Source: an optimization exercise on an open RTL-to-GDS flow (aim: small area). Production flows keep margins and buffers that such runs may drop.
At most, simulation tests tie the RTL to the original design; equivalence was not proved.
Not every run is shown, and edits may drop behaviour that the tests do not exercise.
Function not checked in run 4: the RTL went through the layout flow alone.
The clock cells of run 6 come from the design's own scripts or RTL, not from TritonCTS.
No driver is modelled on the clock port, so clock power and skew are understated where the tree is cut down; a real chip needs a root buffer or a tree.

`design.v`:
```
module top #(
    parameter   input_clk_freq  = 100_000_000,
    parameter   output_clk_freq = 40_000,
    parameter   setup_time      = 10,
    parameter   pulse_duration  = 10
)(
    input   clk,
    input   rst_n,
    output  SRCLK,
    output  RCLK,
    output  SER
);
    reg [4:0] P;
    reg [5:0] Q;
    reg [5:0] R;
    reg [6:0] U;
    wire n8;
    wire n11;
    wire n13;
    wire n14;
    wire n15;
    wire n17;
    wire n18;
    wire n20;
    wire n21;
    wire n22;
    wire n23;
    wire n24;
    wire n25;
    wire n26;
    wire n28;
    wire n31;
    wire n32;
    wire n34;
    wire n35;
    wire n37;
    wire n38;
    wire n39;
    wire n40;
    wire n42;
    wire n43;
    wire n44;
    wire n45;
    wire n46;
    wire n47;
    wire n49;
    wire n50;
    wire n51;
    wire n52;
    wire n53;
    wire n54;
    wire n55;
    wire n56;
    wire n57;
    wire n58;
    wire n59;
    wire n60;
    wire n61;
    wire n62;
    wire n63;
    wire n64;
    wire n65;
    wire n66;
    wire n67;
    wire n68;
    wire n69;
    wire n70;
    wire n71;
    wire n72;
    wire n73;
    wire n74;
    wire n75;
    wire n77;
    wire n78;
    wire n79;
    wire n80;
    wire n81;
    wire n82;
    wire n83;
    wire n84;
    wire n85;
    wire n86;
    wire n87;
    wire n88;
    wire n89;
    wire n90;
    wire n91;
    wire n92;
    wire n93;
    wire n94;
    wire n95;
    wire n96;
    wire n97;
    wire n98;
    wire n99;
    wire n100;
    wire n101;
    wire n102;
    wire n103;
    wire n104;
    wire n105;
    wire n106;
    wire n107;
    wire n108;
    wire n109;
    wire n110;
    wire n111;
    wire n112;
    wire n113;
    wire n114;
    wire n115;
    wire n116;
    wire n117;
    wire n118;
    wire n119;
    wire n120;
    wire n121;
    wire n123;
    wire n125;
    wire n126;
    wire n127;
    wire n128;
    wire n129;
    wire n130;
    wire n131;
    wire n132;
    wire n133;
    wire n134;
    wire n135;
    wire n136;
    wire n137;
    wire n138;
    wire n139;
    wire n140;
    wire n141;
    wire n142;
    wire n143;
    wire n144;
    wire n145;
    wire n146;
    wire n147;
    wire n148;
    wire n149;
    wire n150;
    wire n151;
    wire n152;
    wire n153;
    wire n154;
    wire n155;
    wire n156;
    wire n157;
    wire n158;
    wire n159;
    wire n160;
    wire n161;
    wire n162;
    wire n163;
    wire n164;
    wire n165;
    wire n166;
    wire n167;
    wire n168;
    wire n169;
    wire n170;
    wire n172;
    wire n174;
    wire n175;
    wire n176;
    wire n177;
    wire n178;
    wire n179;
    wire n180;
    wire n181;
    wire n182;
    wire n183;
    wire n184;
    wire n185;
    wire n186;
    wire n187;
    wire n188;
    wire n189;
    wire n190;
    wire n191;
    wire n192;
    wire n193;
    wire n194;
    wire n195;
    wire n196;
    wire n197;
    wire n198;
    wire n199;
    wire n200;
    wire n201;
    wire n202;
    wire n203;
    wire n204;
    wire n205;
    wire n206;
    wire n207;
    wire n208;
    wire n209;
    wire n210;
    wire n211;
    wire n212;
    wire n213;
    wire n214;
    wire n215;
    wire n216;
    wire n217;
    wire n218;
    wire n219;
    wire n220;
    wire n221;
    wire n222;
    wire n223;
    wire n224;
    wire n225;
    wire n226;
    wire n227;
    wire n228;
    wire n231;
    wire n234;
    wire n236;
    wire n237;
    wire n238;
    wire n239;
    wire n240;
    wire n241;
    wire n243;
    wire n244;
    wire n245;
    wire n246;
    wire n247;
    wire n248;
    wire n249;
    wire n250;
    wire n251;
    wire n252;
    wire n253;
    wire n254;
    wire n255;
    wire n256;
    wire n257;
    wire n258;
    wire n259;
    wire n260;
    wire n261;
    wire n262;
    wire n263;
    wire n264;
    wire n265;
    wire n266;
    wire n267;
    wire n268;
    wire n269;
    wire n270;
    wire n271;
    wire n272;
    wire n273;
    wire n274;
    wire n275;
    wire n276;
    wire n277;
    wire n278;
    wire n279;
    wire n280;
    wire n281;
    wire n282;
    wire n283;
    wire n284;
    wire n285;
    wire n286;
    wire n287;
    wire n288;
    wire n289;
    wire n290;
    wire n291;
    wire n292;
    wire n293;
    wire n294;
    wire n295;
    wire n296;
    wire n297;
    wire n298;
    wire n299;
    wire n300;
    wire n301;
    wire n302;
    wire n303;
    wire n304;
    wire n305;
    wire n306;
    wire n307;
    wire n308;
    wire n309;
    wire n310;
    wire n311;
    wire n312;
    wire n313;
    wire n314;
    wire n315;
    wire n316;
    wire n317;
    wire n318;
    wire n319;
    wire n320;
    wire n321;
    wire n322;
    wire n323;
    wire n324;
    wire n325;
    wire n326;
    wire n327;
    wire n328;
    wire n329;
    wire n330;
    wire n331;
    wire n332;
    wire n333;
    wire n334;
    wire n335;
    always @(posedge clk) begin
        P[0] <= n310;
        P[1] <= n309;
        P[2] <= n285;
        P[3] <= n306;
        P[4] <= n327;
        Q[0] <= n303;
        Q[1] <= n300;
        Q[2] <= n289;
        Q[3] <= n287;
        Q[4] <= n279;
        Q[5] <= n292;
        R[0] <= n269;
        R[1] <= n265;
        R[2] <= n335;
        R[3] <= n333;
        R[4] <= n330;
        R[5] <= n298;
        U[0] <= n326;
        U[1] <= n324;
        U[2] <= n321;
        U[3] <= n318;
        U[4] <= n315;
        U[5] <= n313;
        U[6] <= n282;
    end
    lm_clkinv g0 (.A(R[0]), .Y(n8));
    lm_nor2 g1 (.A(Q[3]), .B(Q[4]), .Y(n11));
    lm_clkinv g2 (.A(Q[2]), .Y(n13));
    lm_nand2 g3 (.A(n11), .B(n13), .Y(n14));
    lm_clkinv g4 (.A(n14), .Y(n15));
    lm_clkinv g5 (.A(Q[1]), .Y(n17));
    lm_nand2 g6 (.A(n15), .B(n17), .Y(n18));
    lm_clkinv g7 (.A(Q[5]), .Y(n20));
    lm_nand2 g8 (.A(n18), .B(n20), .Y(n21));
    lm_clkinv g9 (.A(n21), .Y(n22));
    lm_clkinv g10 (.A(Q[3]), .Y(n23));
    lm_clkinv g11 (.A(Q[4]), .Y(n24));
    lm_nor2 g12 (.A(n23), .B(n24), .Y(n25));
    lm_o21ai g13 (.A1(n17), .A2(n13), .B1(n25), .Y(n26));
    lm_nand2 g14 (.A(n26), .B(Q[0]), .Y(n28));
    lm_nor2 g15 (.A(R[4]), .B(R[5]), .Y(n31));
    lm_clkinv g16 (.A(n31), .Y(n32));
    lm_nor2 g17 (.A(R[3]), .B(n32), .Y(n34));
    lm_nand3 g18 (.A(n22), .B(n28), .C(n34), .Y(n35));
    lm_nor2 g19 (.A(R[1]), .B(n35), .Y(n37));
    lm_clkinv g20 (.A(n37), .Y(n38));
    lm_nor2 g21 (.A(n8), .B(n38), .Y(n39));
    lm_clkinv g22 (.A(n39), .Y(n40));
    lm_clkinv g23 (.A(U[5]), .Y(n42));
    lm_a21oi g24 (.A1(n42), .A2(Q[1]), .B1(Q[2]), .Y(n43));
    lm_o21ai g25 (.A1(n42), .A2(Q[1]), .B1(n43), .Y(n44));
    lm_clkinv g26 (.A(n25), .Y(n45));
    lm_nor2 g27 (.A(Q[5]), .B(n45), .Y(n46));
    lm_clkinv g28 (.A(Q[0]), .Y(n47));
    lm_nor2 g29 (.A(U[4]), .B(n47), .Y(n49));
    lm_clkinv g30 (.A(n49), .Y(n50));
    lm_nand2 g31 (.A(n47), .B(U[4]), .Y(n51));
    lm_nand3 g32 (.A(n46), .B(n50), .C(n51), .Y(n52));
    lm_nor2 g33 (.A(n44), .B(n52), .Y(n53));
    lm_clkinv g34 (.A(n53), .Y(n54));
    lm_clkinv g35 (.A(U[4]), .Y(n55));
    lm_nor2 g36 (.A(U[5]), .B(n55), .Y(n56));
    lm_clkinv g37 (.A(n56), .Y(n57));
    lm_nor3 g38 (.A(Q[1]), .B(n25), .C(n57), .Y(n58));
    lm_nor3 g39 (.A(U[4]), .B(n42), .C(n14), .Y(n59));
    lm_o21ai g40 (.A1(n58), .A2(n59), .B1(n22), .Y(n60));
    lm_nand2 g41 (.A(n54), .B(n60), .Y(n61));
    lm_clkinv g42 (.A(n61), .Y(n62));
    lm_a21oi g43 (.A1(n17), .A2(U[5]), .B1(n13), .Y(n63));
    lm_nor2 g44 (.A(n43), .B(n63), .Y(n64));
    lm_nand4 g45 (.A(n46), .B(n64), .C(n50), .D(n51), .Y(n65));
    lm_nand2 g46 (.A(n62), .B(n65), .Y(n66));
    lm_nor3 g47 (.A(Q[4]), .B(n57), .C(n21), .Y(n67));
    lm_clkinv g48 (.A(n67), .Y(n68));
    lm_nor2 g49 (.A(n23), .B(n68), .Y(n69));
    lm_clkinv g50 (.A(n64), .Y(n70));
    lm_nand2 g51 (.A(n70), .B(n50), .Y(n71));
    lm_nand2 g52 (.A(n44), .B(n49), .Y(n72));
    lm_nand3 g53 (.A(n71), .B(n72), .C(n46), .Y(n73));
    lm_clkinv g54 (.A(n73), .Y(n74));
    lm_a21oi g55 (.A1(n66), .A2(n69), .B1(n74), .Y(n75));
    lm_nor3 g56 (.A(R[2]), .B(n40), .C(n75), .Y(n77));
    lm_nor2 g57 (.A(R[0]), .B(n35), .Y(n78));
    lm_clkinv g58 (.A(n78), .Y(n79));
    lm_nor2 g59 (.A(Q[5]), .B(Q[2]), .Y(n80));
    lm_nand2 g60 (.A(n56), .B(n80), .Y(n81));
    lm_nor3 g61 (.A(n25), .B(n11), .C(n81), .Y(n82));
    lm_a21oi g62 (.A1(n67), .A2(n23), .B1(n82), .Y(n83));
    lm_clkinv g63 (.A(n83), .Y(n84));
    lm_nor2 g64 (.A(n74), .B(n84), .Y(n85));
    lm_clkinv g65 (.A(R[1]), .Y(n86));
    lm_nor2 g66 (.A(R[2]), .B(n35), .Y(n87));
    lm_clkinv g67 (.A(n87), .Y(n88));
    lm_nor2 g68 (.A(n86), .B(n88), .Y(n89));
    lm_clkinv g69 (.A(n89), .Y(n90));
    lm_a211oi g70 (.A1(n69), .A2(n79), .B1(n85), .C1(n90), .Y(n91));
    lm_clkinv g71 (.A(n85), .Y(n92));
    lm_nor2 g72 (.A(n67), .B(n92), .Y(n93));
    lm_clkinv g73 (.A(n93), .Y(n94));
    lm_nor2 g74 (.A(n67), .B(n66), .Y(n95));
    lm_clkinv g75 (.A(n95), .Y(n96));
    lm_a21oi g76 (.A1(n66), .A2(n54), .B1(n82), .Y(n97));
    lm_nor2 g77 (.A(n87), .B(n37), .Y(n98));
    lm_clkinv g78 (.A(n98), .Y(n99));
    lm_a2111oi g79 (.A1(n94), .A2(n96), .B1(n97), .C1(n78), .D1(n99), .Y(n100));
    lm_nor3 g80 (.A(n77), .B(n91), .C(n100), .Y(n101));
    lm_nor2 g81 (.A(n84), .B(n66), .Y(n102));
    lm_a211oi g82 (.A1(n73), .A2(n79), .B1(n99), .C1(n102), .Y(n103));
    lm_clkinv g83 (.A(R[2]), .Y(n104));
    lm_nor2 g84 (.A(n104), .B(n38), .Y(n105));
    lm_clkinv g85 (.A(n105), .Y(n106));
    lm_a21oi g86 (.A1(n75), .A2(n70), .B1(n82), .Y(n107));
    lm_a211oi g87 (.A1(n24), .A2(n66), .B1(R[0]), .C1(n107), .Y(n108));
    lm_nor2 g88 (.A(n106), .B(n108), .Y(n109));
    lm_nand2 g89 (.A(n66), .B(n69), .Y(n110));
    lm_nor2 g90 (.A(n85), .B(n110), .Y(n111));
    lm_nor2 g91 (.A(n93), .B(n111), .Y(n112));
    lm_clkinv g92 (.A(n112), .Y(n113));
    lm_a21oi g93 (.A1(n23), .A2(n95), .B1(n113), .Y(n114));
    lm_o21ai g94 (.A1(n103), .A2(n109), .B1(n114), .Y(n115));
    lm_clkinv g95 (.A(n66), .Y(n116));
    lm_o21ai g96 (.A1(n23), .A2(n116), .B1(n92), .Y(n117));
    lm_nor2 g97 (.A(R[0]), .B(n106), .Y(n118));
    lm_a21oi g98 (.A1(n117), .A2(R[0]), .B1(n118), .Y(n119));
    lm_nand2 g99 (.A(n95), .B(n74), .Y(n120));
    lm_a21oi g100 (.A1(n119), .A2(n90), .B1(n120), .Y(n121));
    lm_clkinv g101 (.A(U[1]), .Y(n123));
    lm_o21ai g102 (.A1(U[0]), .A2(n121), .B1(n123), .Y(n125));
    lm_a21oi g103 (.A1(n101), .A2(n115), .B1(n125), .Y(n126));
    lm_clkinv g104 (.A(U[0]), .Y(n127));
    lm_nor2 g105 (.A(n82), .B(n96), .Y(n128));
    lm_nor3 g106 (.A(n107), .B(n128), .C(n119), .Y(n129));
    lm_clkinv g107 (.A(n102), .Y(n130));
    lm_clkinv g108 (.A(R[3]), .Y(n131));
    lm_nor2 g109 (.A(n17), .B(n20), .Y(n132));
    lm_nor2 g110 (.A(Q[5]), .B(n18), .Y(n133));
    lm_a31oi g111 (.A1(Q[0]), .A2(n15), .A3(n132), .B1(n133), .Y(n134));
    lm_nor2 g112 (.A(n131), .B(n134), .Y(n135));
    lm_clkinv g113 (.A(n135), .Y(n136));
    lm_nor2 g114 (.A(n104), .B(n136), .Y(n137));
    lm_nor2 g115 (.A(R[0]), .B(R[1]), .Y(n138));
    lm_clkinv g116 (.A(n138), .Y(n139));
    lm_o21ai g117 (.A1(n87), .A2(n137), .B1(n139), .Y(n140));
    lm_a21oi g118 (.A1(n73), .A2(n37), .B1(n140), .Y(n141));
    lm_a21oi g119 (.A1(n37), .A2(n140), .B1(n141), .Y(n142));
    lm_o21ai g120 (.A1(n74), .A2(n130), .B1(n142), .Y(n143));
    lm_o21ai g121 (.A1(n15), .A2(n85), .B1(n96), .Y(n144));
    lm_nand2 g122 (.A(n144), .B(n120), .Y(n145));
    lm_nand2 g123 (.A(n145), .B(n38), .Y(n146));
    lm_nor3 g124 (.A(n79), .B(n102), .C(n113), .Y(n147));
    lm_a21oi g125 (.A1(n143), .A2(n146), .B1(n147), .Y(n148));
    lm_nor3 g126 (.A(n127), .B(n129), .C(n148), .Y(n149));
    lm_clkinv g127 (.A(n114), .Y(n150));
    lm_nor2 g128 (.A(n111), .B(n128), .Y(n151));
    lm_clkinv g129 (.A(n35), .Y(n152));
    lm_nor2 g130 (.A(n8), .B(n86), .Y(n153));
    lm_clkinv g131 (.A(n153), .Y(n154));
    lm_nand2 g132 (.A(n152), .B(n154), .Y(n155));
    lm_nand2 g133 (.A(n151), .B(n155), .Y(n156));
    lm_o21ai g134 (.A1(n79), .A2(n150), .B1(n156), .Y(n157));
    lm_o22ai g135 (.A1(n8), .A2(n87), .B1(n53), .B2(n92), .Y(n158));
    lm_a31oi g136 (.A1(n120), .A2(n54), .A3(n105), .B1(n39), .Y(n159));
    lm_a21oi g137 (.A1(n150), .A2(n158), .B1(n159), .Y(n160));
    lm_a21oi g138 (.A1(n24), .A2(Q[2]), .B1(n23), .Y(n161));
    lm_nor3 g139 (.A(n8), .B(n68), .C(n66), .Y(n162));
    lm_nor2 g140 (.A(n8), .B(n102), .Y(n163));
    lm_nor2 g141 (.A(R[0]), .B(n130), .Y(n164));
    lm_nor2 g142 (.A(n163), .B(n164), .Y(n165));
    lm_nor2 g143 (.A(n165), .B(n150), .Y(n166));
    lm_nor3 g144 (.A(n92), .B(n162), .C(n166), .Y(n167));
    lm_a311oi g145 (.A1(R[0]), .A2(n116), .A3(n161), .B1(n90), .C1(n167), .Y(n168));
    lm_a2111oi g146 (.A1(n98), .A2(n157), .B1(U[0]), .C1(n160), .D1(n168), .Y(n169));
    lm_nor3 g147 (.A(n123), .B(n149), .C(n169), .Y(n170));
    lm_clkinv g148 (.A(U[2]), .Y(n172));
    lm_o211ai g149 (.A1(n126), .A2(n170), .B1(n172), .C1(U[3]), .Y(n174));
    lm_a21oi g150 (.A1(Q[0]), .A2(n20), .B1(n32), .Y(n175));
    lm_nor2 g151 (.A(n175), .B(n134), .Y(n176));
    lm_clkinv g152 (.A(n176), .Y(n177));
    lm_o21ai g153 (.A1(R[2]), .A2(R[1]), .B1(n135), .Y(n178));
    lm_nand2 g154 (.A(n177), .B(n178), .Y(n179));
    lm_clkinv g155 (.A(U[3]), .Y(n180));
    lm_o21ai g156 (.A1(n139), .A2(n88), .B1(n180), .Y(n181));
    lm_nor2 g157 (.A(n154), .B(n136), .Y(n182));
    lm_a21oi g158 (.A1(n137), .A2(n8), .B1(n182), .Y(n183));
    lm_a31oi g159 (.A1(n152), .A2(n139), .A3(n154), .B1(n176), .Y(n184));
    lm_nand2 g160 (.A(n137), .B(n86), .Y(n185));
    lm_nand2 g161 (.A(n182), .B(n104), .Y(n186));
    lm_a21boi g162 (.A1(n185), .A2(n186), .B1_N(n175), .Y(n187));
    lm_nor2 g163 (.A(n180), .B(n187), .Y(n188));
    lm_a21oi g164 (.A1(n183), .A2(n184), .B1(n188), .Y(n189));
    lm_a211oi g165 (.A1(n144), .A2(n120), .B1(n90), .C1(n162), .Y(n190));
    lm_o21ai g166 (.A1(n189), .A2(n190), .B1(n104), .Y(n191));
    lm_a21oi g167 (.A1(n191), .A2(n143), .B1(n147), .Y(n192));
    lm_a21oi g168 (.A1(n96), .A2(n75), .B1(n163), .Y(n193));
    lm_o31ai g169 (.A1(n106), .A2(n193), .A3(n166), .B1(U[3]), .Y(n194));
    lm_o221ai g170 (.A1(n179), .A2(n181), .B1(n192), .B2(n194), .C1(n127), .Y(n195));
    lm_nor2 g171 (.A(n23), .B(n116), .Y(n196));
    lm_o21ai g172 (.A1(n67), .A2(n196), .B1(n110), .Y(n197));
    lm_nand2 g173 (.A(n154), .B(n139), .Y(n198));
    lm_a22oi g174 (.A1(R[1]), .A2(n53), .B1(n197), .B2(n198), .Y(n199));
    lm_nor2 g175 (.A(n92), .B(n196), .Y(n200));
    lm_o22ai g176 (.A1(n61), .A2(n40), .B1(n79), .B2(n200), .Y(n201));
    lm_nand3 g177 (.A(n199), .B(n94), .C(n201), .Y(n202));
    lm_nand2 g178 (.A(n140), .B(n177), .Y(n203));
    lm_nor2 g179 (.A(n203), .B(n118), .Y(n204));
    lm_nand2 g180 (.A(n102), .B(n183), .Y(n205));
    lm_nand3 g181 (.A(n204), .B(n155), .C(n205), .Y(n206));
    lm_a211oi g182 (.A1(n202), .A2(n206), .B1(n87), .C1(n111), .Y(n207));
    lm_a21oi g183 (.A1(n54), .A2(n85), .B1(n199), .Y(n208));
    lm_o21ai g184 (.A1(n138), .A2(n200), .B1(n156), .Y(n209));
    lm_nand2 g185 (.A(n209), .B(n87), .Y(n210));
    lm_o21ai g186 (.A1(n208), .A2(n210), .B1(U[3]), .Y(n211));
    lm_a21oi g187 (.A1(n204), .A2(n180), .B1(n127), .Y(n212));
    lm_o21ai g188 (.A1(n207), .A2(n211), .B1(n212), .Y(n213));
    lm_nand3 g189 (.A(n195), .B(n123), .C(n213), .Y(n214));
    lm_nor3 g190 (.A(n180), .B(n187), .C(n121), .Y(n215));
    lm_nor3 g191 (.A(Q[5]), .B(n18), .C(n179), .Y(n216));
    lm_nor2 g192 (.A(n20), .B(n24), .Y(n217));
    lm_a2111oi g193 (.A1(n187), .A2(R[0]), .B1(n78), .C1(n216), .D1(n217), .Y(n218));
    lm_o21ai g194 (.A1(U[3]), .A2(n218), .B1(U[0]), .Y(n219));
    lm_nor2 g195 (.A(n89), .B(n77), .Y(n220));
    lm_nor2 g196 (.A(n107), .B(n199), .Y(n221));
    lm_a21oi g197 (.A1(n17), .A2(n45), .B1(n106), .Y(n222));
    lm_o311ai g198 (.A1(Q[3]), .A2(R[0]), .A3(n107), .B1(n222), .C1(n114), .Y(n223));
    lm_a21oi g199 (.A1(n147), .A2(R[1]), .B1(n100), .Y(n224));
    lm_o311ai g200 (.A1(n200), .A2(n220), .A3(n221), .B1(n223), .C1(n224), .Y(n225));
    lm_a21oi g201 (.A1(n225), .A2(U[3]), .B1(n189), .Y(n226));
    lm_o221ai g202 (.A1(n215), .A2(n219), .B1(U[0]), .B2(n226), .C1(U[1]), .Y(n227));
    lm_nand3 g203 (.A(n214), .B(U[2]), .C(n227), .Y(n228));
    lm_nand2 g204 (.A(n174), .B(n228), .Y(SER));
    lm_or2 g205 (.A(P[0]), .B(P[1]), .X(n231));
    lm_a21oi g206 (.A1(n231), .A2(P[2]), .B1(P[3]), .Y(n234));
    lm_clkinv g207 (.A(P[4]), .Y(n236));
    lm_nor2 g208 (.A(n236), .B(n217), .Y(n237));
    lm_clkinv g209 (.A(P[3]), .Y(n238));
    lm_nand3 g210 (.A(P[2]), .B(P[0]), .C(P[1]), .Y(n239));
    lm_nor2 g211 (.A(n238), .B(n239), .Y(n240));
    lm_clkinv g212 (.A(n240), .Y(n241));
    lm_nor4 g213 (.A(U[0]), .B(U[4]), .C(U[5]), .D(U[6]), .Y(n243));
    lm_nand3 g214 (.A(n237), .B(n241), .C(n243), .Y(n244));
    lm_nor2 g215 (.A(n234), .B(n244), .Y(RCLK));
    lm_a21oi g216 (.A1(P[2]), .A2(P[1]), .B1(P[3]), .Y(n245));
    lm_nand2 g217 (.A(n237), .B(U[6]), .Y(n246));
    lm_nor2 g218 (.A(n245), .B(n246), .Y(SRCLK));
    lm_nor2 g219 (.A(n236), .B(n241), .Y(n247));
    lm_clkinv g220 (.A(n247), .Y(n248));
    lm_nor2 g221 (.A(n127), .B(n248), .Y(n249));
    lm_nand2 g222 (.A(n249), .B(U[1]), .Y(n250));
    lm_nor2 g223 (.A(n172), .B(n250), .Y(n251));
    lm_clkinv g224 (.A(n251), .Y(n252));
    lm_nor2 g225 (.A(n180), .B(n252), .Y(n253));
    lm_nand2 g226 (.A(n253), .B(U[4]), .Y(n254));
    lm_nor2 g227 (.A(n42), .B(n254), .Y(n255));
    lm_clkinv g228 (.A(n255), .Y(n256));
    lm_nor2 g229 (.A(U[6]), .B(n256), .Y(n257));
    lm_clkinv g230 (.A(n257), .Y(n258));
    lm_nor2 g231 (.A(n8), .B(n258), .Y(n259));
    lm_nor2 g232 (.A(R[1]), .B(n259), .Y(n260));
    lm_nor2 g233 (.A(n154), .B(n258), .Y(n261));
    lm_nand3 g234 (.A(n259), .B(R[4]), .C(R[5]), .Y(n262));
    lm_nand3 g235 (.A(n257), .B(n47), .C(n132), .Y(n263));
    lm_nand3 g236 (.A(n262), .B(rst_n), .C(n263), .Y(n264));
    lm_nor3 g237 (.A(n260), .B(n261), .C(n264), .Y(n265));
    lm_nor2 g238 (.A(R[0]), .B(n257), .Y(n266));
    lm_nor2 g239 (.A(n266), .B(n259), .Y(n267));
    lm_nand2 g240 (.A(n267), .B(n263), .Y(n268));
    lm_nand2 g241 (.A(n268), .B(rst_n), .Y(n269));
    lm_nor2 g242 (.A(n47), .B(n262), .Y(n270));
    lm_clkinv g243 (.A(n270), .Y(n271));
    lm_nor2 g244 (.A(n17), .B(n271), .Y(n272));
    lm_clkinv g245 (.A(n272), .Y(n273));
    lm_nor2 g246 (.A(n80), .B(n273), .Y(n274));
    lm_clkinv g247 (.A(n274), .Y(n275));
    lm_a21oi g248 (.A1(Q[2]), .A2(n45), .B1(n275), .Y(n276));
    lm_nor2 g249 (.A(n23), .B(n275), .Y(n277));
    lm_nor2 g250 (.A(Q[4]), .B(n277), .Y(n278));
    lm_o21ai g251 (.A1(n276), .A2(n278), .B1(rst_n), .Y(n279));
    lm_clkinv g252 (.A(rst_n), .Y(n280));
    lm_a21oi g253 (.A1(n256), .A2(U[6]), .B1(n280), .Y(n281));
    lm_nand2 g254 (.A(n258), .B(n281), .Y(n282));
    lm_a21oi g255 (.A1(P[0]), .A2(P[1]), .B1(P[2]), .Y(n283));
    lm_nand2 g256 (.A(n239), .B(rst_n), .Y(n284));
    lm_nor2 g257 (.A(n283), .B(n284), .Y(n285));
    lm_a21oi g258 (.A1(n272), .A2(Q[2]), .B1(Q[3]), .Y(n286));
    lm_o21ai g259 (.A1(n286), .A2(n277), .B1(rst_n), .Y(n287));
    lm_nor2 g260 (.A(Q[2]), .B(n272), .Y(n288));
    lm_o21ai g261 (.A1(n288), .A2(n274), .B1(rst_n), .Y(n289));
    lm_nor2 g262 (.A(n20), .B(n25), .Y(n290));
    lm_o211ai g263 (.A1(n46), .A2(n290), .B1(Q[2]), .C1(n272), .Y(n291));
    lm_o211ai g264 (.A1(n20), .A2(n272), .B1(rst_n), .C1(n291), .Y(n292));
    lm_nand3 g265 (.A(n259), .B(R[4]), .C(R[5]), .Y(n293));
    lm_nand2 g266 (.A(n293), .B(n263), .Y(n294));
    lm_nand2 g267 (.A(n261), .B(R[2]), .Y(n295));
    lm_nor3b g268 (.A(n131), .B(n295), .C_N(R[4]), .Y(n296));
    lm_nor2 g269 (.A(R[5]), .B(n296), .Y(n297));
    lm_o21ai g270 (.A1(n294), .A2(n297), .B1(rst_n), .Y(n298));
    lm_nor2 g271 (.A(Q[1]), .B(n270), .Y(n299));
    lm_o21ai g272 (.A1(n299), .A2(n272), .B1(rst_n), .Y(n300));
    lm_o21ai g273 (.A1(Q[0]), .A2(n294), .B1(n271), .Y(n301));
    lm_nand3 g274 (.A(n257), .B(n13), .C(n132), .Y(n302));
    lm_nand3 g275 (.A(n301), .B(rst_n), .C(n302), .Y(n303));
    lm_o21ai g276 (.A1(n236), .A2(n243), .B1(n240), .Y(n304));
    lm_nand2 g277 (.A(n304), .B(rst_n), .Y(n305));
    lm_a21oi g278 (.A1(n238), .A2(n239), .B1(n305), .Y(n306));
    lm_nand2 g279 (.A(P[0]), .B(P[1]), .Y(n307));
    lm_a21oi g280 (.A1(n231), .A2(n307), .B1(n247), .Y(n308));
    lm_nor2 g281 (.A(n280), .B(n308), .Y(n309));
    lm_nand2 g282 (.A(P[0]), .B(rst_n), .Y(n310));
    lm_clkinv g283 (.A(n254), .Y(n311));
    lm_o21ai g284 (.A1(U[5]), .A2(n311), .B1(rst_n), .Y(n312));
    lm_nor2 g285 (.A(n255), .B(n312), .Y(n313));
    lm_o21ai g286 (.A1(U[4]), .A2(n253), .B1(rst_n), .Y(n314));
    lm_nor2 g287 (.A(n314), .B(n311), .Y(n315));
    lm_nor2 g288 (.A(U[3]), .B(n251), .Y(n316));
    lm_nand2 g289 (.A(n255), .B(U[6]), .Y(n317));
    lm_o211ai g290 (.A1(n253), .A2(n316), .B1(rst_n), .C1(n317), .Y(n318));
    lm_nand2 g291 (.A(n250), .B(n172), .Y(n319));
    lm_nand2 g292 (.A(n252), .B(n319), .Y(n320));
    lm_a21oi g293 (.A1(n317), .A2(n320), .B1(n280), .Y(n321));
    lm_o21ai g294 (.A1(n127), .A2(n248), .B1(n123), .Y(n322));
    lm_nand2 g295 (.A(n250), .B(n322), .Y(n323));
    lm_nand3 g296 (.A(n317), .B(rst_n), .C(n323), .Y(n324));
    lm_nor2 g297 (.A(U[0]), .B(n247), .Y(n325));
    lm_o21ai g298 (.A1(n325), .A2(n249), .B1(rst_n), .Y(n326));
    lm_o211ai g299 (.A1(n236), .A2(n240), .B1(rst_n), .C1(n304), .Y(n327));
    lm_nor2 g300 (.A(n131), .B(n295), .Y(n328));
    lm_nor2 g301 (.A(R[4]), .B(n328), .Y(n329));
    lm_o31ai g302 (.A1(n294), .A2(n296), .A3(n329), .B1(rst_n), .Y(n330));
    lm_clkinv g303 (.A(n295), .Y(n331));
    lm_nor2 g304 (.A(R[3]), .B(n331), .Y(n332));
    lm_nor3 g305 (.A(n264), .B(n328), .C(n332), .Y(n333));
    lm_nor2 g306 (.A(R[2]), .B(n261), .Y(n334));
    lm_nor3 g307 (.A(n334), .B(n331), .C(n264), .Y(n335));
endmodule
module lm_a2111oi(input A1, A2, B1, C1, D1, output Y);
    assign Y = (~A1&~B1&~C1&~D1) | (~A2&~B1&~C1&~D1);
endmodule
module lm_a211oi(input A1, A2, B1, C1, output Y);
    assign Y = (~A1&~B1&~C1) | (~A2&~B1&~C1);
endmodule
module lm_a21boi(input A1, A2, B1_N, output Y);
    assign Y = (~A1&B1_N) | (~A2&B1_N);
endmodule
module lm_a21oi(input A1, A2, B1, output Y);
    assign Y = (~A1&~B1) | (~A2&~B1);
endmodule
module lm_a22oi(input A1, A2, B1, B2, output Y);
    assign Y = (~A1&~B1) | (~A1&~B2) | (~A2&~B1) | (~A2&~B2);
endmodule
module lm_a311oi(input A1, A2, A3, B1, C1, output Y);
    assign Y = (~A1&~B1&~C1) | (~A2&~B1&~C1) | (~A3&~B1&~C1);
endmodule
module lm_a31oi(input A1, A2, A3, B1, output Y);
    assign Y = (~A1&~B1) | (~A2&~B1) | (~A3&~B1);
endmodule
module lm_clkinv(input A, output Y);
    assign Y = (~A);
endmodule
module lm_nand2(input A, B, output Y);
    assign Y = (~A) | (~B);
endmodule
module lm_nand3(input A, B, C, output Y);
    assign Y = (~A) | (~B) | (~C);
endmodule
module lm_nand4(input A, B, C, D, output Y);
    assign Y = (~A) | (~B) | (~C) | (~D);
endmodule
module lm_nor2(input A, B, output Y);
    assign Y = (~A&~B);
endmodule
module lm_nor3(input A, B, C, output Y);
    assign Y = (~A&~B&~C);
endmodule
module lm_nor3b(input A, B, C_N, output Y);
    assign Y = (~A&~B&C_N);
endmodule
module lm_nor4(input A, B, C, D, output Y);
    assign Y = (~A&~B&~C&~D);
endmodule
module lm_o211ai(input A1, A2, B1, C1, output Y);
    assign Y = (~A1&~A2) | (~B1) | (~C1);
endmodule
module lm_o21ai(input A1, A2, B1, output Y);
    assign Y = (~A1&~A2) | (~B1);
endmodule
module lm_o221ai(input A1, A2, B1, B2, C1, output Y);
    assign Y = (~B1&~B2) | (~A1&~A2) | (~C1);
endmodule
module lm_o22ai(input A1, A2, B1, B2, output Y);
    assign Y = (~B1&~B2) | (~A1&~A2);
endmodule
module lm_o311ai(input A1, A2, A3, B1, C1, output Y);
    assign Y = (~A1&~A2&~A3) | (~B1) | (~C1);
endmodule
module lm_o31ai(input A1, A2, A3, B1, output Y);
    assign Y = (~A1&~A2&~A3) | (~B1);
endmodule
module lm_or2(input A, B, output X);
    assign X = (A) | (B);
endmodule
```
`config.mk`:
```
export PLATFORM = sky130hd
export DESIGN_NAME = top
export DESIGN_NICKNAME = top
export VERILOG_FILES = /design/flow/design.v
export SDC_FILE = /design/flow/constraint.sdc
export NUM_CORES = 4
export LEC_CHECK = 0
export CAP_MARGIN = 20
export CORE_MARGIN = 2
export CORE_UTILIZATION = 40
export SLEW_MARGIN = 20
export SYNTH_HIERARCHICAL = 1
```
`standard.sh`:
```
#!/bin/bash
# synth_recipe.tcl (not shown) runs the flow's synth.tcl, then flattens the netlist and writes it again
# the make line also repeats each setting of config.mk as NAME=value (left out here)
make -C /OpenROAD-flow-scripts/flow DESIGN_CONFIG=/design/flow/config.mk WORK_HOME=/design/flow/orfs CLKGATE_MAP_FILE= SYNTH_SCRIPT=/design/flow/synth_recipe.tcl "${@:-finish}"
```
`flow/run.sh`:
```
#!/bin/bash
# Standard synthesis, then every combinational cell at its smallest drive
# strength, then the standard layout from floorplan to finish.
set -euo pipefail
R=orfs/results/$FLOW_PLATFORM/top/base
LIB=$FLOW_HOME/platforms/$FLOW_PLATFORM/lib/sky130_fd_sc_hd__tt_025C_1v80.lib
bash standard.sh synth > synth.log 2>&1
python3 flow/downsize.py $R/1_2_yosys.v $LIB > downsize.log 2>&1
rm -f $R/1_synth.odb $R/1_synth.sdc
bash standard.sh > layout.log 2>&1
```
`constraint.sdc`:
```
create_clock -name core_clock -period 10.0 [get_ports {clk}]
set_input_delay 2.0000 -clock core_clock [delete_from_list [all_inputs] [get_ports {clk}]]
set_output_delay 2.0000 -clock core_clock [all_outputs]
set_load 0.01 [all_outputs]
```
`flow/downsize.py`:
```
#!/usr/bin/env python3
"""Give every combinational cell in the synthesized netlist the smallest drive
strength of its function (the flow's repair steps upsize again where needed).
Registers, tie cells and buffers keep the cell the standard synthesis chose."""
import re, sys

net, lib = sys.argv[1], sys.argv[2]
dont = set(sys.argv[3].split()) if len(sys.argv) > 3 else set()
text = open(lib).read()
area = {}
for m in re.finditer(r'cell \("(sky130_fd_sc_hd__\w+)"\)\s*\{(.*?)\barea\s*:\s*([\d.]+)', text, re.S):
    area[m.group(1)] = float(m.group(3))
best = {}
for c, a in area.items():
    if c in dont:
        continue
    base = c.rsplit('_', 1)[0]
    if base not in best or a < area[best[base]] or (a == area[best[base]] and c < best[base]):
        best[base] = c
keep = ('dfxtp', 'dfrtp', 'dfstp', 'conb', 'buf', 'clkbuf', 'dlygate', 'dlymetal')
src = open(net).read()
count = {}
def sub(m):
    c = m.group(1)
    base = c.rsplit('_', 1)[0]
    short = base[len('sky130_fd_sc_hd__'):]
    if short.startswith(keep) or base not in best or best[base] == c:
        return m.group(0)
    count[c + ' -> ' + best[base]] = count.get(c + ' -> ' + best[base], 0) + 1
    return best[base] + m.group(2)
src = re.sub(r'\b(sky130_fd_sc_hd__\w+?)(\s+[\\\w])', sub, src)
open(net, 'w').write(src)
for k, v in sorted(count.items()):
    print(v, k)
```
==> reports/metrics.csv, run 1 <==
stage,metric,value,unit
global_routing,largest net degree at the start of global routing,21,
clock_network,H-tree Lvls,1,
final_layout,Area growth syn-to-layout,9.42,%
die,die area,5250,µm²
place,"Cell Area, Placed",1980,µm²
setup_path,Worst setup EP type,output pin,
final_layout,biggest regs,"U (7), Q (6), R (6)",
job,MaxCap Viol Count,0,
timing,period utilization,0.649,
final_layout,share of layout cells above drive strength 1,0.0118,
die,Tap Cells,52,
timing,"Slew Viols, Final",0,
timing,setup tns final,0,ns
final_layout,clock buffers,3,
final_layout,max reg flops,7,
timing,Worst Tran Pin Value,0.715,ns
timing,Max-Slew Margin vs Limit,0.519,
setup_path,Critical path origin,Q[3],
final_layout,cell type taking the most area,multi-input combinational cells,
final_layout,multi-input combinational area share,0.570,
clock_network,clk root buf,clkbuf_8,
timing,worst clock skew,0.00245,ns
die,IO Count,5,
clock_network,clk slew on worst S/H paths,0.09,ns
clock_network,post-cts resize count,0,
final_layout,flip-flop and latch count,24,
global_routing,met2 Track Usage GR,0.380,
setup_path,crit path kind,reg2out,
final_layout,nonclk buf count,4,
global_routing,GR met1 Demand/Resource,0.353,
final_layout,"commonest non-fill, non-tap cell in the layout",nor2_1,
yosys,Ys Warns,7,
final_layout,multi-input logic area,1170,µm²
hold_path,Hold Crit Depth,1,
final_layout,number of diodes,0,
final_layout,comb_multi_in,248,
hold_path,worst min path class,reg2reg,
yosys,Mapped Avg Cell Area,5.64,µm²
final_layout,Fillers,513,
final_layout,Sequential cell area,480,µm²
final_layout,"commonest cells after routing, fill and taps aside","nor2_1, inv_1, nand2_1, a21oi_1, o21ai_0",
yosys,syn_nets,334,
hold_path,hold path start,P[0],
run_status,outcome,"complete, no violations",
setup_path,Startpoint Class,register,
clock_network,CTS buffer count,3,
timing,maximum clock rate,0.154,GHz
yosys,mapped cell area,1870,µm²
place,HPWL after DPL,4880,µm
clock_network,clock tree sinks,24,
global_routing,grt met3 use,0.0361,
die,standard-cell rows,24,
routing,Detailed Routing Iterations Pass 1,6,
die,die height,72.4,µm
global_routing,vias in the first global route,2089,
clock_network,post-cts hold buffer count,0,
routing,remaining antenna violation count after routing,0,
routing,Iteration-0 DRC Markers,353,
yosys,Cells after Synth,332,
global_routing,grt peak-use layer,met2,
global_routing,total congestion overflow,0,
die,Die W,72.4,µm
timing,Fin. Hold Viols,0,
place,port bufs,4,
final_layout,fin nets,343,
final_layout,sequential share of cell area,0.234,
timing,Tmin final,6.49,ns
routing,DRC,0,
final_layout,largest reg by FF count,U,
clock_network,Max Buffers Root-to-Sink,2,
final_layout,Layout clock area frac,0.0348,
place,placed cells,388,
-- run 1: metal layers --
metal / wire length [µm] / share of wire
met5: 0 / 0
met2: 2630 / 0.42
met3: 344 / 0.056
met4: 315 / 0.051
met1: 2890 / 0.47
-- run 1: critical path, cell delays in order (launching register included) --
cell	delay, ns
dfxtp_1	0.38
inv_1	0.15
nor2_1	0.25
inv_1	0.12
nor2_1	0.24
nand3_1	0.11
nor2_1	0.20
inv_1	0.13
nand2_1	0.11
inv_1	0.04
nand2_1	0.22
nand2_1	0.12
nor2_1	0.24
nor2_1	0.08
inv_1	0.08
a21oi_1	0.07
inv_1	0.12
nor2_1	0.07
nor3_1	0.13
a311oi_1	0.07
a2111oi_0	0.48
nor3_1	0.09
o211ai_1	0.19
nand2_1	0.07
clkdlybuf4s50_1	0.47
-- run 1: stage by stage --
step                      hold slack [ns]  worst slack (ns)
final                               0.456              3.51
after CTS                           0.454              3.61
after global routing                0.490              3.14
after detailed placement            0.431              3.93
after global placement              0.430              3.85
after floorplan                     0.399              5.04
-- run 1: worst paths after layout --
path	to	slack [ns]
worst max-delay path	SER	3.51
worst min-delay path	P[0]	0.46
worst max register to register	Q[4]	5.51
worst min register to register	P[0]	0.46
Fig. 1: run 1, final layout
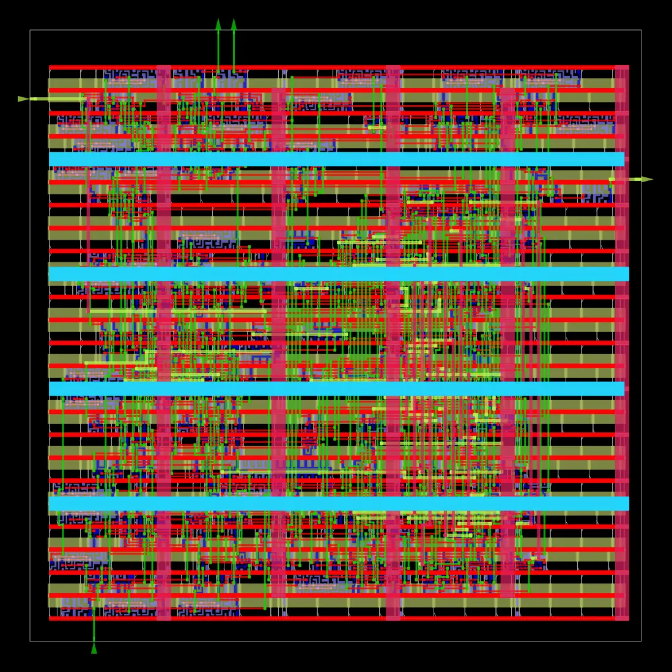
Post-Layout Cell Count: 392
Total Wirelength: 6180 µm

Fig. 2: run 1, wiring by layer
Two of the layers only.
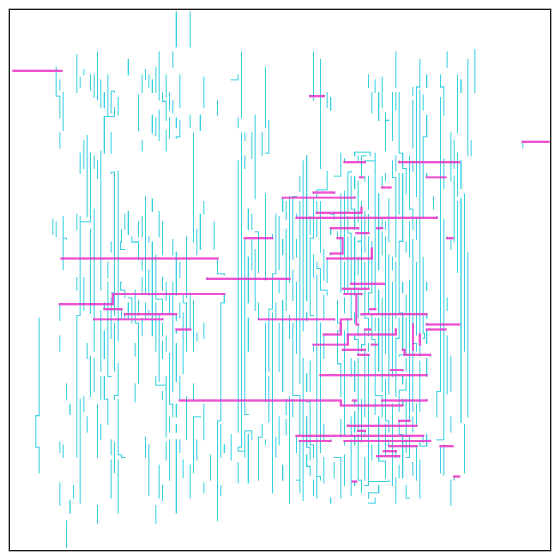
| colour | layer | wire length |
|---|---|---|
| cyan | M2 | 2630 µm |
| magenta | M3 | 344 µm |
GRT Total Usage: 0.252
DR vias: 2269
WL/cell: 15.8 µm

Fig. 3: run 1, cell area per tile
The bar under the picture is 20 µm long. 7 x 7 tiles, from white (low) to dark blue (high), 0 to 100% covered.
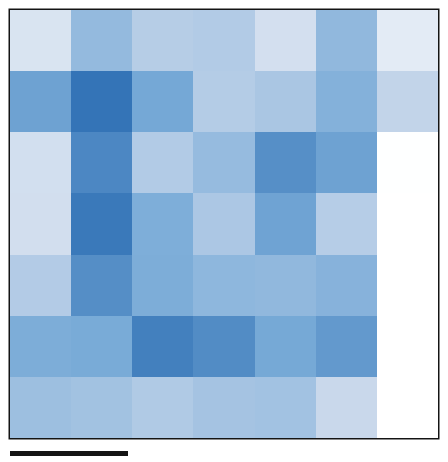
nearly empty tiles: 10%
mean over tiles: 38%
fullest tile: 73%
Starting Density: 0.421
fin util: 0.461
Core Region: 4440 µm²

Fig. 4: run 1, register map, names as in the netlist
Other sequential cells in the stronger grey, the rest of the logic in the fainter grey.
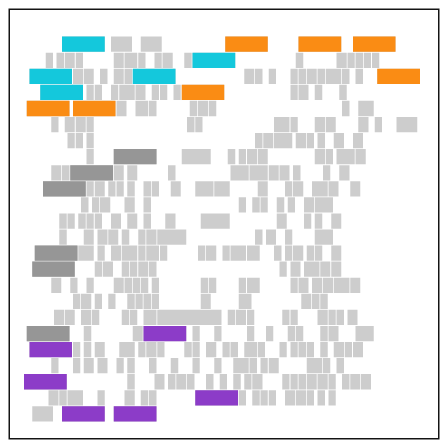

## Run 2: what changed since run 1
==> flow/run.sh (replaced) <==
#!/bin/bash
# Standard synthesis, then every combinational cell at its smallest drive
# strength, then the standard layout from floorplan to finish, with the ports
# buffered by buf_1 and a clock tree without dummy loads.
set -euo pipefail
R=orfs/results/$FLOW_PLATFORM/top/base
LIB=$FLOW_HOME/platforms/$FLOW_PLATFORM/lib/sky130_fd_sc_hd__tt_025C_1v80.lib
bash standard.sh synth > synth.log 2>&1
python3 flow/downsize.py $R/1_2_yosys.v $LIB > downsize.log 2>&1
rm -f $R/1_synth.odb $R/1_synth.sdc
export BUFFER_PORTS_ARGS="-buffer_cell sky130_fd_sc_hd__buf_1"
export CTS_ARGS="-sink_clustering_enable -repair_clock_nets -dont_use_dummy_load"
bash standard.sh > layout.log 2>&1
Fig. 5: run 2, register map, names as in the netlist
Other sequential cells in the stronger grey, the rest of the logic in the fainter grey.
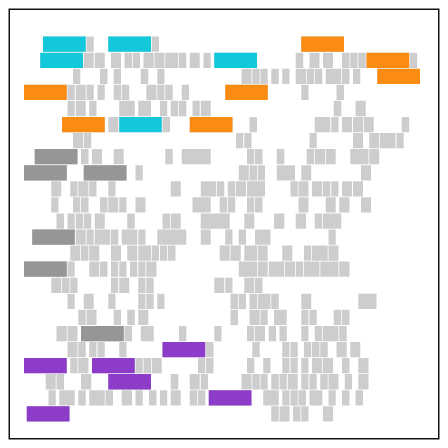
| colour | name in the netlist | flops |
|---|---|---|
| cyan | P | 5 |
| orange | U | 7 |
| purple | R | 6 |
not coloured: 6
sequential share of cell area: 0.241
Sequential cell area: 480 µm²

Fig. 6: run 2, final layout
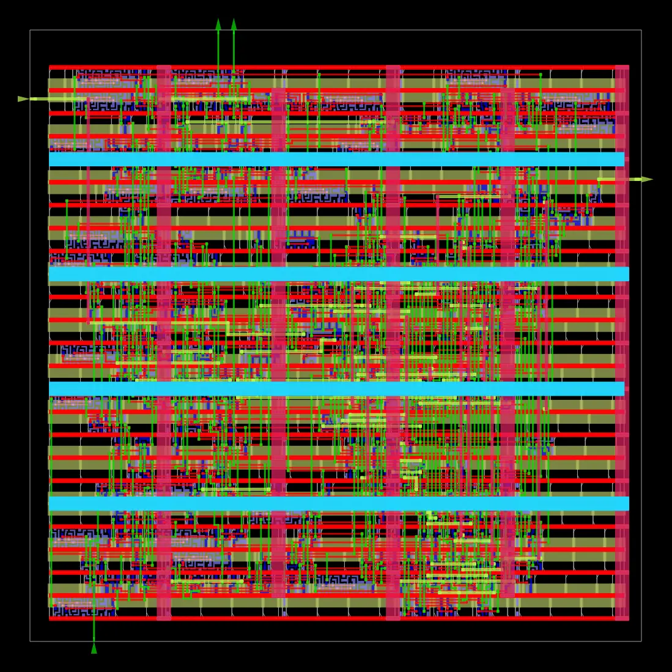
Total Wirelength: 6170 µm
Die W: 72.4 µm

Fig. 7: run 2, wiring by layer
Two of the layers only.
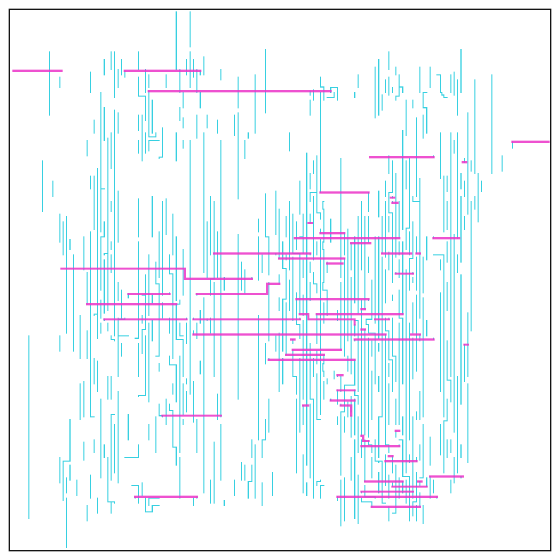
| colour | layer | wire length |
|---|---|---|
| cyan | M2 | 2670 µm |
| magenta | M3 | 368 µm |
DR vias: 2271
GRT Total Usage: 0.251
WL/cell: 15.8 µm

==> reports/metrics.csv, run 2 <==
stage,metric,value,unit,change
hold_path,worst min path class,reg2reg,,unchanged
clock_network,clk root buf,clkbuf_8,,unchanged
final_layout,max reg flops,7,,unchanged
setup_path,"Buf+Inv Stages, Crit Path",7,,unchanged
final_layout,biggest regs,"U (7), Q (6), R (6)",,unchanged
hold_path,hold path start,P[0],,unchanged
yosys,syn_nets,334,,unchanged
final_layout,largest reg by FF count,U,,unchanged
timing,Worst Tran Pin Value,0.777,ns,was 0.715 ns
final_layout,comb_multi_in,248,,unchanged
setup_path,Critical path origin,Q[3],,unchanged
routing,Iteration-0 DRC Markers,326,,was 353
global_routing,largest net degree at the start of global routing,21,,unchanged
setup_path,RR Endpoint,Q[4],,unchanged
hold_path,Hold Crit Depth,1,,unchanged
final_layout,clock buffers,3,,unchanged
final_layout,cell type taking the most area,multi-input combinational cells,,unchanged
routing,DRC,0,,unchanged
final_layout,flip-flop and latch count,24,,unchanged
global_routing,total congestion overflow,0,,unchanged
place,port bufs,4,,unchanged
final_layout,multi-input combinational area share,0.585,,was 0.570
yosys,Ys Warns,7,,unchanged
final_layout,"commonest cells after routing, fill and taps aside","nor2_1, inv_1, nand2_1, a21oi_1, o21ai_0",,unchanged
final_layout,Fillers,502,,was 513
timing,Fin. Hold Viols,0,,unchanged
setup_path,crit path to,SER,,unchanged
final_layout,"commonest non-fill, non-tap cell in the layout",nor2_1,,unchanged
die,Tap Cells,52,,unchanged
setup_path,Startpoint Class,register,,unchanged
clock_network,H-tree Lvls,1,,unchanged
clock_network,Max Buffers Root-to-Sink,2,,unchanged
timing,Max-Slew Margin vs Limit,0.482,,was 0.519
timing,setup tns final,0,ns,unchanged
final_layout,nonclk buf count,4,,unchanged
final_layout,number of diodes,0,,unchanged
job,MaxCap Viol Count,0,,unchanged
setup_path,Crit path arrival time,4.22,ns,was 4.49 ns
setup_path,Crit. path cell count,24,,unchanged
die,Core Region,4440,µm²,unchanged
timing,period utilization,0.622,,was 0.649
die,Starting Density,0.421,,unchanged
clock_network,CTS buffer count,3,,unchanged
final_layout,share of layout cells above drive strength 1,0.00885,,was 0.0118
setup_path,cells along the critical path,inv_1 > nor2_1 > inv_1 > nor2_1 > nand3_1 > nor2_1 > inv_1 > nand2_1 > inv_1 > nand2_1 > nand2_1 > nor2_1 > nor2_1 > inv_1 > a21oi_1 > inv_1 > nor2_1 > nor3_1 > a311oi_1 > a2111oi_0 > nor3_1 > o211ai_1 > nand2_1 > buf_1,,was inv_1 > nor2_1 > inv_1 > nor2_1 > nand3_1 > nor2_1 > inv_1 > nand2_1 > inv_1 > nand2_1 > nand2_1 > nor2_1 > nor2_1 > inv_1 > a21oi_1 > inv_1 > nor2_1 > nor3_1 > a311oi_1 > a2111oi_0 > nor3_1 > o211ai_1 > nand2_1 > clkdlybuf4s50_1
setup_path,crit path kind,reg2out,,unchanged
place,HPWL after DPL,4910,µm,was 4880 µm
clock_network,post-cts resize count,0,,unchanged
clock_network,post-cts hold buffer count,0,,unchanged
setup_path,Worst path max stage delay,0.43,ns,was 0.48 ns
timing,maximum clock rate,0.161,GHz,was 0.154 GHz
die,standard-cell rows,24,,unchanged
timing,worst clock skew,0.00937,ns,was 0.00245 ns
setup_path,master of the slowest instance on the critical path,a2111oi_0,,unchanged
run_status,outcome,"complete, no violations",,unchanged
final_layout,Area growth syn-to-layout,6.48,%,was 9.42%
setup_path,Crit path max-delay family,simple AND/OR/NAND/NOR gates,,unchanged
die,IO Count,5,,unchanged
routing,remaining antenna violation count after routing,0,,unchanged
yosys,mapped cell area,1870,µm²,unchanged
final_layout,multi-input logic area,1170,µm²,unchanged
clock_network,clock tree sinks,24,,unchanged
final_layout,fin nets,343,,unchanged
timing,RSZ-0062 raised after global routing,no,,unchanged
timing,Tmin final,6.22,ns,was 6.49 ns
timing,"Slew Viols, Final",0,,unchanged
die,die area,5250,µm²,unchanged
routing,Detailed Routing Iterations Pass 1,5,,was 6
hold_path,Worst Hold End,P[0],,unchanged
setup_path,Worst setup EP type,output pin,,unchanged
clock_network,clk slew on worst S/H paths,0.09,ns,about the same
timing,WHS,0.451,ns,was 0.456 ns
==> run 2: worst reg2reg max path, stage by stage (launching register included) <==
cell	delay [ns]
dfxtp_1	0.41
nand3_1	0.14
nor2_1	0.19
inv_1	0.08
nor2_1	0.20
inv_1	0.08
nor2_1	0.15
nand2_1	0.11
nor2_1	0.16
inv_1	0.08
nor2_1	0.26
nand2_1	0.11
nor2_1	0.24
inv_1	0.09
nor2_1	0.29
inv_1	0.17
nor2_1	0.26
nand3_1	0.15
nor2_1	0.16
inv_1	0.07
nor2_1	0.32
inv_1	0.08
nor2_1	0.14
inv_1	0.06
nor2_1	0.13
nor2_1	0.06
o21ai_0	0.15
==> run 2: layer usage <==
metal	global-route usage	wire length, µm	vias up
li1	-	-	1124
met1	0.340	2870	1024
met2	0.379	2670	99
met3	0.0444	368	24
met4	0.136	257	0
met5	0	0	-
==> run 2: stage by stage <==
stage	cells	util	area [µm²]	worst slack [ns]
floorplan	332	-	1870	5.04
global placement	388	0.439	1950	4.15
detailed placement	388	0.439	1950	4.21
CTS	391	0.449	1990	3.92
global route	391	0.449	1990	3.36
finish	391	0.449	1990	3.78
Fig. 8: run 2, routed metal per tile
14 x 14 tiles, from white (low) to dark blue (high), scaled to the fullest tile. Values are wire area over tile area, all layers added.
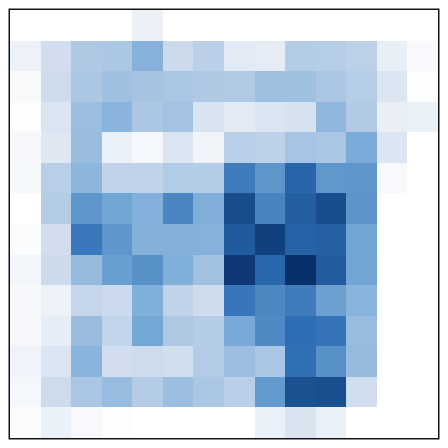

## Run 3: what changed since run 2
--- a/flow/run.sh
+++ b/flow/run.sh
@@ -2,5 +2,6 @@
 # Standard synthesis, then every combinational cell at its smallest drive
 # strength, then the standard layout from floorplan to finish, with the ports
-# buffered by buf_1 and a clock tree without dummy loads.
+# buffered by buf_1, a clock tree without dummy loads and its root buffer
+# (which drives only the buffers below it) at clkbuf_2.
 set -euo pipefail
 R=orfs/results/$FLOW_PLATFORM/top/base
@@ -11,3 +12,5 @@
 export BUFFER_PORTS_ARGS="-buffer_cell sky130_fd_sc_hd__buf_1"
 export CTS_ARGS="-sink_clustering_enable -repair_clock_nets -dont_use_dummy_load"
+bash standard.sh cts > layout_cts.log 2>&1
+CTS_ODB=$R/4_cts.odb openroad -no_init -exit flow/rootbuf.tcl > rootbuf.log 2>&1
 bash standard.sh > layout.log 2>&1
==> flow/rootbuf.tcl (new file) <==
# The clock tree's root buffer only drives the few buffers below it: give it
# the smallest clock buffer that does, and legalize the placement again.
read_db $::env(CTS_ODB)
set block [ord::get_db_block]
set small [[ord::get_db] findMaster sky130_fd_sc_hd__clkbuf_2]
set clk [$block findNet clk]
foreach it [$clk getITerms] {
  set inst [$it getInst]
  set m [[$inst getMaster] getName]
  if {[regexp {clkbuf} $m] && [$it isInputSignal]} {
    set out [[$inst findITerm X] getNet]
    set fanout [llength [$out getITerms]]
    set leafs 1
    foreach o [$out getITerms] {
      if {[$o isInputSignal] && ![regexp {clkbuf} [[[$o getInst] getMaster] getName]]} { set leafs 0 }
    }
    puts "root [$inst getName] $m fanout [expr $fanout - 1] only_buffers $leafs"
    if {$leafs && $fanout <= 5} {
      $inst swapMaster $small
      puts "swapped to sky130_fd_sc_hd__clkbuf_2"
    }
  }
}
detailed_placement
check_placement -verbose
write_db $::env(CTS_ODB)
Fig. 9: run 3, routed metal per tile
14 x 14 tiles, from white (low) to dark blue (high), scaled to the fullest tile. Values are wire area over tile area, all layers added.
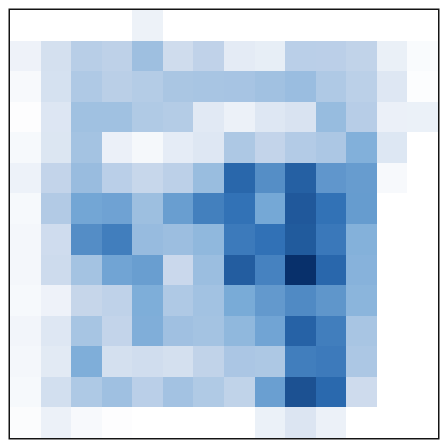
nearly empty tiles: 20%
mean over tiles: 0.19
densest ninth of the die: centre
WL/cell: 15.8 µm
Total Wirelength: 6170 µm
GRT Total Usage: 0.250
DR vias: 2270

Fig. 10: run 3, wiring by layer
Two of the layers only.
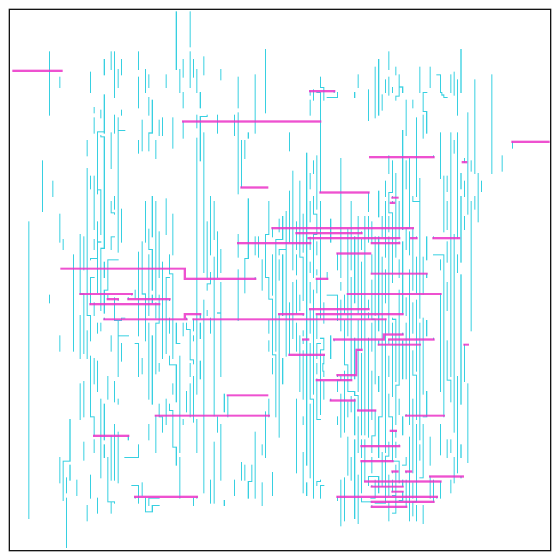
| colour | layer | wire length |
|---|---|---|
| cyan | M2 | 2680 µm |
| magenta | M3 | 387 µm |

==> reports/metrics.csv, run 3 <==
stage,metric,value,unit,change
global_routing,largest net degree at the start of global routing,21,,unchanged
setup_path,Worst setup EP type,output pin,,unchanged
place,placed cells,388,,unchanged
place,port bufs,4,,unchanged
global_routing,GR met1 Demand/Resource,0.340,,unchanged
setup_path,Crit path arrival time,4.24,ns,was 4.22 ns
die,Die W,72.4,µm,unchanged
timing,period utilization,0.624,,was 0.622
setup_path,Worst path max stage delay,0.43,ns,about the same
timing,"Slew Viols, Final",0,,unchanged
clock_network,clock tree sinks,24,,unchanged
setup_path,crit path kind,reg2out,,unchanged
timing,Worst Tran Pin Value,0.757,ns,was 0.777 ns
job,MaxCap Viol Count,0,,unchanged
clock_network,clk slew on worst S/H paths,0.09,ns,about the same
timing,Tmin final,6.24,ns,was 6.22 ns
yosys,mapped cell area,1870,µm²,unchanged
setup_path,CP max FO,8,,unchanged
final_layout,"commonest cells after routing, fill and taps aside","nor2_1, inv_1, nand2_1, a21oi_1, o21ai_0",,unchanged
routing,Detailed Routing Iterations Pass 1,7,,was 5
clock_network,post-CTS setup repair buffer count,0,,unchanged
timing,maximum clock rate,0.160,GHz,was 0.161 GHz
yosys,Ys Warns,7,,unchanged
yosys,syn_nets,334,,unchanged
global_routing,vias in the first global route,2121,,was 2124
die,die height,72.4,µm,unchanged
timing,RSZ-0062 raised after global routing,no,,unchanged
final_layout,Area growth syn-to-layout,6.01,%,was 6.48%
timing,worst clock skew,0.0116,ns,was 0.00937 ns
routing,remaining antenna violation count after routing,0,,unchanged
clock_network,clk root buf,clkbuf_8,,unchanged
final_layout,share of layout cells above drive strength 1,0.00885,,unchanged
final_layout,largest reg by FF count,U,,unchanged
place,HPWL after DPL,4910,µm,unchanged
final_layout,fin util,0.447,,was 0.449
final_layout,"commonest non-fill, non-tap cell in the layout",nor2_1,,unchanged
setup_path,master of the slowest instance on the critical path,a2111oi_0,,unchanged
final_layout,number of diodes,0,,unchanged
final_layout,biggest regs,"U (7), Q (6), R (6)",,unchanged
routing,Iteration-0 DRC Markers,288,,was 326
yosys,Cells after Synth,332,,unchanged
routing,DRC,0,,unchanged
global_routing,grt met3 use,0.0403,,was 0.0444
global_routing,global-route wire length before repair,10200,µm,was 10300 µm
setup_path,cells along the critical path,inv_1 > nor2_1 > inv_1 > nor2_1 > nand3_1 > nor2_1 > inv_1 > nand2_1 > inv_1 > nand2_1 > nand2_1 > nor2_1 > nor2_1 > inv_1 > a21oi_1 > inv_1 > nor2_1 > nor3_1 > a311oi_1 > a2111oi_0 > nor3_1 > o211ai_1 > nand2_1 > buf_1,,unchanged
clock_network,clock latency on the worst-skew pair,0.28,ns,was 0.27 ns
clock_network,post-cts resize count,0,,unchanged
global_routing,grt peak-use layer,met2,,unchanged
setup_path,Startpoint Class,register,,unchanged
die,die area,5250,µm²,unchanged
die,Starting Density,0.421,,unchanged
timing,Max-Slew Margin vs Limit,0.495,,was 0.482
die,Core Region,4440,µm²,unchanged
hold_path,worst min path class,reg2reg,,unchanged
global_routing,initial antenna violation count,0,,unchanged
clock_network,H-tree Lvls,1,,unchanged
setup_path,"Buf+Inv Stages, Crit Path",7,,unchanged
place,routability cong.,0.975,,unchanged
timing,setup tns final,0,ns,unchanged
global_routing,met2 Track Usage GR,0.379,,unchanged
timing,final setup fails,0,,unchanged
setup_path,Crit path max-delay family,simple AND/OR/NAND/NOR gates,,unchanged
clock_network,post-cts hold buffer count,0,,unchanged
final_layout,fin nets,343,,unchanged
clock_network,CTS buffer count,3,,unchanged
yosys,Mapped Avg Cell Area,5.64,µm²,unchanged
global_routing,total congestion overflow,0,,unchanged
clock_network,Max Buffers Root-to-Sink,2,,unchanged
final_layout,Post-Layout Cell Count,391,,unchanged
run_status,outcome,"complete, no violations",,unchanged
timing,Fin. Hold Viols,0,,unchanged
final_layout,max reg flops,7,,unchanged
Fig. 11: run 3, final layout
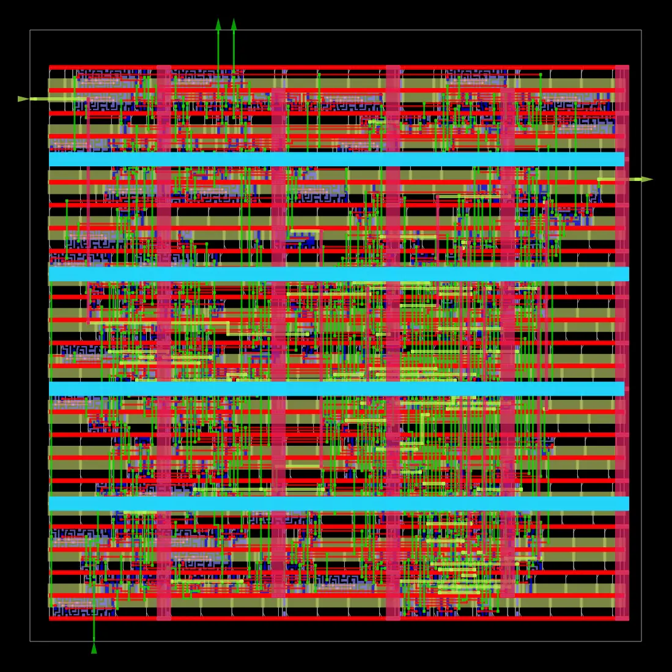
IO Count: 5
standard-cell rows: 24

[run 3: layout make-up]
type | count | area [µm²]
well taps | 52 | 65.1
repair buffers | 4 | 15.0
clock buffers | 3 | 32.5
fillers | 502 | 2460
multi-input cells | 248 | 1170
flip-flops and latches | 24 | 480
inverters | 60 | 225
[run 3: final timing paths]
check	slack [ns]	endpoint	start	cells past startpoint
setup / recovery	3.76	SER	Q[3]	24
hold / removal	0.45	P[0]	P[0]	1
setup reg to reg	5.53	Q[4]	P[1]	26
hold reg to reg	0.45	P[0]	P[0]	1
[run 3: stage by stage]
step	hold WS, ns	cell area (µm²)	worst slack, ns
after detailed placement	0.429	1950	4.21
after global placement	0.429	1950	4.15
after floorplan	0.399	1870	5.04
after global routing	0.502	1990	3.34
after CTS	0.451	1990	3.92
final	0.451	1990	3.76
[run 3: metal layers]
layer | part of all wire | wire length [µm]
met5 | 0 | 0
met4 | 0.038 | 235
met1 | 0.46 | 2870
met3 | 0.063 | 387
met2 | 0.43 | 2680
Fig. 12: run 3, register map, names as in the netlist
Other sequential cells in the stronger grey, the rest of the logic in the fainter grey.
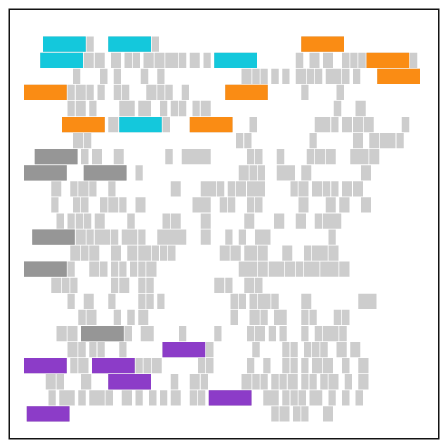

## Run 4: files that changed since run 3, shown whole
removed: flow/rootbuf.tcl
==> design.v <==
module top #(
    parameter   input_clk_freq  = 100_000_000,
    parameter   output_clk_freq = 40_000,
    parameter   setup_time      = 10,
    parameter   pulse_duration  = 10
)(
    input   clk,
    input   rst_n,
    output  SRCLK,
    output  RCLK,
    output  SER
);
    reg [4:0] P;
    reg [5:0] Q;
    reg [5:0] R;
    reg [6:0] U;
    wire n8;
    wire n10;
    wire n11;
    wire n14;
    wire n16;
    wire n18;
    wire n19;
    wire n21;
    wire n22;
    wire n23;
    wire n24;
    wire n25;
    wire n27;
    wire n28;
    wire n31;
    wire n32;
    wire n33;
    wire n35;
    wire n37;
    wire n38;
    wire n39;
    wire n40;
    wire n41;
    wire n42;
    wire n43;
    wire n45;
    wire n47;
    wire n48;
    wire n49;
    wire n50;
    wire n51;
    wire n52;
    wire n53;
    wire n54;
    wire n55;
    wire n56;
    wire n57;
    wire n58;
    wire n59;
    wire n60;
    wire n61;
    wire n62;
    wire n63;
    wire n64;
    wire n65;
    wire n66;
    wire n67;
    wire n68;
    wire n69;
    wire n70;
    wire n71;
    wire n72;
    wire n73;
    wire n74;
    wire n75;
    wire n76;
    wire n77;
    wire n78;
    wire n79;
    wire n80;
    wire n81;
    wire n82;
    wire n83;
    wire n84;
    wire n85;
    wire n86;
    wire n87;
    wire n88;
    wire n89;
    wire n90;
    wire n91;
    wire n92;
    wire n93;
    wire n94;
    wire n95;
    wire n96;
    wire n97;
    wire n98;
    wire n99;
    wire n100;
    wire n101;
    wire n102;
    wire n103;
    wire n104;
    wire n105;
    wire n107;
    wire n108;
    wire n109;
    wire n110;
    wire n111;
    wire n112;
    wire n113;
    wire n114;
    wire n115;
    wire n116;
    wire n117;
    wire n118;
    wire n119;
    wire n120;
    wire n121;
    wire n122;
    wire n123;
    wire n124;
    wire n125;
    wire n126;
    wire n127;
    wire n128;
    wire n129;
    wire n130;
    wire n131;
    wire n132;
    wire n133;
    wire n134;
    wire n135;
    wire n136;
    wire n137;
    wire n138;
    wire n139;
    wire n141;
    wire n143;
    wire n144;
    wire n145;
    wire n146;
    wire n147;
    wire n148;
    wire n149;
    wire n150;
    wire n151;
    wire n152;
    wire n153;
    wire n154;
    wire n155;
    wire n156;
    wire n157;
    wire n158;
    wire n159;
    wire n160;
    wire n161;
    wire n162;
    wire n163;
    wire n164;
    wire n165;
    wire n166;
    wire n167;
    wire n168;
    wire n169;
    wire n170;
    wire n171;
    wire n172;
    wire n173;
    wire n174;
    wire n175;
    wire n176;
    wire n177;
    wire n178;
    wire n179;
    wire n180;
    wire n181;
    wire n182;
    wire n183;
    wire n184;
    wire n185;
    wire n186;
    wire n187;
    wire n188;
    wire n189;
    wire n190;
    wire n191;
    wire n192;
    wire n193;
    wire n194;
    wire n195;
    wire n196;
    wire n197;
    wire n198;
    wire n199;
    wire n201;
    wire n202;
    wire n203;
    wire n204;
    wire n205;
    wire n206;
    wire n207;
    wire n208;
    wire n209;
    wire n210;
    wire n211;
    wire n212;
    wire n213;
    wire n214;
    wire n215;
    wire n216;
    wire n217;
    wire n218;
    wire n219;
    wire n220;
    wire n221;
    wire n222;
    wire n223;
    wire n224;
    wire n225;
    wire n227;
    wire n228;
    wire n229;
    wire n233;
    wire n235;
    wire n237;
    wire n238;
    wire n239;
    wire n240;
    wire n241;
    wire n242;
    wire n243;
    wire n244;
    wire n245;
    wire n246;
    wire n247;
    wire n248;
    wire n249;
    wire n250;
    wire n251;
    wire n252;
    wire n253;
    wire n254;
    wire n255;
    wire n256;
    wire n257;
    wire n258;
    wire n259;
    wire n260;
    wire n261;
    wire n262;
    wire n263;
    wire n264;
    wire n265;
    wire n266;
    wire n267;
    wire n268;
    wire n269;
    wire n270;
    wire n271;
    wire n272;
    wire n273;
    wire n274;
    wire n275;
    wire n276;
    wire n277;
    wire n278;
    wire n279;
    wire n280;
    wire n281;
    wire n282;
    wire n283;
    wire n284;
    wire n285;
    wire n286;
    wire n287;
    wire n288;
    wire n289;
    wire n290;
    wire n291;
    wire n292;
    wire n293;
    wire n294;
    wire n295;
    wire n296;
    wire n297;
    wire n298;
    wire n299;
    wire n300;
    wire n301;
    wire n302;
    wire n303;
    wire n304;
    wire n305;
    wire n306;
    wire n307;
    wire n308;
    wire n309;
    wire n310;
    wire n311;
    wire n312;
    wire n313;
    wire n314;
    wire n315;
    wire n316;
    wire n317;
    wire n318;
    wire n319;
    wire n320;
    wire n321;
    wire n322;
    wire n323;
    wire n324;
    wire n325;
    wire n326;
    wire n327;
    wire n328;
    wire n329;
    wire n330;
    wire n331;
    wire n332;
    wire n333;
    wire n334;
    wire n335;
    wire n336;
    wire n337;
    wire n338;
    wire n339;
    wire n340;
    wire n341;
    wire n342;
    wire n343;
    always @(posedge clk) begin
        P[0] <= n340;
        P[1] <= n338;
        P[2] <= n339;
        P[3] <= n343;
        P[4] <= n333;
        Q[0] <= n325;
        Q[1] <= n323;
        Q[2] <= n321;
        Q[3] <= n319;
        Q[4] <= n328;
        Q[5] <= n336;
        R[0] <= n310;
        R[1] <= n307;
        R[2] <= n305;
        R[3] <= n303;
        R[4] <= n300;
        R[5] <= n287;
        U[0] <= n298;
        U[1] <= n296;
        U[2] <= n293;
        U[3] <= n271;
        U[4] <= n269;
        U[5] <= n266;
        U[6] <= n290;
    end
    lm_clkinv g0 (.A(R[0]), .Y(n8));
    lm_nor2 g1 (.A(R[1]), .B(n8), .Y(n10));
    lm_clkinv g2 (.A(n10), .Y(n11));
    lm_nor2 g3 (.A(Q[2]), .B(Q[3]), .Y(n14));
    lm_clkinv g4 (.A(Q[4]), .Y(n16));
    lm_clkinv g5 (.A(Q[1]), .Y(n18));
    lm_nand3 g6 (.A(n14), .B(n16), .C(n18), .Y(n19));
    lm_clkinv g7 (.A(Q[0]), .Y(n21));
    lm_clkinv g8 (.A(Q[2]), .Y(n22));
    lm_nor3 g9 (.A(n21), .B(n18), .C(n22), .Y(n23));
    lm_clkinv g10 (.A(Q[3]), .Y(n24));
    lm_nor2 g11 (.A(n16), .B(n24), .Y(n25));
    lm_nand3 g12 (.A(n23), .B(Q[5]), .C(n25), .Y(n27));
    lm_o21ai g13 (.A1(Q[5]), .A2(n19), .B1(n27), .Y(n28));
    lm_nor2 g14 (.A(R[4]), .B(R[5]), .Y(n31));
    lm_o21ai g15 (.A1(Q[1]), .A2(n21), .B1(n31), .Y(n32));
    lm_clkinv g16 (.A(n32), .Y(n33));
    lm_clkinv g17 (.A(R[3]), .Y(n35));
    lm_nor2 g18 (.A(R[1]), .B(R[2]), .Y(n37));
    lm_o21ai g19 (.A1(n35), .A2(n37), .B1(n33), .Y(n38));
    lm_nand3 g20 (.A(n28), .B(n33), .C(n38), .Y(n39));
    lm_nor2 g21 (.A(n11), .B(n39), .Y(n40));
    lm_clkinv g22 (.A(Q[5]), .Y(n41));
    lm_nand2 g23 (.A(n19), .B(n41), .Y(n42));
    lm_clkinv g24 (.A(n25), .Y(n43));
    lm_clkinv g25 (.A(U[5]), .Y(n45));
    lm_nand3 g26 (.A(n43), .B(U[4]), .C(n45), .Y(n47));
    lm_nor2 g27 (.A(Q[2]), .B(n47), .Y(n48));
    lm_clkinv g28 (.A(n48), .Y(n49));
    lm_nor2 g29 (.A(n42), .B(n49), .Y(n50));
    lm_nor2 g30 (.A(U[4]), .B(n21), .Y(n51));
    lm_clkinv g31 (.A(U[4]), .Y(n52));
    lm_nor2 g32 (.A(Q[0]), .B(n52), .Y(n53));
    lm_nor2 g33 (.A(n51), .B(n53), .Y(n54));
    lm_clkinv g34 (.A(n54), .Y(n55));
    lm_nor3 g35 (.A(Q[1]), .B(Q[2]), .C(n45), .Y(n56));
    lm_nor2 g36 (.A(Q[1]), .B(n45), .Y(n57));
    lm_nor2 g37 (.A(n22), .B(n57), .Y(n58));
    lm_nor4 g38 (.A(Q[5]), .B(n56), .C(n58), .D(n43), .Y(n59));
    lm_clkinv g39 (.A(n59), .Y(n60));
    lm_nand2 g40 (.A(n14), .B(n16), .Y(n61));
    lm_o32ai g41 (.A1(U[4]), .A2(n45), .A3(n61), .B1(Q[1]), .B2(n47), .Y(n62));
    lm_nand3 g42 (.A(n62), .B(n41), .C(n19), .Y(n63));
    lm_o21ai g43 (.A1(n55), .A2(n60), .B1(n63), .Y(n64));
    lm_clkinv g44 (.A(n64), .Y(n65));
    lm_nor2 g45 (.A(n50), .B(n65), .Y(n66));
    lm_clkinv g46 (.A(n66), .Y(n67));
    lm_nor2 g47 (.A(U[5]), .B(n18), .Y(n68));
    lm_nor2 g48 (.A(n57), .B(n68), .Y(n69));
    lm_clkinv g49 (.A(n69), .Y(n70));
    lm_nand2 g50 (.A(n70), .B(n51), .Y(n71));
    lm_nand2 g51 (.A(n69), .B(n53), .Y(n72));
    lm_nor3 g52 (.A(Q[4]), .B(U[5]), .C(n52), .Y(n73));
    lm_clkinv g53 (.A(n73), .Y(n74));
    lm_nor2 g54 (.A(n42), .B(n74), .Y(n75));
    lm_a31oi g55 (.A1(n59), .A2(n71), .A3(n72), .B1(n75), .Y(n76));
    lm_nor2 g56 (.A(n76), .B(n64), .Y(n77));
    lm_clkinv g57 (.A(n77), .Y(n78));
    lm_nand2 g58 (.A(n67), .B(n78), .Y(n79));
    lm_clkinv g59 (.A(R[1]), .Y(n80));
    lm_nor4 g60 (.A(R[3]), .B(R[4]), .C(R[5]), .D(n23), .Y(n81));
    lm_o21ai g61 (.A1(n21), .A2(n25), .B1(n81), .Y(n82));
    lm_nor2 g62 (.A(n42), .B(n82), .Y(n83));
    lm_clkinv g63 (.A(n83), .Y(n84));
    lm_nor2 g64 (.A(R[2]), .B(n84), .Y(n85));
    lm_clkinv g65 (.A(n85), .Y(n86));
    lm_nor2 g66 (.A(n80), .B(n86), .Y(n87));
    lm_clkinv g67 (.A(n75), .Y(n88));
    lm_nor2 g68 (.A(n24), .B(n88), .Y(n89));
    lm_nor2 g69 (.A(n89), .B(n76), .Y(n90));
    lm_nor2 g70 (.A(n64), .B(n90), .Y(n91));
    lm_o21ai g71 (.A1(n76), .A2(n91), .B1(n49), .Y(n92));
    lm_nor2 g72 (.A(n70), .B(n55), .Y(n93));
    lm_clkinv g73 (.A(n93), .Y(n94));
    lm_nand2 g74 (.A(n92), .B(n94), .Y(n95));
    lm_clkinv g75 (.A(n95), .Y(n96));
    lm_o211ai g76 (.A1(n8), .A2(n79), .B1(n87), .C1(n96), .Y(n97));
    lm_nand2 g77 (.A(n90), .B(n94), .Y(n98));
    lm_nor2 g78 (.A(n24), .B(n98), .Y(n99));
    lm_clkinv g79 (.A(n99), .Y(n100));
    lm_clkinv g80 (.A(n89), .Y(n101));
    lm_a21oi g81 (.A1(n100), .A2(n101), .B1(n91), .Y(n102));
    lm_nand3 g82 (.A(n102), .B(n10), .C(n85), .Y(n103));
    lm_nor2 g83 (.A(R[0]), .B(R[1]), .Y(n104));
    lm_clkinv g84 (.A(n104), .Y(n105));
    lm_clkinv g85 (.A(U[3]), .Y(n107));
    lm_nor3 g86 (.A(n8), .B(R[2]), .C(n39), .Y(n108));
    lm_nor2 g87 (.A(n107), .B(n108), .Y(n109));
    lm_o21ai g88 (.A1(n105), .A2(n39), .B1(n109), .Y(n110));
    lm_nor2 g89 (.A(n40), .B(n110), .Y(n111));
    lm_nand3 g90 (.A(n97), .B(n103), .C(n111), .Y(n112));
    lm_nor2 g91 (.A(R[1]), .B(n84), .Y(n113));
    lm_clkinv g92 (.A(n113), .Y(n114));
    lm_clkinv g93 (.A(n50), .Y(n115));
    lm_a31oi g94 (.A1(n8), .A2(n115), .A3(n101), .B1(n78), .Y(n116));
    lm_nor3 g95 (.A(n114), .B(n99), .C(n116), .Y(n117));
    lm_nor2 g96 (.A(R[0]), .B(n84), .Y(n118));
    lm_a21oi g97 (.A1(n90), .A2(n94), .B1(n50), .Y(n119));
    lm_a21oi g98 (.A1(n102), .A2(n55), .B1(n119), .Y(n120));
    lm_clkinv g99 (.A(n120), .Y(n121));
    lm_nand3 g100 (.A(n121), .B(n88), .C(n65), .Y(n122));
    lm_nor2 g101 (.A(n115), .B(n65), .Y(n123));
    lm_nand2 g102 (.A(n123), .B(n73), .Y(n124));
    lm_nand2 g103 (.A(n122), .B(n124), .Y(n125));
    lm_nor2 g104 (.A(n118), .B(n125), .Y(n126));
    lm_clkinv g105 (.A(n123), .Y(n127));
    lm_nand4 g106 (.A(n122), .B(n118), .C(n124), .D(n96), .Y(n128));
    lm_nand2 g107 (.A(n128), .B(n114), .Y(n129));
    lm_a31oi g108 (.A1(n126), .A2(n76), .A3(n127), .B1(n129), .Y(n130));
    lm_nor3 g109 (.A(n85), .B(n117), .C(n130), .Y(n131));
    lm_nand2 g110 (.A(n8), .B(R[1]), .Y(n132));
    lm_nand2 g111 (.A(n11), .B(n132), .Y(n133));
    lm_nand2 g112 (.A(n83), .B(n133), .Y(n134));
    lm_nand3 g113 (.A(n105), .B(R[2]), .C(R[3]), .Y(n135));
    lm_nand2 g114 (.A(n33), .B(n135), .Y(n136));
    lm_a21oi g115 (.A1(n28), .A2(n136), .B1(U[3]), .Y(n137));
    lm_nand4 g116 (.A(n28), .B(n132), .C(n33), .D(n38), .Y(n138));
    lm_nand3 g117 (.A(n134), .B(n137), .C(n138), .Y(n139));
    lm_clkinv g118 (.A(U[1]), .Y(n141));
    lm_nor2 g119 (.A(U[0]), .B(n141), .Y(n143));
    lm_o211ai g120 (.A1(n112), .A2(n131), .B1(n139), .C1(n143), .Y(n144));
    lm_clkinv g121 (.A(n91), .Y(n145));
    lm_nor2 g122 (.A(n50), .B(n145), .Y(n146));
    lm_nor2 g123 (.A(n87), .B(n146), .Y(n147));
    lm_nor2 g124 (.A(n66), .B(n100), .Y(n148));
    lm_nand2 g125 (.A(n127), .B(n74), .Y(n149));
    lm_a21oi g126 (.A1(n149), .A2(n124), .B1(n99), .Y(n150));
    lm_nor2 g127 (.A(R[0]), .B(n150), .Y(n151));
    lm_a211oi g128 (.A1(n98), .A2(n66), .B1(n148), .C1(n151), .Y(n152));
    lm_nor2 g129 (.A(n86), .B(n152), .Y(n153));
    lm_nor3 g130 (.A(n8), .B(R[2]), .C(n99), .Y(n154));
    lm_clkinv g131 (.A(n129), .Y(n155));
    lm_o22ai g132 (.A1(n147), .A2(n153), .B1(n154), .B2(n155), .Y(n156));
    lm_clkinv g133 (.A(n146), .Y(n157));
    lm_nand2 g134 (.A(n67), .B(n8), .Y(n158));
    lm_nor3 g135 (.A(R[0]), .B(n102), .C(n150), .Y(n159));
    lm_a21oi g136 (.A1(n150), .A2(n158), .B1(n159), .Y(n160));
    lm_clkinv g137 (.A(R[2]), .Y(n161));
    lm_nor2 g138 (.A(n161), .B(n114), .Y(n162));
    lm_o21ai g139 (.A1(n74), .A2(n157), .B1(n160), .Y(n163));
    lm_o211ai g140 (.A1(n157), .A2(n160), .B1(n162), .C1(n163), .Y(n164));
    lm_nand3 g141 (.A(n156), .B(n109), .C(n164), .Y(n165));
    lm_nor2 g142 (.A(U[0]), .B(U[1]), .Y(n166));
    lm_a21oi g143 (.A1(n28), .A2(n38), .B1(U[3]), .Y(n167));
    lm_o21ai g144 (.A1(n105), .A2(n86), .B1(n167), .Y(n168));
    lm_nand3 g145 (.A(n165), .B(n166), .C(n168), .Y(n169));
    lm_nor2 g146 (.A(n27), .B(n38), .Y(n170));
    lm_nor4 g147 (.A(n40), .B(n170), .C(n108), .D(n118), .Y(n171));
    lm_clkinv g148 (.A(n111), .Y(n172));
    lm_a21oi g149 (.A1(n162), .A2(n8), .B1(n87), .Y(n173));
    lm_nor3 g150 (.A(n100), .B(n66), .C(n173), .Y(n174));
    lm_clkinv g151 (.A(U[0]), .Y(n175));
    lm_nor2 g152 (.A(n175), .B(n141), .Y(n176));
    lm_o221ai g153 (.A1(U[3]), .A2(n171), .B1(n172), .B2(n174), .C1(n176), .Y(n177));
    lm_o211ai g154 (.A1(n40), .A2(n144), .B1(n169), .C1(n177), .Y(n178));
    lm_o21ai g155 (.A1(n11), .A2(n86), .B1(n173), .Y(n179));
    lm_clkinv g156 (.A(n179), .Y(n180));
    lm_nand3 g157 (.A(n126), .B(n114), .C(n86), .Y(n181));
    lm_clkinv g158 (.A(n150), .Y(n182));
    lm_o211ai g159 (.A1(n113), .A2(n118), .B1(R[2]), .C1(n182), .Y(n183));
    lm_nand2 g160 (.A(n181), .B(n183), .Y(n184));
    lm_clkinv g161 (.A(n184), .Y(n185));
    lm_a21oi g162 (.A1(n185), .A2(n145), .B1(n146), .Y(n186));
    lm_nand2 g163 (.A(n79), .B(R[1]), .Y(n187));
    lm_o21ai g164 (.A1(n59), .A2(n187), .B1(n100), .Y(n188));
    lm_nand2 g165 (.A(n126), .B(n188), .Y(n189));
    lm_o211ai g166 (.A1(n80), .A2(n94), .B1(n133), .C1(n92), .Y(n190));
    lm_nand2 g167 (.A(n24), .B(Q[4]), .Y(n191));
    lm_a21oi g168 (.A1(n65), .A2(n50), .B1(n161), .Y(n192));
    lm_a22oi g169 (.A1(n8), .A2(n162), .B1(n117), .B2(n192), .Y(n193));
    lm_a31oi g170 (.A1(n120), .A2(n118), .A3(n191), .B1(n193), .Y(n194));
    lm_a31oi g171 (.A1(n189), .A2(n85), .A3(n190), .B1(n194), .Y(n195));
    lm_o31ai g172 (.A1(n113), .A2(n85), .A3(n186), .B1(n195), .Y(n196));
    lm_clkinv g173 (.A(n110), .Y(n197));
    lm_nand2 g174 (.A(n141), .B(U[0]), .Y(n198));
    lm_a221oi g175 (.A1(n137), .A2(n180), .B1(n196), .B2(n197), .C1(n198), .Y(n199));
    lm_o21ai g176 (.A1(n178), .A2(n199), .B1(U[2]), .Y(n201));
    lm_o21ai g177 (.A1(n8), .A2(n101), .B1(n87), .Y(n202));
    lm_nand2 g178 (.A(n75), .B(n14), .Y(n203));
    lm_o2111ai g179 (.A1(R[0]), .A2(n162), .B1(n100), .C1(n203), .D1(n122), .Y(n204));
    lm_o21ai g180 (.A1(n65), .A2(n100), .B1(n130), .Y(n205));
    lm_o211ai g181 (.A1(n158), .A2(n204), .B1(n184), .C1(n205), .Y(n206));
    lm_o2111ai g182 (.A1(n119), .A2(n202), .B1(n141), .C1(n103), .D1(n206), .Y(n207));
    lm_clkinv g183 (.A(n190), .Y(n208));
    lm_nor3 g184 (.A(n101), .B(n208), .C(n121), .Y(n209));
    lm_nor2 g185 (.A(n101), .B(n208), .Y(n210));
    lm_o21ai g186 (.A1(n101), .A2(n187), .B1(n208), .Y(n211));
    lm_nand2 g187 (.A(n121), .B(n211), .Y(n212));
    lm_o21ai g188 (.A1(n210), .A2(n212), .B1(n179), .Y(n213));
    lm_o221ai g189 (.A1(n209), .A2(n213), .B1(n174), .B2(n185), .C1(n143), .Y(n214));
    lm_o21ai g190 (.A1(n22), .A2(n101), .B1(n203), .Y(n215));
    lm_o22ai g191 (.A1(n101), .A2(n67), .B1(n8), .B2(n121), .Y(n216));
    lm_o21ai g192 (.A1(n216), .A2(n204), .B1(n176), .Y(n217));
    lm_a21oi g193 (.A1(n155), .A2(n215), .B1(n217), .Y(n218));
    lm_clkinv g194 (.A(U[2]), .Y(n219));
    lm_o311ai g195 (.A1(U[0]), .A2(U[1]), .A3(n174), .B1(n219), .C1(U[3]), .Y(n220));
    lm_a21oi g196 (.A1(n218), .A2(n156), .B1(n220), .Y(n221));
    lm_nand3 g197 (.A(n207), .B(n214), .C(n221), .Y(n222));
    lm_clkinv g198 (.A(R[4]), .Y(n223));
    lm_clkinv g199 (.A(R[5]), .Y(n224));
    lm_nor4 g200 (.A(n223), .B(n224), .C(n135), .D(n133), .Y(n225));
    lm_a21oi g201 (.A1(n201), .A2(n222), .B1(n225), .Y(SER));
    lm_clkinv g202 (.A(U[6]), .Y(n227));
    lm_nor3 g203 (.A(U[2]), .B(U[3]), .C(n227), .Y(n228));
    lm_nand4 g204 (.A(n228), .B(n52), .C(n45), .D(n166), .Y(n229));
    lm_o21ai g205 (.A1(P[1]), .A2(P[0]), .B1(P[2]), .Y(n233));
    lm_clkinv g206 (.A(P[4]), .Y(n235));
    lm_nor2 g207 (.A(P[3]), .B(n235), .Y(n237));
    lm_clkinv g208 (.A(P[3]), .Y(n238));
    lm_nor2 g209 (.A(P[4]), .B(n238), .Y(n239));
    lm_clkinv g210 (.A(n239), .Y(n240));
    lm_clkinv g211 (.A(P[1]), .Y(n241));
    lm_clkinv g212 (.A(P[0]), .Y(n242));
    lm_nor2 g213 (.A(n241), .B(n242), .Y(n243));
    lm_nor2 g214 (.A(P[2]), .B(n243), .Y(n244));
    lm_nor2 g215 (.A(n240), .B(n244), .Y(n245));
    lm_a21oi g216 (.A1(n233), .A2(n237), .B1(n245), .Y(n246));
    lm_nor3 g217 (.A(n229), .B(n246), .C(n225), .Y(RCLK));
    lm_a21oi g218 (.A1(P[2]), .A2(P[3]), .B1(P[4]), .Y(n247));
    lm_nor3 g219 (.A(U[6]), .B(n247), .C(n225), .Y(SRCLK));
    lm_nor3 g220 (.A(n52), .B(n45), .C(n198), .Y(n248));
    lm_nand2 g221 (.A(n248), .B(n228), .Y(n249));
    lm_clkinv g222 (.A(n249), .Y(n250));
    lm_clkinv g223 (.A(P[2]), .Y(n251));
    lm_nor3 g224 (.A(P[1]), .B(n242), .C(n251), .Y(n252));
    lm_clkinv g225 (.A(n252), .Y(n253));
    lm_nor2 g226 (.A(n240), .B(n253), .Y(n254));
    lm_nand2 g227 (.A(n250), .B(n254), .Y(n255));
    lm_nand2 g228 (.A(n255), .B(rst_n), .Y(n256));
    lm_clkinv g229 (.A(n255), .Y(n257));
    lm_a31oi g230 (.A1(n237), .A2(n249), .A3(n252), .B1(n257), .Y(n258));
    lm_clkinv g231 (.A(n258), .Y(n259));
    lm_nand2 g232 (.A(n259), .B(n176), .Y(n260));
    lm_nor2 g233 (.A(n219), .B(n260), .Y(n261));
    lm_nand2 g234 (.A(n261), .B(U[3]), .Y(n262));
    lm_nor3 g235 (.A(n52), .B(n45), .C(n262), .Y(n263));
    lm_nor2 g236 (.A(n52), .B(n262), .Y(n264));
    lm_nor2 g237 (.A(U[5]), .B(n264), .Y(n265));
    lm_nor3 g238 (.A(n256), .B(n263), .C(n265), .Y(n266));
    lm_clkinv g239 (.A(n262), .Y(n267));
    lm_nor2 g240 (.A(U[4]), .B(n267), .Y(n268));
    lm_nor3 g241 (.A(n264), .B(n256), .C(n268), .Y(n269));
    lm_nor2 g242 (.A(U[3]), .B(n261), .Y(n270));
    lm_o21ai g243 (.A1(n270), .A2(n267), .B1(rst_n), .Y(n271));
    lm_nor2 g244 (.A(n8), .B(n255), .Y(n272));
    lm_clkinv g245 (.A(n272), .Y(n273));
    lm_nor2 g246 (.A(n80), .B(n273), .Y(n274));
    lm_clkinv g247 (.A(n274), .Y(n275));
    lm_nor2 g248 (.A(n161), .B(n275), .Y(n276));
    lm_clkinv g249 (.A(n276), .Y(n277));
    lm_nor2 g250 (.A(n35), .B(n277), .Y(n278));
    lm_clkinv g251 (.A(n278), .Y(n279));
    lm_nor3 g252 (.A(n223), .B(n224), .C(n279), .Y(n280));
    lm_nand4 g253 (.A(n37), .B(n35), .C(R[4]), .D(R[5]), .Y(n281));
    lm_nor4 g254 (.A(n41), .B(Q[0]), .C(n18), .D(n61), .Y(n282));
    lm_nand2 g255 (.A(n257), .B(n282), .Y(n283));
    lm_o21ai g256 (.A1(n281), .A2(n273), .B1(n283), .Y(n284));
    lm_nor2 g257 (.A(n223), .B(n279), .Y(n285));
    lm_nor2 g258 (.A(R[5]), .B(n285), .Y(n286));
    lm_o31ai g259 (.A1(n280), .A2(n284), .A3(n286), .B1(rst_n), .Y(n287));
    lm_nor4 g260 (.A(n227), .B(n52), .C(n45), .D(n262), .Y(n288));
    lm_nor2 g261 (.A(U[6]), .B(n263), .Y(n289));
    lm_nor3 g262 (.A(n256), .B(n288), .C(n289), .Y(n290));
    lm_clkinv g263 (.A(n260), .Y(n291));
    lm_o21ai g264 (.A1(U[2]), .A2(n291), .B1(rst_n), .Y(n292));
    lm_nor2 g265 (.A(n261), .B(n292), .Y(n293));
    lm_nor2 g266 (.A(n175), .B(n258), .Y(n294));
    lm_o21ai g267 (.A1(U[1]), .A2(n294), .B1(n249), .Y(n295));
    lm_o21ai g268 (.A1(n295), .A2(n291), .B1(rst_n), .Y(n296));
    lm_nor2 g269 (.A(U[0]), .B(n259), .Y(n297));
    lm_o21ai g270 (.A1(n294), .A2(n297), .B1(rst_n), .Y(n298));
    lm_nor2 g271 (.A(R[4]), .B(n278), .Y(n299));
    lm_o31ai g272 (.A1(n284), .A2(n299), .A3(n285), .B1(rst_n), .Y(n300));
    lm_clkinv g273 (.A(n283), .Y(n301));
    lm_nor2 g274 (.A(R[3]), .B(n276), .Y(n302));
    lm_o31ai g275 (.A1(n301), .A2(n302), .A3(n278), .B1(rst_n), .Y(n303));
    lm_nor2 g276 (.A(R[2]), .B(n274), .Y(n304));
    lm_o31ai g277 (.A1(n304), .A2(n284), .A3(n276), .B1(rst_n), .Y(n305));
    lm_nor2 g278 (.A(R[1]), .B(n272), .Y(n306));
    lm_o31ai g279 (.A1(n306), .A2(n274), .A3(n284), .B1(rst_n), .Y(n307));
    lm_nor3 g280 (.A(n240), .B(n253), .C(n249), .Y(n308));
    lm_o211ai g281 (.A1(R[0]), .A2(n308), .B1(n283), .C1(n273), .Y(n309));
    lm_nand2 g282 (.A(n309), .B(rst_n), .Y(n310));
    lm_nand2 g283 (.A(n308), .B(R[0]), .Y(n311));
    lm_nor2 g284 (.A(n281), .B(n311), .Y(n312));
    lm_nand2 g285 (.A(n312), .B(n23), .Y(n313));
    lm_clkinv g286 (.A(n313), .Y(n314));
    lm_nor2 g287 (.A(Q[3]), .B(n314), .Y(n315));
    lm_nor2 g288 (.A(n281), .B(n273), .Y(n316));
    lm_nand2 g289 (.A(n316), .B(Q[0]), .Y(n317));
    lm_nor4 g290 (.A(n18), .B(n22), .C(n24), .D(n317), .Y(n318));
    lm_o21ai g291 (.A1(n315), .A2(n318), .B1(rst_n), .Y(n319));
    lm_a31oi g292 (.A1(n312), .A2(Q[0]), .A3(Q[1]), .B1(Q[2]), .Y(n320));
    lm_o21ai g293 (.A1(n320), .A2(n314), .B1(rst_n), .Y(n321));
    lm_nand3 g294 (.A(n317), .B(Q[1]), .C(n283), .Y(n322));
    lm_o211ai g295 (.A1(Q[1]), .A2(n317), .B1(rst_n), .C1(n322), .Y(n323));
    lm_o211ai g296 (.A1(Q[0]), .A2(n312), .B1(n283), .C1(n317), .Y(n324));
    lm_nand3 g297 (.A(n324), .B(rst_n), .C(n27), .Y(n325));
    lm_nor2 g298 (.A(n43), .B(n313), .Y(n326));
    lm_nor2 g299 (.A(Q[4]), .B(n318), .Y(n327));
    lm_o21ai g300 (.A1(n326), .A2(n327), .B1(rst_n), .Y(n328));
    lm_nand2 g301 (.A(n243), .B(P[2]), .Y(n329));
    lm_nand3 g302 (.A(n258), .B(P[4]), .C(n329), .Y(n330));
    lm_clkinv g303 (.A(n329), .Y(n331));
    lm_o21ai g304 (.A1(n239), .A2(n237), .B1(n331), .Y(n332));
    lm_a21boi g305 (.A1(n330), .A2(n332), .B1_N(rst_n), .Y(n333));
    lm_o21ai g306 (.A1(n41), .A2(n301), .B1(n326), .Y(n334));
    lm_o211ai g307 (.A1(n43), .A2(n313), .B1(Q[5]), .C1(n283), .Y(n335));
    lm_nand3 g308 (.A(n334), .B(rst_n), .C(n335), .Y(n336));
    lm_nor2 g309 (.A(P[1]), .B(P[0]), .Y(n337));
    lm_o31ai g310 (.A1(n243), .A2(n337), .A3(n259), .B1(rst_n), .Y(n338));
    lm_o31ai g311 (.A1(n244), .A2(n331), .A3(n259), .B1(rst_n), .Y(n339));
    lm_nand2 g312 (.A(P[0]), .B(rst_n), .Y(n340));
    lm_nor2 g313 (.A(P[3]), .B(n331), .Y(n341));
    lm_nor2 g314 (.A(n238), .B(n329), .Y(n342));
    lm_nor3 g315 (.A(n341), .B(n342), .C(n256), .Y(n343));
endmodule
module lm_a211oi(input A1, A2, B1, C1, output Y);
    assign Y = (~A1&~B1&~C1) | (~A2&~B1&~C1);
endmodule
module lm_a21boi(input A1, A2, B1_N, output Y);
    assign Y = (~A1&B1_N) | (~A2&B1_N);
endmodule
module lm_a21oi(input A1, A2, B1, output Y);
    assign Y = (~A1&~B1) | (~A2&~B1);
endmodule
module lm_a221oi(input A1, A2, B1, B2, C1, output Y);
    assign Y = (~A1&~B1&~C1) | (~A1&~B2&~C1) | (~A2&~B1&~C1) | (~A2&~B2&~C1);
endmodule
module lm_a22oi(input A1, A2, B1, B2, output Y);
    assign Y = (~A1&~B1) | (~A1&~B2) | (~A2&~B1) | (~A2&~B2);
endmodule
module lm_a31oi(input A1, A2, A3, B1, output Y);
    assign Y = (~A1&~B1) | (~A2&~B1) | (~A3&~B1);
endmodule
module lm_clkinv(input A, output Y);
    assign Y = (~A);
endmodule
module lm_nand2(input A, B, output Y);
    assign Y = (~A) | (~B);
endmodule
module lm_nand3(input A, B, C, output Y);
    assign Y = (~A) | (~B) | (~C);
endmodule
module lm_nand4(input A, B, C, D, output Y);
    assign Y = (~A) | (~B) | (~C) | (~D);
endmodule
module lm_nor2(input A, B, output Y);
    assign Y = (~A&~B);
endmodule
module lm_nor3(input A, B, C, output Y);
    assign Y = (~A&~B&~C);
endmodule
module lm_nor4(input A, B, C, D, output Y);
    assign Y = (~A&~B&~C&~D);
endmodule
module lm_o2111ai(input A1, A2, B1, C1, D1, output Y);
    assign Y = (~A1&~A2) | (~B1) | (~C1) | (~D1);
endmodule
module lm_o211ai(input A1, A2, B1, C1, output Y);
    assign Y = (~A1&~A2) | (~B1) | (~C1);
endmodule
module lm_o21ai(input A1, A2, B1, output Y);
    assign Y = (~A1&~A2) | (~B1);
endmodule
module lm_o221ai(input A1, A2, B1, B2, C1, output Y);
    assign Y = (~B1&~B2) | (~A1&~A2) | (~C1);
endmodule
module lm_o22ai(input A1, A2, B1, B2, output Y);
    assign Y = (~B1&~B2) | (~A1&~A2);
endmodule
module lm_o311ai(input A1, A2, A3, B1, C1, output Y);
    assign Y = (~A1&~A2&~A3) | (~B1) | (~C1);
endmodule
module lm_o31ai(input A1, A2, A3, B1, output Y);
    assign Y = (~A1&~A2&~A3) | (~B1);
endmodule
module lm_o32ai(input A1, A2, A3, B1, B2, output Y);
    assign Y = (~A1&~A2&~A3) | (~B1&~B2);
endmodule
==> flow/run.sh <==
#!/bin/bash
# Standard synthesis, then every combinational cell at its smallest drive
# strength, then the standard layout from floorplan to finish.
set -euo pipefail
R=orfs/results/$FLOW_PLATFORM/top/base
LIB=$FLOW_HOME/platforms/$FLOW_PLATFORM/lib/sky130_fd_sc_hd__tt_025C_1v80.lib
bash standard.sh synth > synth.log 2>&1
python3 flow/downsize.py $R/1_2_yosys.v $LIB > downsize.log 2>&1
rm -f $R/1_synth.odb $R/1_synth.sdc
bash standard.sh > layout.log 2>&1
==> config.mk <==
export PLATFORM = sky130hd
export DESIGN_NAME = top
export DESIGN_NICKNAME = top
export VERILOG_FILES = /design/flow/design.v
export SDC_FILE = /design/flow/constraint.sdc
export NUM_CORES = 4
export LEC_CHECK = 0
export CAP_MARGIN = 20
export CORE_MARGIN = 2
export CORE_UTILIZATION = 40
export SLEW_MARGIN = 20
Fig. 13: run 4, register map, names as in the netlist
Other sequential cells in the stronger grey, the rest of the logic in the fainter grey.
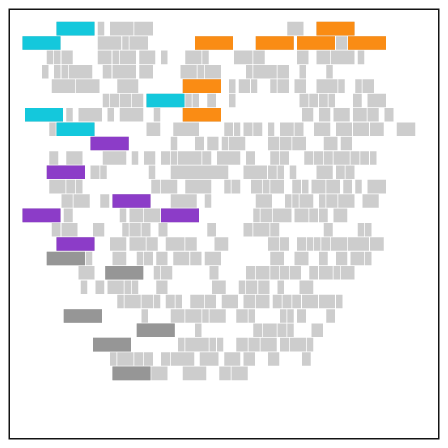
| colour | name in the netlist | flops |
|---|---|---|
| purple | R | 6 |
| orange | U | 7 |
| cyan | P | 5 |
not coloured: 6
sequential share of cell area: 0.191
fin util: 0.433

Fig. 14: run 4, cell area per tile
The bar under the picture is 20 µm long. 8 x 8 tiles, from white (low) to dark blue (high), 0 to 100% covered.
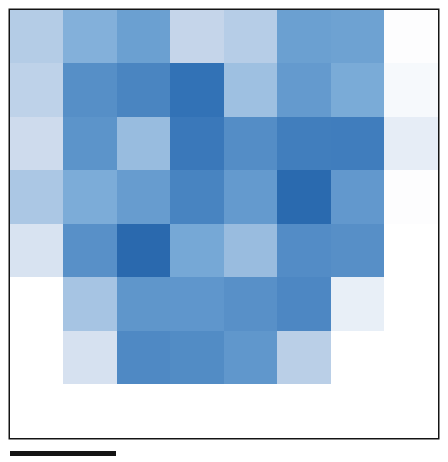
emptiest ninth of the die: lower right
nearly empty tiles: 25%
fullest tile: 77%
densest ninth of the die: centre
Starting Density: 0.408
Core Region: 5820 µm²

==> reports/metrics.csv, run 4 <==
stage,metric,value,unit,change
clock_network,post-cts resize count,0,,unchanged
die,die height,81.1,µm,was 72.4 µm
routing,Detailed Routing Iterations Pass 1,5,,was 7
die,Die W,81.1,µm,was 72.4 µm
timing,"Slew Viols, Final",0,,unchanged
timing,RSZ-0062 raised after global routing,no,,unchanged
yosys,syn_nets,349,,was 334
place,placed cells,397,,was 388
yosys,Ys Warns,1,,was 7
timing,Worst Tran Pin Value,0.917,ns,was 0.757 ns
global_routing,total congestion overflow,0,,unchanged
clock_network,CTS buffer count,3,,unchanged
setup_path,"Buf+Inv Stages, Crit Path",2,,was 7
final_layout,largest reg by FF count,U,,unchanged
timing,maximum clock rate,0.161,GHz,was 0.160 GHz
setup_path,crit path kind,reg2out,,unchanged
hold_path,worst min path class,reg2reg,,unchanged
die,die area,6570,µm²,was 5250 µm²
setup_path,master of the slowest instance on the critical path,dfxtp_1,,was a2111oi_0
routing,Iteration-0 DRC Markers,301,,was 288
setup_path,Startpoint Class,register,,unchanged
global_routing,grt peak-use layer,met2,,unchanged
routing,DRC,0,,unchanged
setup_path,Worst path max stage delay,0.53,ns,was 0.43 ns
clock_network,clock tree sinks,24,,unchanged
final_layout,cell area after layout,2520,µm²,was 1990 µm²
place,port bufs,4,,unchanged
clock_network,H-tree Lvls,1,,unchanged
timing,Fin. Hold Viols,0,,unchanged
place,HPWL after DPL,5120,µm,was 4910 µm
die,IO Count,5,,unchanged
timing,PnR worst setup slack,3.79,ns,was 3.76 ns
clock_network,Max Buffers Root-to-Sink,2,,unchanged
setup_path,cells along the critical path,inv_1 > ha_1 > mux2i_1 > nand4_1 > and3_1 > nor4b_1 > nand3_1 > o211ai_1 > o21ai_0 > a2111oi_0 > o211ai_1 > clkdlybuf4s50_1,,was inv_1 > nor2_1 > inv_1 > nor2_1 > nand3_1 > nor2_1 > inv_1 > nand2_1 > inv_1 > nand2_1 > nand2_1 > nor2_1 > nor2_1 > inv_1 > a21oi_1 > inv_1 > nor2_1 > nor3_1 > a311oi_1 > a2111oi_0 > nor3_1 > o211ai_1 > nand2_1 > buf_1
clock_network,post-cts hold buffer count,0,,unchanged
final_layout,"commonest cells after routing, fill and taps aside","nand2_1, o21ai_0, nor2_1, dfxtp_1, inv_1",,"was nor2_1, inv_1, nand2_1, a21oi_1, o21ai_0"
routing,max layer used,met4,,unchanged
setup_path,Crit path arrival time,4.21,ns,was 4.24 ns
timing,worst clock skew,0.00801,ns,was 0.0116 ns
place,routability cong.,0.962,,was 0.975
timing,period utilization,0.621,,was 0.624
setup_path,CP max FO,11,,was 8
final_layout,number of diodes,0,,unchanged
setup_path,Crit path max-delay family,simple AND/OR/NAND/NOR gates,,unchanged
run_status,outcome,"complete, no violations",,unchanged
setup_path,Crit. path cell count,12,,was 24
final_layout,Area growth syn-to-layout,6.06,%,was 6.01%
global_routing,global-route wire length before repair,10900,µm,was 10200 µm
routing,met3 wire len,392,µm,was 387 µm
timing,Tmin final,6.21,ns,was 6.24 ns
yosys,mapped cell area,2370,µm²,was 1870 µm²
timing,final setup fails,0,,unchanged
clock_network,clk root buf,clkbuf_8,,unchanged
clock_network,clock latency on the worst-skew pair,0.27,ns,was 0.28 ns
setup_path,Worst R2R Path Depth,6,,was 26
clock_network,clk slew on worst S/H paths,0.09,ns,about the same
final_layout,share of layout cells above drive strength 1,0.0153,,was 0.00885
global_routing,largest net degree at the start of global routing,22,,was 21
yosys,Cells after Synth,330,,was 332
routing,remaining antenna violation count after routing,0,,unchanged
yosys,Mapped Avg Cell Area,7.20,µm²,was 5.64 µm²
global_routing,GRT Total Usage,0.209,,was 0.250
die,standard-cell rows,28,,was 24
timing,WHS,0.446,ns,was 0.451 ns
timing,setup tns final,0,ns,unchanged
Fig. 15: run 4, routed metal per tile
16 x 16 tiles, from white (low) to dark blue (high), scaled to the fullest tile. Values are wire area over tile area, all layers added.
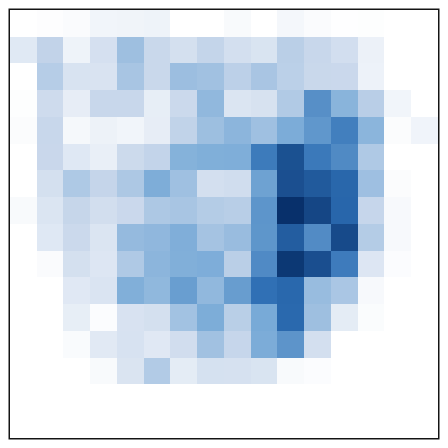
tiles over half the peak: 12%
mean over tiles: 0.16
emptiest ninth of the die: lower left
fullest tile: 0.75
WL/cell: 16.4 µm
Total Wirelength: 6560 µm
DR vias: 2476

-- run 4: final cells by class --
type	count	area (µm²)	area share
inverter	19	71.3	0.0283
clock buffer	3	41.3	0.0164
timing repair buffer	5	47.5	0.0189
sequential	24	480	0.191
tap	75	93.8	0.0373
clock inverter	1	30.0	0.0119
multi-input combinational	274	1750	0.696
-- run 4: worst paths after layout --
| check | slack, ns | end | start |
|---|---|---|---|
| worst max-delay path | 3.79 | SER | Q[1] |
| worst min-delay path | 0.45 | P[0] | P[0] |
| worst max register to register | 7.03 | R[4] | U[4] |
| worst min register to register | 0.45 | P[0] | P[0] |
-- run 4: worst reg2reg max path, cell delays in order (launching register included) --
cell and delay [ns]:
dfxtp_1 0.59, nand2_1 0.11, nor4_1 0.52, nand4_1 0.34
nor4_1 0.83, or2_0 0.29, o21ai_0 0.12
Fig. 16: run 4, wiring by layer
Two of the layers only.
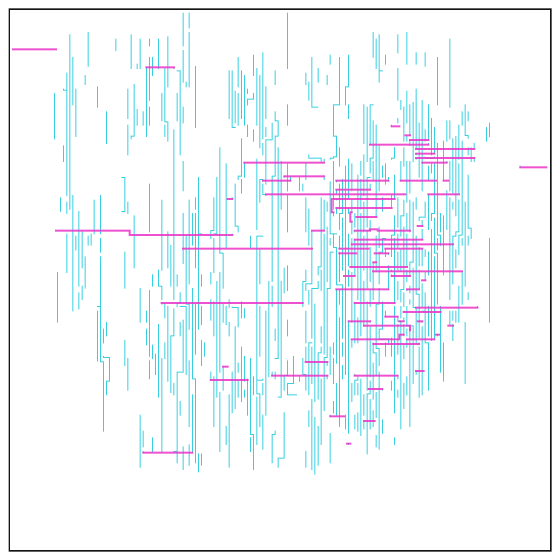

==> run 5: too many edits to list; what changed since run 4 <==
design.v: 735 -> 623 lines; modules unchanged: 18
  top: edited, 672 -> 536 lines
  lm_a31o: new, 3 lines
  lm_a32oi: new, 3 lines
  lm_and3: new, 3 lines
  lm_nand2b: new, 3 lines
  lm_nand4b: new, 3 lines
  lm_o21a: new, 3 lines
  lm_o22a: new, 3 lines
  lm_o311a: new, 3 lines
  lm_o41ai: new, 3 lines
  lm_or2: new, 3 lines
  lm_or3: new, 3 lines
  removed: lm_a21boi, lm_a22oi, lm_o311ai
==> module lm_a32oi as of run 5 <==
module lm_a32oi(input A1, A2, A3, B1, B2, output Y);
    assign Y = (~A1&~B1) | (~A1&~B2) | (~A2&~B1) | (~A3&~B1) | (~A2&~B2) | (~A3&~B2);
endmodule
==> module lm_o21a as of run 5 <==
module lm_o21a(input A1, A2, B1, output X);
    assign X = (A1&B1) | (A2&B1);
endmodule
==> module lm_or3 as of run 5 <==
module lm_or3(input A, B, C, output X);
    assign X = (A) | (B) | (C);
endmodule
==> module lm_nand4b as of run 5 <==
module lm_nand4b(input A_N, B, C, D, output Y);
    assign Y = (A_N) | (~B) | (~C) | (~D);
endmodule
==> module lm_o41ai as of run 5 <==
module lm_o41ai(input A1, A2, A3, A4, B1, output Y);
    assign Y = (~A1&~A2&~A3&~A4) | (~B1);
endmodule
==> module lm_or2 as of run 5 <==
module lm_or2(input A, B, output X);
    assign X = (A) | (B);
endmodule
==> module lm_o311a as of run 5 <==
module lm_o311a(input A1, A2, A3, B1, C1, output X);
    assign X = (A1&B1&C1) | (A2&B1&C1) | (A3&B1&C1);
endmodule
==> module lm_nand2b as of run 5 <==
module lm_nand2b(input A_N, B, output Y);
    assign Y = (A_N) | (~B);
endmodule
==> module lm_o22a as of run 5 <==
module lm_o22a(input A1, A2, B1, B2, output X);
    assign X = (A1&B1) | (A2&B1) | (A1&B2) | (A2&B2);
endmodule
==> module lm_a31o as of run 5 <==
module lm_a31o(input A1, A2, A3, B1, output X);
    assign X = (A1&A2&A3) | (B1);
endmodule
==> module lm_and3 as of run 5 <==
module lm_and3(input A, B, C, output X);
    assign X = (A&B&C);
endmodule
==> flow/run.sh (replaced) <==
#!/bin/bash
# Standard synthesis, then every combinational cell at its smallest drive
# strength, then the standard layout from floorplan to finish, with the ports
# buffered by buf_1, a clock tree without dummy loads and its root buffer
# (which drives only the buffers below it) at clkbuf_2.
set -euo pipefail
R=orfs/results/$FLOW_PLATFORM/top/base
LIB=$FLOW_HOME/platforms/$FLOW_PLATFORM/lib/sky130_fd_sc_hd__tt_025C_1v80.lib
bash standard.sh synth > synth.log 2>&1
python3 flow/downsize.py $R/1_2_yosys.v $LIB > downsize.log 2>&1
rm -f $R/1_synth.odb $R/1_synth.sdc
export BUFFER_PORTS_ARGS="-buffer_cell sky130_fd_sc_hd__buf_1"
export CTS_ARGS="-sink_clustering_enable -repair_clock_nets -dont_use_dummy_load"
bash standard.sh cts > layout_cts.log 2>&1
CTS_ODB=$R/4_cts.odb openroad -no_init -exit flow/rootbuf.tcl > rootbuf.log 2>&1
bash standard.sh > layout.log 2>&1
==> flow/rootbuf.tcl (new file) <==
# The clock tree's root buffer only drives the few buffers below it: give it
# the smallest clock buffer that does, and legalize the placement again.
read_db $::env(CTS_ODB)
set block [ord::get_db_block]
set small [[ord::get_db] findMaster sky130_fd_sc_hd__clkbuf_2]
set clk [$block findNet clk]
foreach it [$clk getITerms] {
  set inst [$it getInst]
  set m [[$inst getMaster] getName]
  if {[regexp {clkbuf} $m] && [$it isInputSignal]} {
    set out [[$inst findITerm X] getNet]
    set fanout [llength [$out getITerms]]
    set leafs 1
    foreach o [$out getITerms] {
      if {[$o isInputSignal] && ![regexp {clkbuf} [[[$o getInst] getMaster] getName]]} { set leafs 0 }
    }
    puts "root [$inst getName] $m fanout [expr $fanout - 1] only_buffers $leafs"
    if {$leafs && $fanout <= 5} {
      $inst swapMaster $small
      puts "swapped to sky130_fd_sc_hd__clkbuf_2"
    }
  }
}
detailed_placement
check_placement -verbose
write_db $::env(CTS_ODB)
--- a/config.mk
+++ b/config.mk
@@ -10,2 +10,3 @@
 export CORE_UTILIZATION = 40
 export SLEW_MARGIN = 20
+export SYNTH_HIERARCHICAL = 1
Fig. 17: run 5, wiring by layer
Two of the layers only.
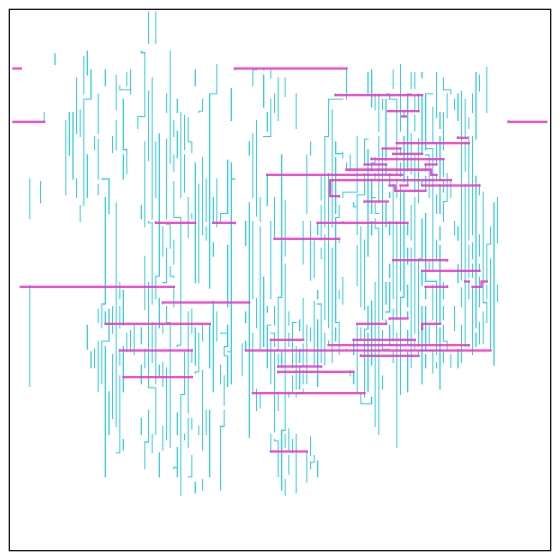
| colour | layer | wire length |
|---|---|---|
| cyan | M2 | 2300 µm |
| magenta | M3 | 354 µm |
WL/cell: 15.2 µm
Total Wirelength: 4990 µm
GRT Total Usage: 0.215
DR vias: 1975

Fig. 18: run 5, cell area per tile
The bar under the picture is 20 µm long. 7 x 7 tiles, from white (low) to dark blue (high), 0 to 100% covered.
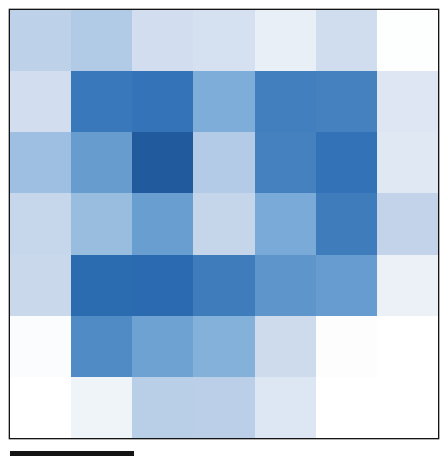
fullest tile: 83%
densest ninth of the die: centre
tiles over 75% full: 6.1%
mean over tiles: 37%
Core Region: 4030 µm²
fin util: 0.447
Starting Density: 0.420

==> reports/metrics.csv, run 5 <==
stage,metric,value,unit,change
clock_network,post-cts resize count,0,,unchanged
hold_path,worst min path class,reg2reg,,unchanged
timing,Tmin final,6.66,ns,was 6.21 ns
place,port bufs,4,,unchanged
yosys,mapped cell area,1690,µm²,was 2370 µm²
clock_network,CTS buffer count,3,,unchanged
yosys,Ys Warns,7,,was 1
yosys,syn_nets,274,,was 349
global_routing,total congestion overflow,0,,unchanged
timing,Fin. Hold Viols,0,,unchanged
routing,Detailed Routing Iterations Pass 1,5,,unchanged
final_layout,"commonest non-fill, non-tap cell in the layout",nor2_1,,was nand2_1
final_layout,Area growth syn-to-layout,6.51,%,was 6.06%
clock_network,H-tree Lvls,1,,unchanged
clock_network,clock latency on the worst-skew pair,0.28,ns,was 0.27 ns
setup_path,Worst R2R Path Depth,23,,was 6
setup_path,crit path kind,reg2out,,unchanged
clock_network,Max Buffers Root-to-Sink,2,,unchanged
timing,final setup fails,0,,unchanged
timing,worst clock skew,0.00905,ns,was 0.00801 ns
timing,"Slew Viols, Final",0,,unchanged
clock_network,clk slew on worst S/H paths,0.08,ns,was 0.09 ns
final_layout,number of diodes,0,,unchanged
global_routing,largest net degree at the start of global routing,14,,was 22
setup_path,Worst setup EP type,output pin,,unchanged
yosys,Mapped Avg Cell Area,6.22,µm²,was 7.20 µm²
die,standard-cell rows,23,,was 28
final_layout,fin nets,283,,was 346
die,Die W,69.0,µm,was 81.1 µm
global_routing,global-route wire length before repair,8540,µm,was 10900 µm
setup_path,CP max FO,6,,was 11
final_layout,max reg flops,7,,unchanged
timing,RSZ-0062 raised after global routing,no,,unchanged
global_routing,GR met1 Demand/Resource,0.297,,about the same
final_layout,share of layout cells above drive strength 1,0.0108,,was 0.0153
global_routing,met2 Track Usage GR,0.344,,was 0.312
final_layout,largest reg by FF count,U,,unchanged
global_routing,grt met3 use,0.0263,,was 0.0244
die,IO Count,5,,unchanged
final_layout,Post-Layout Cell Count,329,,was 401
setup_path,Startpoint Class,register,,unchanged
die,die area,4770,µm²,was 6570 µm²
final_layout,biggest regs,"U (7), Q (6), R (6)",,unchanged
clock_network,clock tree sinks,24,,unchanged
job,MaxCap Viol Count,0,,unchanged
hold_path,Hold Crit Depth,1,,unchanged
setup_path,Crit path arrival time,4.66,ns,was 4.21 ns
global_routing,initial antenna violation count,0,,unchanged
global_routing,grt peak-use layer,met2,,unchanged
timing,maximum clock rate,0.150,GHz,was 0.161 GHz
setup_path,"Buf+Inv Stages, Crit Path",5,,was 2
die,die height,69.0,µm,was 81.1 µm
hold_path,Worst Hold End,P[0],,unchanged
timing,setup tns final,0,ns,unchanged
setup_path,Crit path max-delay family,compound AO/OA/AOI/OAI gates,,was simple AND/OR/NAND/NOR gates
setup_path,Worst path max stage delay,0.44,ns,was 0.53 ns
run_status,outcome,"complete, no violations",,unchanged
setup_path,Critical path origin,U[5],,was Q[1]
final_layout,"commonest cells after routing, fill and taps aside","nor2_1, inv_1, nand2_1, o21ai_0, a21oi_1",,"was nand2_1, o21ai_0, nor2_1, dfxtp_1, inv_1"
setup_path,Crit. path cell count,24,,was 12
routing,Iteration-0 DRC Markers,297,,was 301
clock_network,post-cts hold buffer count,0,,unchanged
yosys,Cells after Synth,272,,was 330
place,HPWL after DPL,3860,µm,was 5120 µm
routing,remaining antenna violation count after routing,0,,unchanged
place,placed cells,326,,was 397
clock_network,post-CTS setup repair buffer count,0,,unchanged
Fig. 19: run 5, routed metal per tile
14 x 14 tiles, from white (low) to dark blue (high), scaled to the fullest tile. Values are wire area over tile area, all layers added.
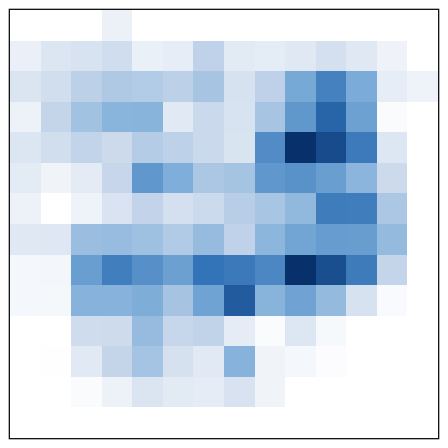
tiles over half the peak: 16%
mean over tiles: 0.17
nearly empty tiles: 28%
fullest tile: 0.73

run 5: layout make-up:
| type | instances | area [µm²] |
|---|---|---|
| fill | 452 | 2230 |
| multi-input combinational | 209 | 1060 |
| sequential | 24 | 480 |
| inverter | 39 | 146 |
| tap | 50 | 62.6 |
| clock buffer | 3 | 32.5 |
| timing repair buffer | 4 | 15.0 |
run 5: metal layers:
metal / routed length [µm] / up-vias
met5: 0 / -
met4: 65 / 0
met3: 354 / 8
met2: 2300 / 93
met1: 2270 / 905
li1: - / 969
run 5: stage by stage:
step	util	hold slack (ns)	worst slack, ns	area (µm²)
2_1_floorplan	-	0.378	4.52	1690
4_1_cts	0.449	0.418	3.46	1810
5_1_grt	0.447	0.433	2.79	1800
6_report	0.447	0.412	3.34	1800
3_3_place_gp	0.439	0.392	3.59	1770
3_5_place_dp	0.439	0.397	3.80	1770
Fig. 20: run 5, register map, names as in the netlist
Other sequential cells in the stronger grey, the rest of the logic in the fainter grey.
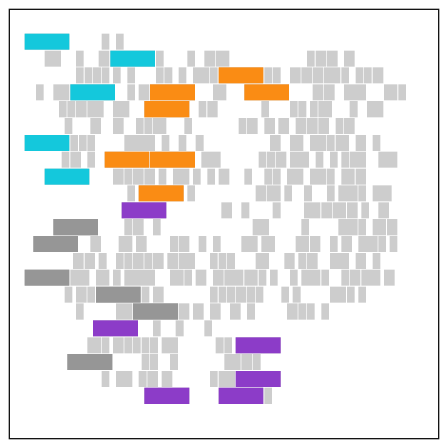

## Run 6: what changed since run 5
==> flow/run.sh (replaced) <==
#!/bin/bash
# Standard synthesis, then every combinational cell at its smallest drive
# strength, then the standard layout from floorplan to finish, with the ports
# buffered by buf_1, a clock tree without dummy loads and a single clock
# buffer (clkbuf_16) driving all the flip-flops.
set -euo pipefail
R=orfs/results/$FLOW_PLATFORM/top/base
LIB=$FLOW_HOME/platforms/$FLOW_PLATFORM/lib/sky130_fd_sc_hd__tt_025C_1v80.lib
bash standard.sh synth > synth.log 2>&1
python3 flow/downsize.py $R/1_2_yosys.v $LIB > downsize.log 2>&1
rm -f $R/1_synth.odb $R/1_synth.sdc
export BUFFER_PORTS_ARGS="-buffer_cell sky130_fd_sc_hd__buf_1"
export CTS_ARGS="-sink_clustering_enable -repair_clock_nets -dont_use_dummy_load"
bash standard.sh cts > layout_cts.log 2>&1
CTS_ODB=$R/4_cts.odb openroad -no_init -exit flow/clocktree.tcl > clocktree.log 2>&1
bash standard.sh > layout.log 2>&1
==> flow/clocktree.tcl (new file) <==
# The clock tree of this small design: CTS builds a root buffer driving a few
# leaf buffers.  Drive all the flip-flops from the root buffer alone, made a
# clkbuf_16, and legalize the placement again.  The clock port still feeds
# only that one buffer.
read_db $::env(CTS_ODB)
set block [ord::get_db_block]
set clk [$block findNet clk]
set root ""
foreach it [$clk getITerms] {
  set inst [$it getInst]
  if {[regexp {clkbuf} [[$inst getMaster] getName]]} { set root $inst }
}
set rootnet [[$root findITerm X] getNet]
foreach it [$rootnet getITerms] {
  set inst [$it getInst]
  if {$inst == $root} continue
  if {[regexp {clkbuf} [[$inst getMaster] getName]]} {
    set leafnet [[$inst findITerm X] getNet]
    foreach s [$leafnet getITerms] {
      if {[$s getInst] == $inst} continue
      $s disconnect
      $s connect $rootnet
    }
    [$inst findITerm A] disconnect
    [$inst findITerm X] disconnect
    puts "removed leaf buffer [$inst getName]"
    odb::dbInst_destroy $inst
    odb::dbNet_destroy $leafnet
  }
}
$root swapMaster [[ord::get_db] findMaster sky130_fd_sc_hd__clkbuf_16]
puts "root [$root getName] drives [expr [llength [$rootnet getITerms]] - 1] pins"
detailed_placement
check_placement -verbose
write_db $::env(CTS_ODB)
--- a/config.mk
+++ b/config.mk
@@ -8,5 +8,5 @@
 export CAP_MARGIN = 20
 export CORE_MARGIN = 2
-export CORE_UTILIZATION = 40
+export CORE_UTILIZATION = 70
 export SLEW_MARGIN = 20
 export SYNTH_HIERARCHICAL = 1
removed: flow/rootbuf.tcl
Fig. 21: run 6, register map, names as in the netlist
Other sequential cells in the stronger grey, the rest of the logic in the fainter grey.
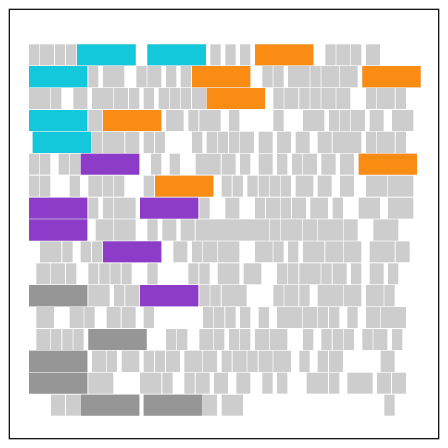
| colour | name in the netlist | flops |
|---|---|---|
| purple | R | 6 |
| cyan | P | 5 |
| orange | U | 7 |
sequential share of cell area: 0.272
fin util: 0.784

Fig. 22: run 6, wiring by layer
Two of the layers only.
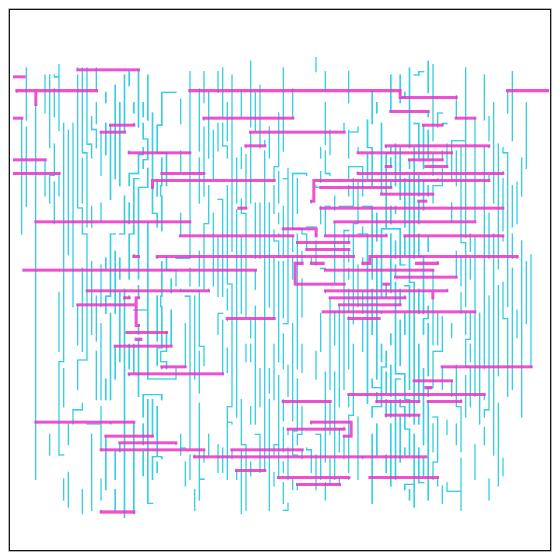
| colour | layer | wire length |
|---|---|---|
| cyan | M2 | 2180 µm |
| magenta | M3 | 581 µm |
GRT Total Usage: 0.395
Total Wirelength: 4830 µm
WL/cell: 15.8 µm
DR vias: 2051

==> reports/metrics.csv, run 6 <==
stage,metric,value,unit,change
run_status,outcome,"complete, no violations",,unchanged
setup_path,master of the slowest instance on the critical path,dfxtp_1,,was o21ai_0
hold_path,worst min path class,reg2reg,,unchanged
die,Core Region,2250,µm²,was 4030 µm²
timing,Worst Tran Pin Value,0.675,ns,was 0.640 ns
timing,setup tns final,0,ns,unchanged
yosys,mapped cell area,1690,µm²,unchanged
routing,Detailed Routing Iterations Pass 1,7,,was 5
final_layout,fin nets,281,,was 283
die,die height,53.2,µm,was 69.0 µm
global_routing,vias in the first global route,1737,,was 1817
yosys,Ys Warns,7,,unchanged
setup_path,Crit path arrival time,4.52,ns,was 4.66 ns
yosys,Mapped Avg Cell Area,6.22,µm²,unchanged
place,port bufs,4,,unchanged
setup_path,Crit. path cell count,24,,unchanged
clock_network,post-cts resize count,0,,unchanged
timing,RSZ-0062 raised after global routing,no,,unchanged
clock_network,clk slew on worst S/H paths,0.10,ns,was 0.08 ns
final_layout,share of layout cells above drive strength 1,0.00361,,was 0.0108
final_layout,largest reg by FF count,U,,unchanged
timing,Max-Slew Margin vs Limit,0.544,,was 0.570
setup_path,FF-to-FF Start,P[0],,unchanged
setup_path,crit path kind,reg2out,,unchanged
final_layout,"commonest cells after routing, fill and taps aside","nor2_1, inv_1, nand2_1, o21ai_0, a21oi_1",,unchanged
timing,maximum clock rate,0.153,GHz,was 0.150 GHz
final_layout,Post-Layout Cell Count,305,,was 329
setup_path,RR Endpoint,Q[5],,unchanged
hold_path,Hold Crit Depth,1,,unchanged
timing,"Slew Viols, Final",0,,unchanged
setup_path,cells along the critical path,inv_1 > a21oi_1 > o21a_1 > a21oi_1 > o21ai_0 > a21oi_1 > inv_1 > o21ai_0 > nand2b_1 > o32ai_1 > inv_1 > a21oi_1 > nand4b_1 > a31o_1 > o21a_1 > nor3_1 > nor2_1 > inv_1 > a31oi_1 > o21ai_0 > o311a_1 > nor2_1 > nand2b_1 > buf_1,,unchanged
routing,Iteration-0 DRC Markers,214,,was 297
die,IO Count,5,,unchanged
final_layout,biggest regs,"U (7), Q (6), R (6)",,unchanged
routing,remaining antenna violation count after routing,0,,unchanged
clock_network,post-CTS setup repair buffer count,0,,unchanged
setup_path,reg-to-reg setup timing slack,6.15,ns,was 6.23 ns
timing,period utilization,0.652,,was 0.666
final_layout,"commonest non-fill, non-tap cell in the layout",nor2_1,,unchanged
place,placed cells,304,,was 326
timing,worst clock skew,0.00429,ns,was 0.00905 ns
global_routing,initial antenna violation count,0,,unchanged
global_routing,global-route wire length before repair,7650,µm,was 8540 µm
die,Die W,53.2,µm,was 69.0 µm
die,Starting Density,0.750,,was 0.420
final_layout,max reg flops,7,,unchanged
setup_path,Worst path max stage delay,0.45,ns,was 0.44 ns
setup_path,Worst setup EP type,output pin,,unchanged
setup_path,Crit path max-delay family,compound AO/OA/AOI/OAI gates,,unchanged
timing,Tmin final,6.52,ns,was 6.66 ns
place,routability cong.,1.01,,was 0.948
setup_path,Startpoint Class,register,,unchanged
yosys,syn_nets,274,,unchanged
die,standard-cell rows,17,,was 23
timing,Fin. Hold Viols,0,,unchanged
timing,final setup fails,0,,unchanged
yosys,Cells after Synth,272,,unchanged
clock_network,clock latency on the worst-skew pair,0.16,ns,was 0.28 ns
setup_path,Worst R2R Path Depth,23,,unchanged
routing,DRC,0,,unchanged
hold_path,hold path start,P[0],,unchanged
hold_path,Worst Hold End,P[0],,unchanged
clock_network,post-cts hold buffer count,0,,unchanged
final_layout,Area growth syn-to-layout,4.44,%,was 6.51%
clock_network,clock tree sinks,24,,unchanged
die,die area,2830,µm²,was 4770 µm²
place,HPWL after DPL,3590,µm,was 3860 µm
final_layout,number of diodes,0,,unchanged
global_routing,largest net degree at the start of global routing,25,,was 14
setup_path,CP max FO,6,,unchanged
global_routing,total congestion overflow,0,,unchanged
job,MaxCap Viol Count,0,,unchanged
Fig. 23: run 6, routed metal per tile
11 x 11 tiles, from white (low) to dark blue (high), scaled to the fullest tile. Values are wire area over tile area, all layers added.
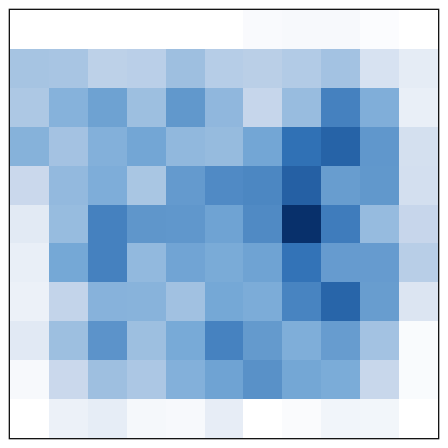
tiles over half the peak: 33%
emptiest ninth of the die: lower left
fullest tile: 0.82
nearly empty tiles: 9.1%
mean over tiles: 0.30

-- run 6: routing by layer --
metal / global-route usage / share of wire / wire, µm
met1: 0.553 / 0.40 / 1940
met2: 0.646 / 0.45 / 2180
met3: 0.0452 / 0.12 / 580
met4: 0.0940 / 0.025 / 123
met5: 0 / 0 / 0
-- run 6: cell type report --
class	count	area, µm²
clock buffer	1	25.0
fill	195	488
sequential	24	480
tap	28	35.0
inverter	39	146
multi-input combinational	209	1060
timing repair buffer	4	15.0
-- run 6: how the worst max path moves through the flow --
| stage | from | endpoint | slack, ns |
|---|---|---|---|
| floorplan | U[5] | SER | 4.52 |
| global placement | U[5] | SER | 3.73 |
| detailed placement | U[5] | SER | 3.83 |
| CTS | U[5] | SER | 3.43 |
| global route | U[5] | SER | 3.00 |
| finish | U[5] | SER | 3.48 |
-- run 6: per-stage QoR --
step	setup WS, ns	cell area, µm²	hold WS [ns]
floorplan	4.52	1690	0.378
global placement	3.73	1740	0.392
detailed placement	3.83	1740	0.407
CTS	3.43	1760	0.440
global route	3.00	1770	0.446
finish	3.48	1770	0.430

[what the ideal ports hide]
Ports are ideal in the flow. The routed layouts listed here were re-timed in OpenROAD. Step 1 (the two cells are an assumption about what drives the block):
set clk [get_ports {clk}]
set_driving_cell -lib_cell sky130_fd_sc_hd__clkbuf_16 $clk
set_driving_cell -lib_cell sky130_fd_sc_hd__buf_2 [delete_from_list [all_inputs] $clk]
Step 2, shift: input delay + t, output delay - t, t = (earliest + latest rising clock arrival at the registers) / 2. This alone moves slack from input paths to output paths. Slacks: ideal / step 1 / step 2; pairs: ideal / step 1.
| run | shift t [ns] | slack for setup (ns) | slew at the worst register clock pin (ns) |
|---|---|---|---|
| run 1 | 0.292 | 3.513 / 3.486 / 3.778 | 0.09 / 0.09 |
| run 2 | 0.290 | 3.780 / 3.754 / 4.044 | 0.09 / 0.09 |
| run 3 | 0.301 | 3.759 / 3.734 / 4.036 | 0.09 / 0.09 |
| run 4 | 0.290 | 3.788 / 3.760 / 4.050 | 0.09 / 0.09 |
| run 5 | 0.296 | 3.345 / 3.324 / 3.620 | 0.08 / 0.08 |
| run 6 | 0.185 | 3.476 / 3.447 / 3.632 | 0.10 / 0.10 |
After both steps setup and hold are still met in every run listed.
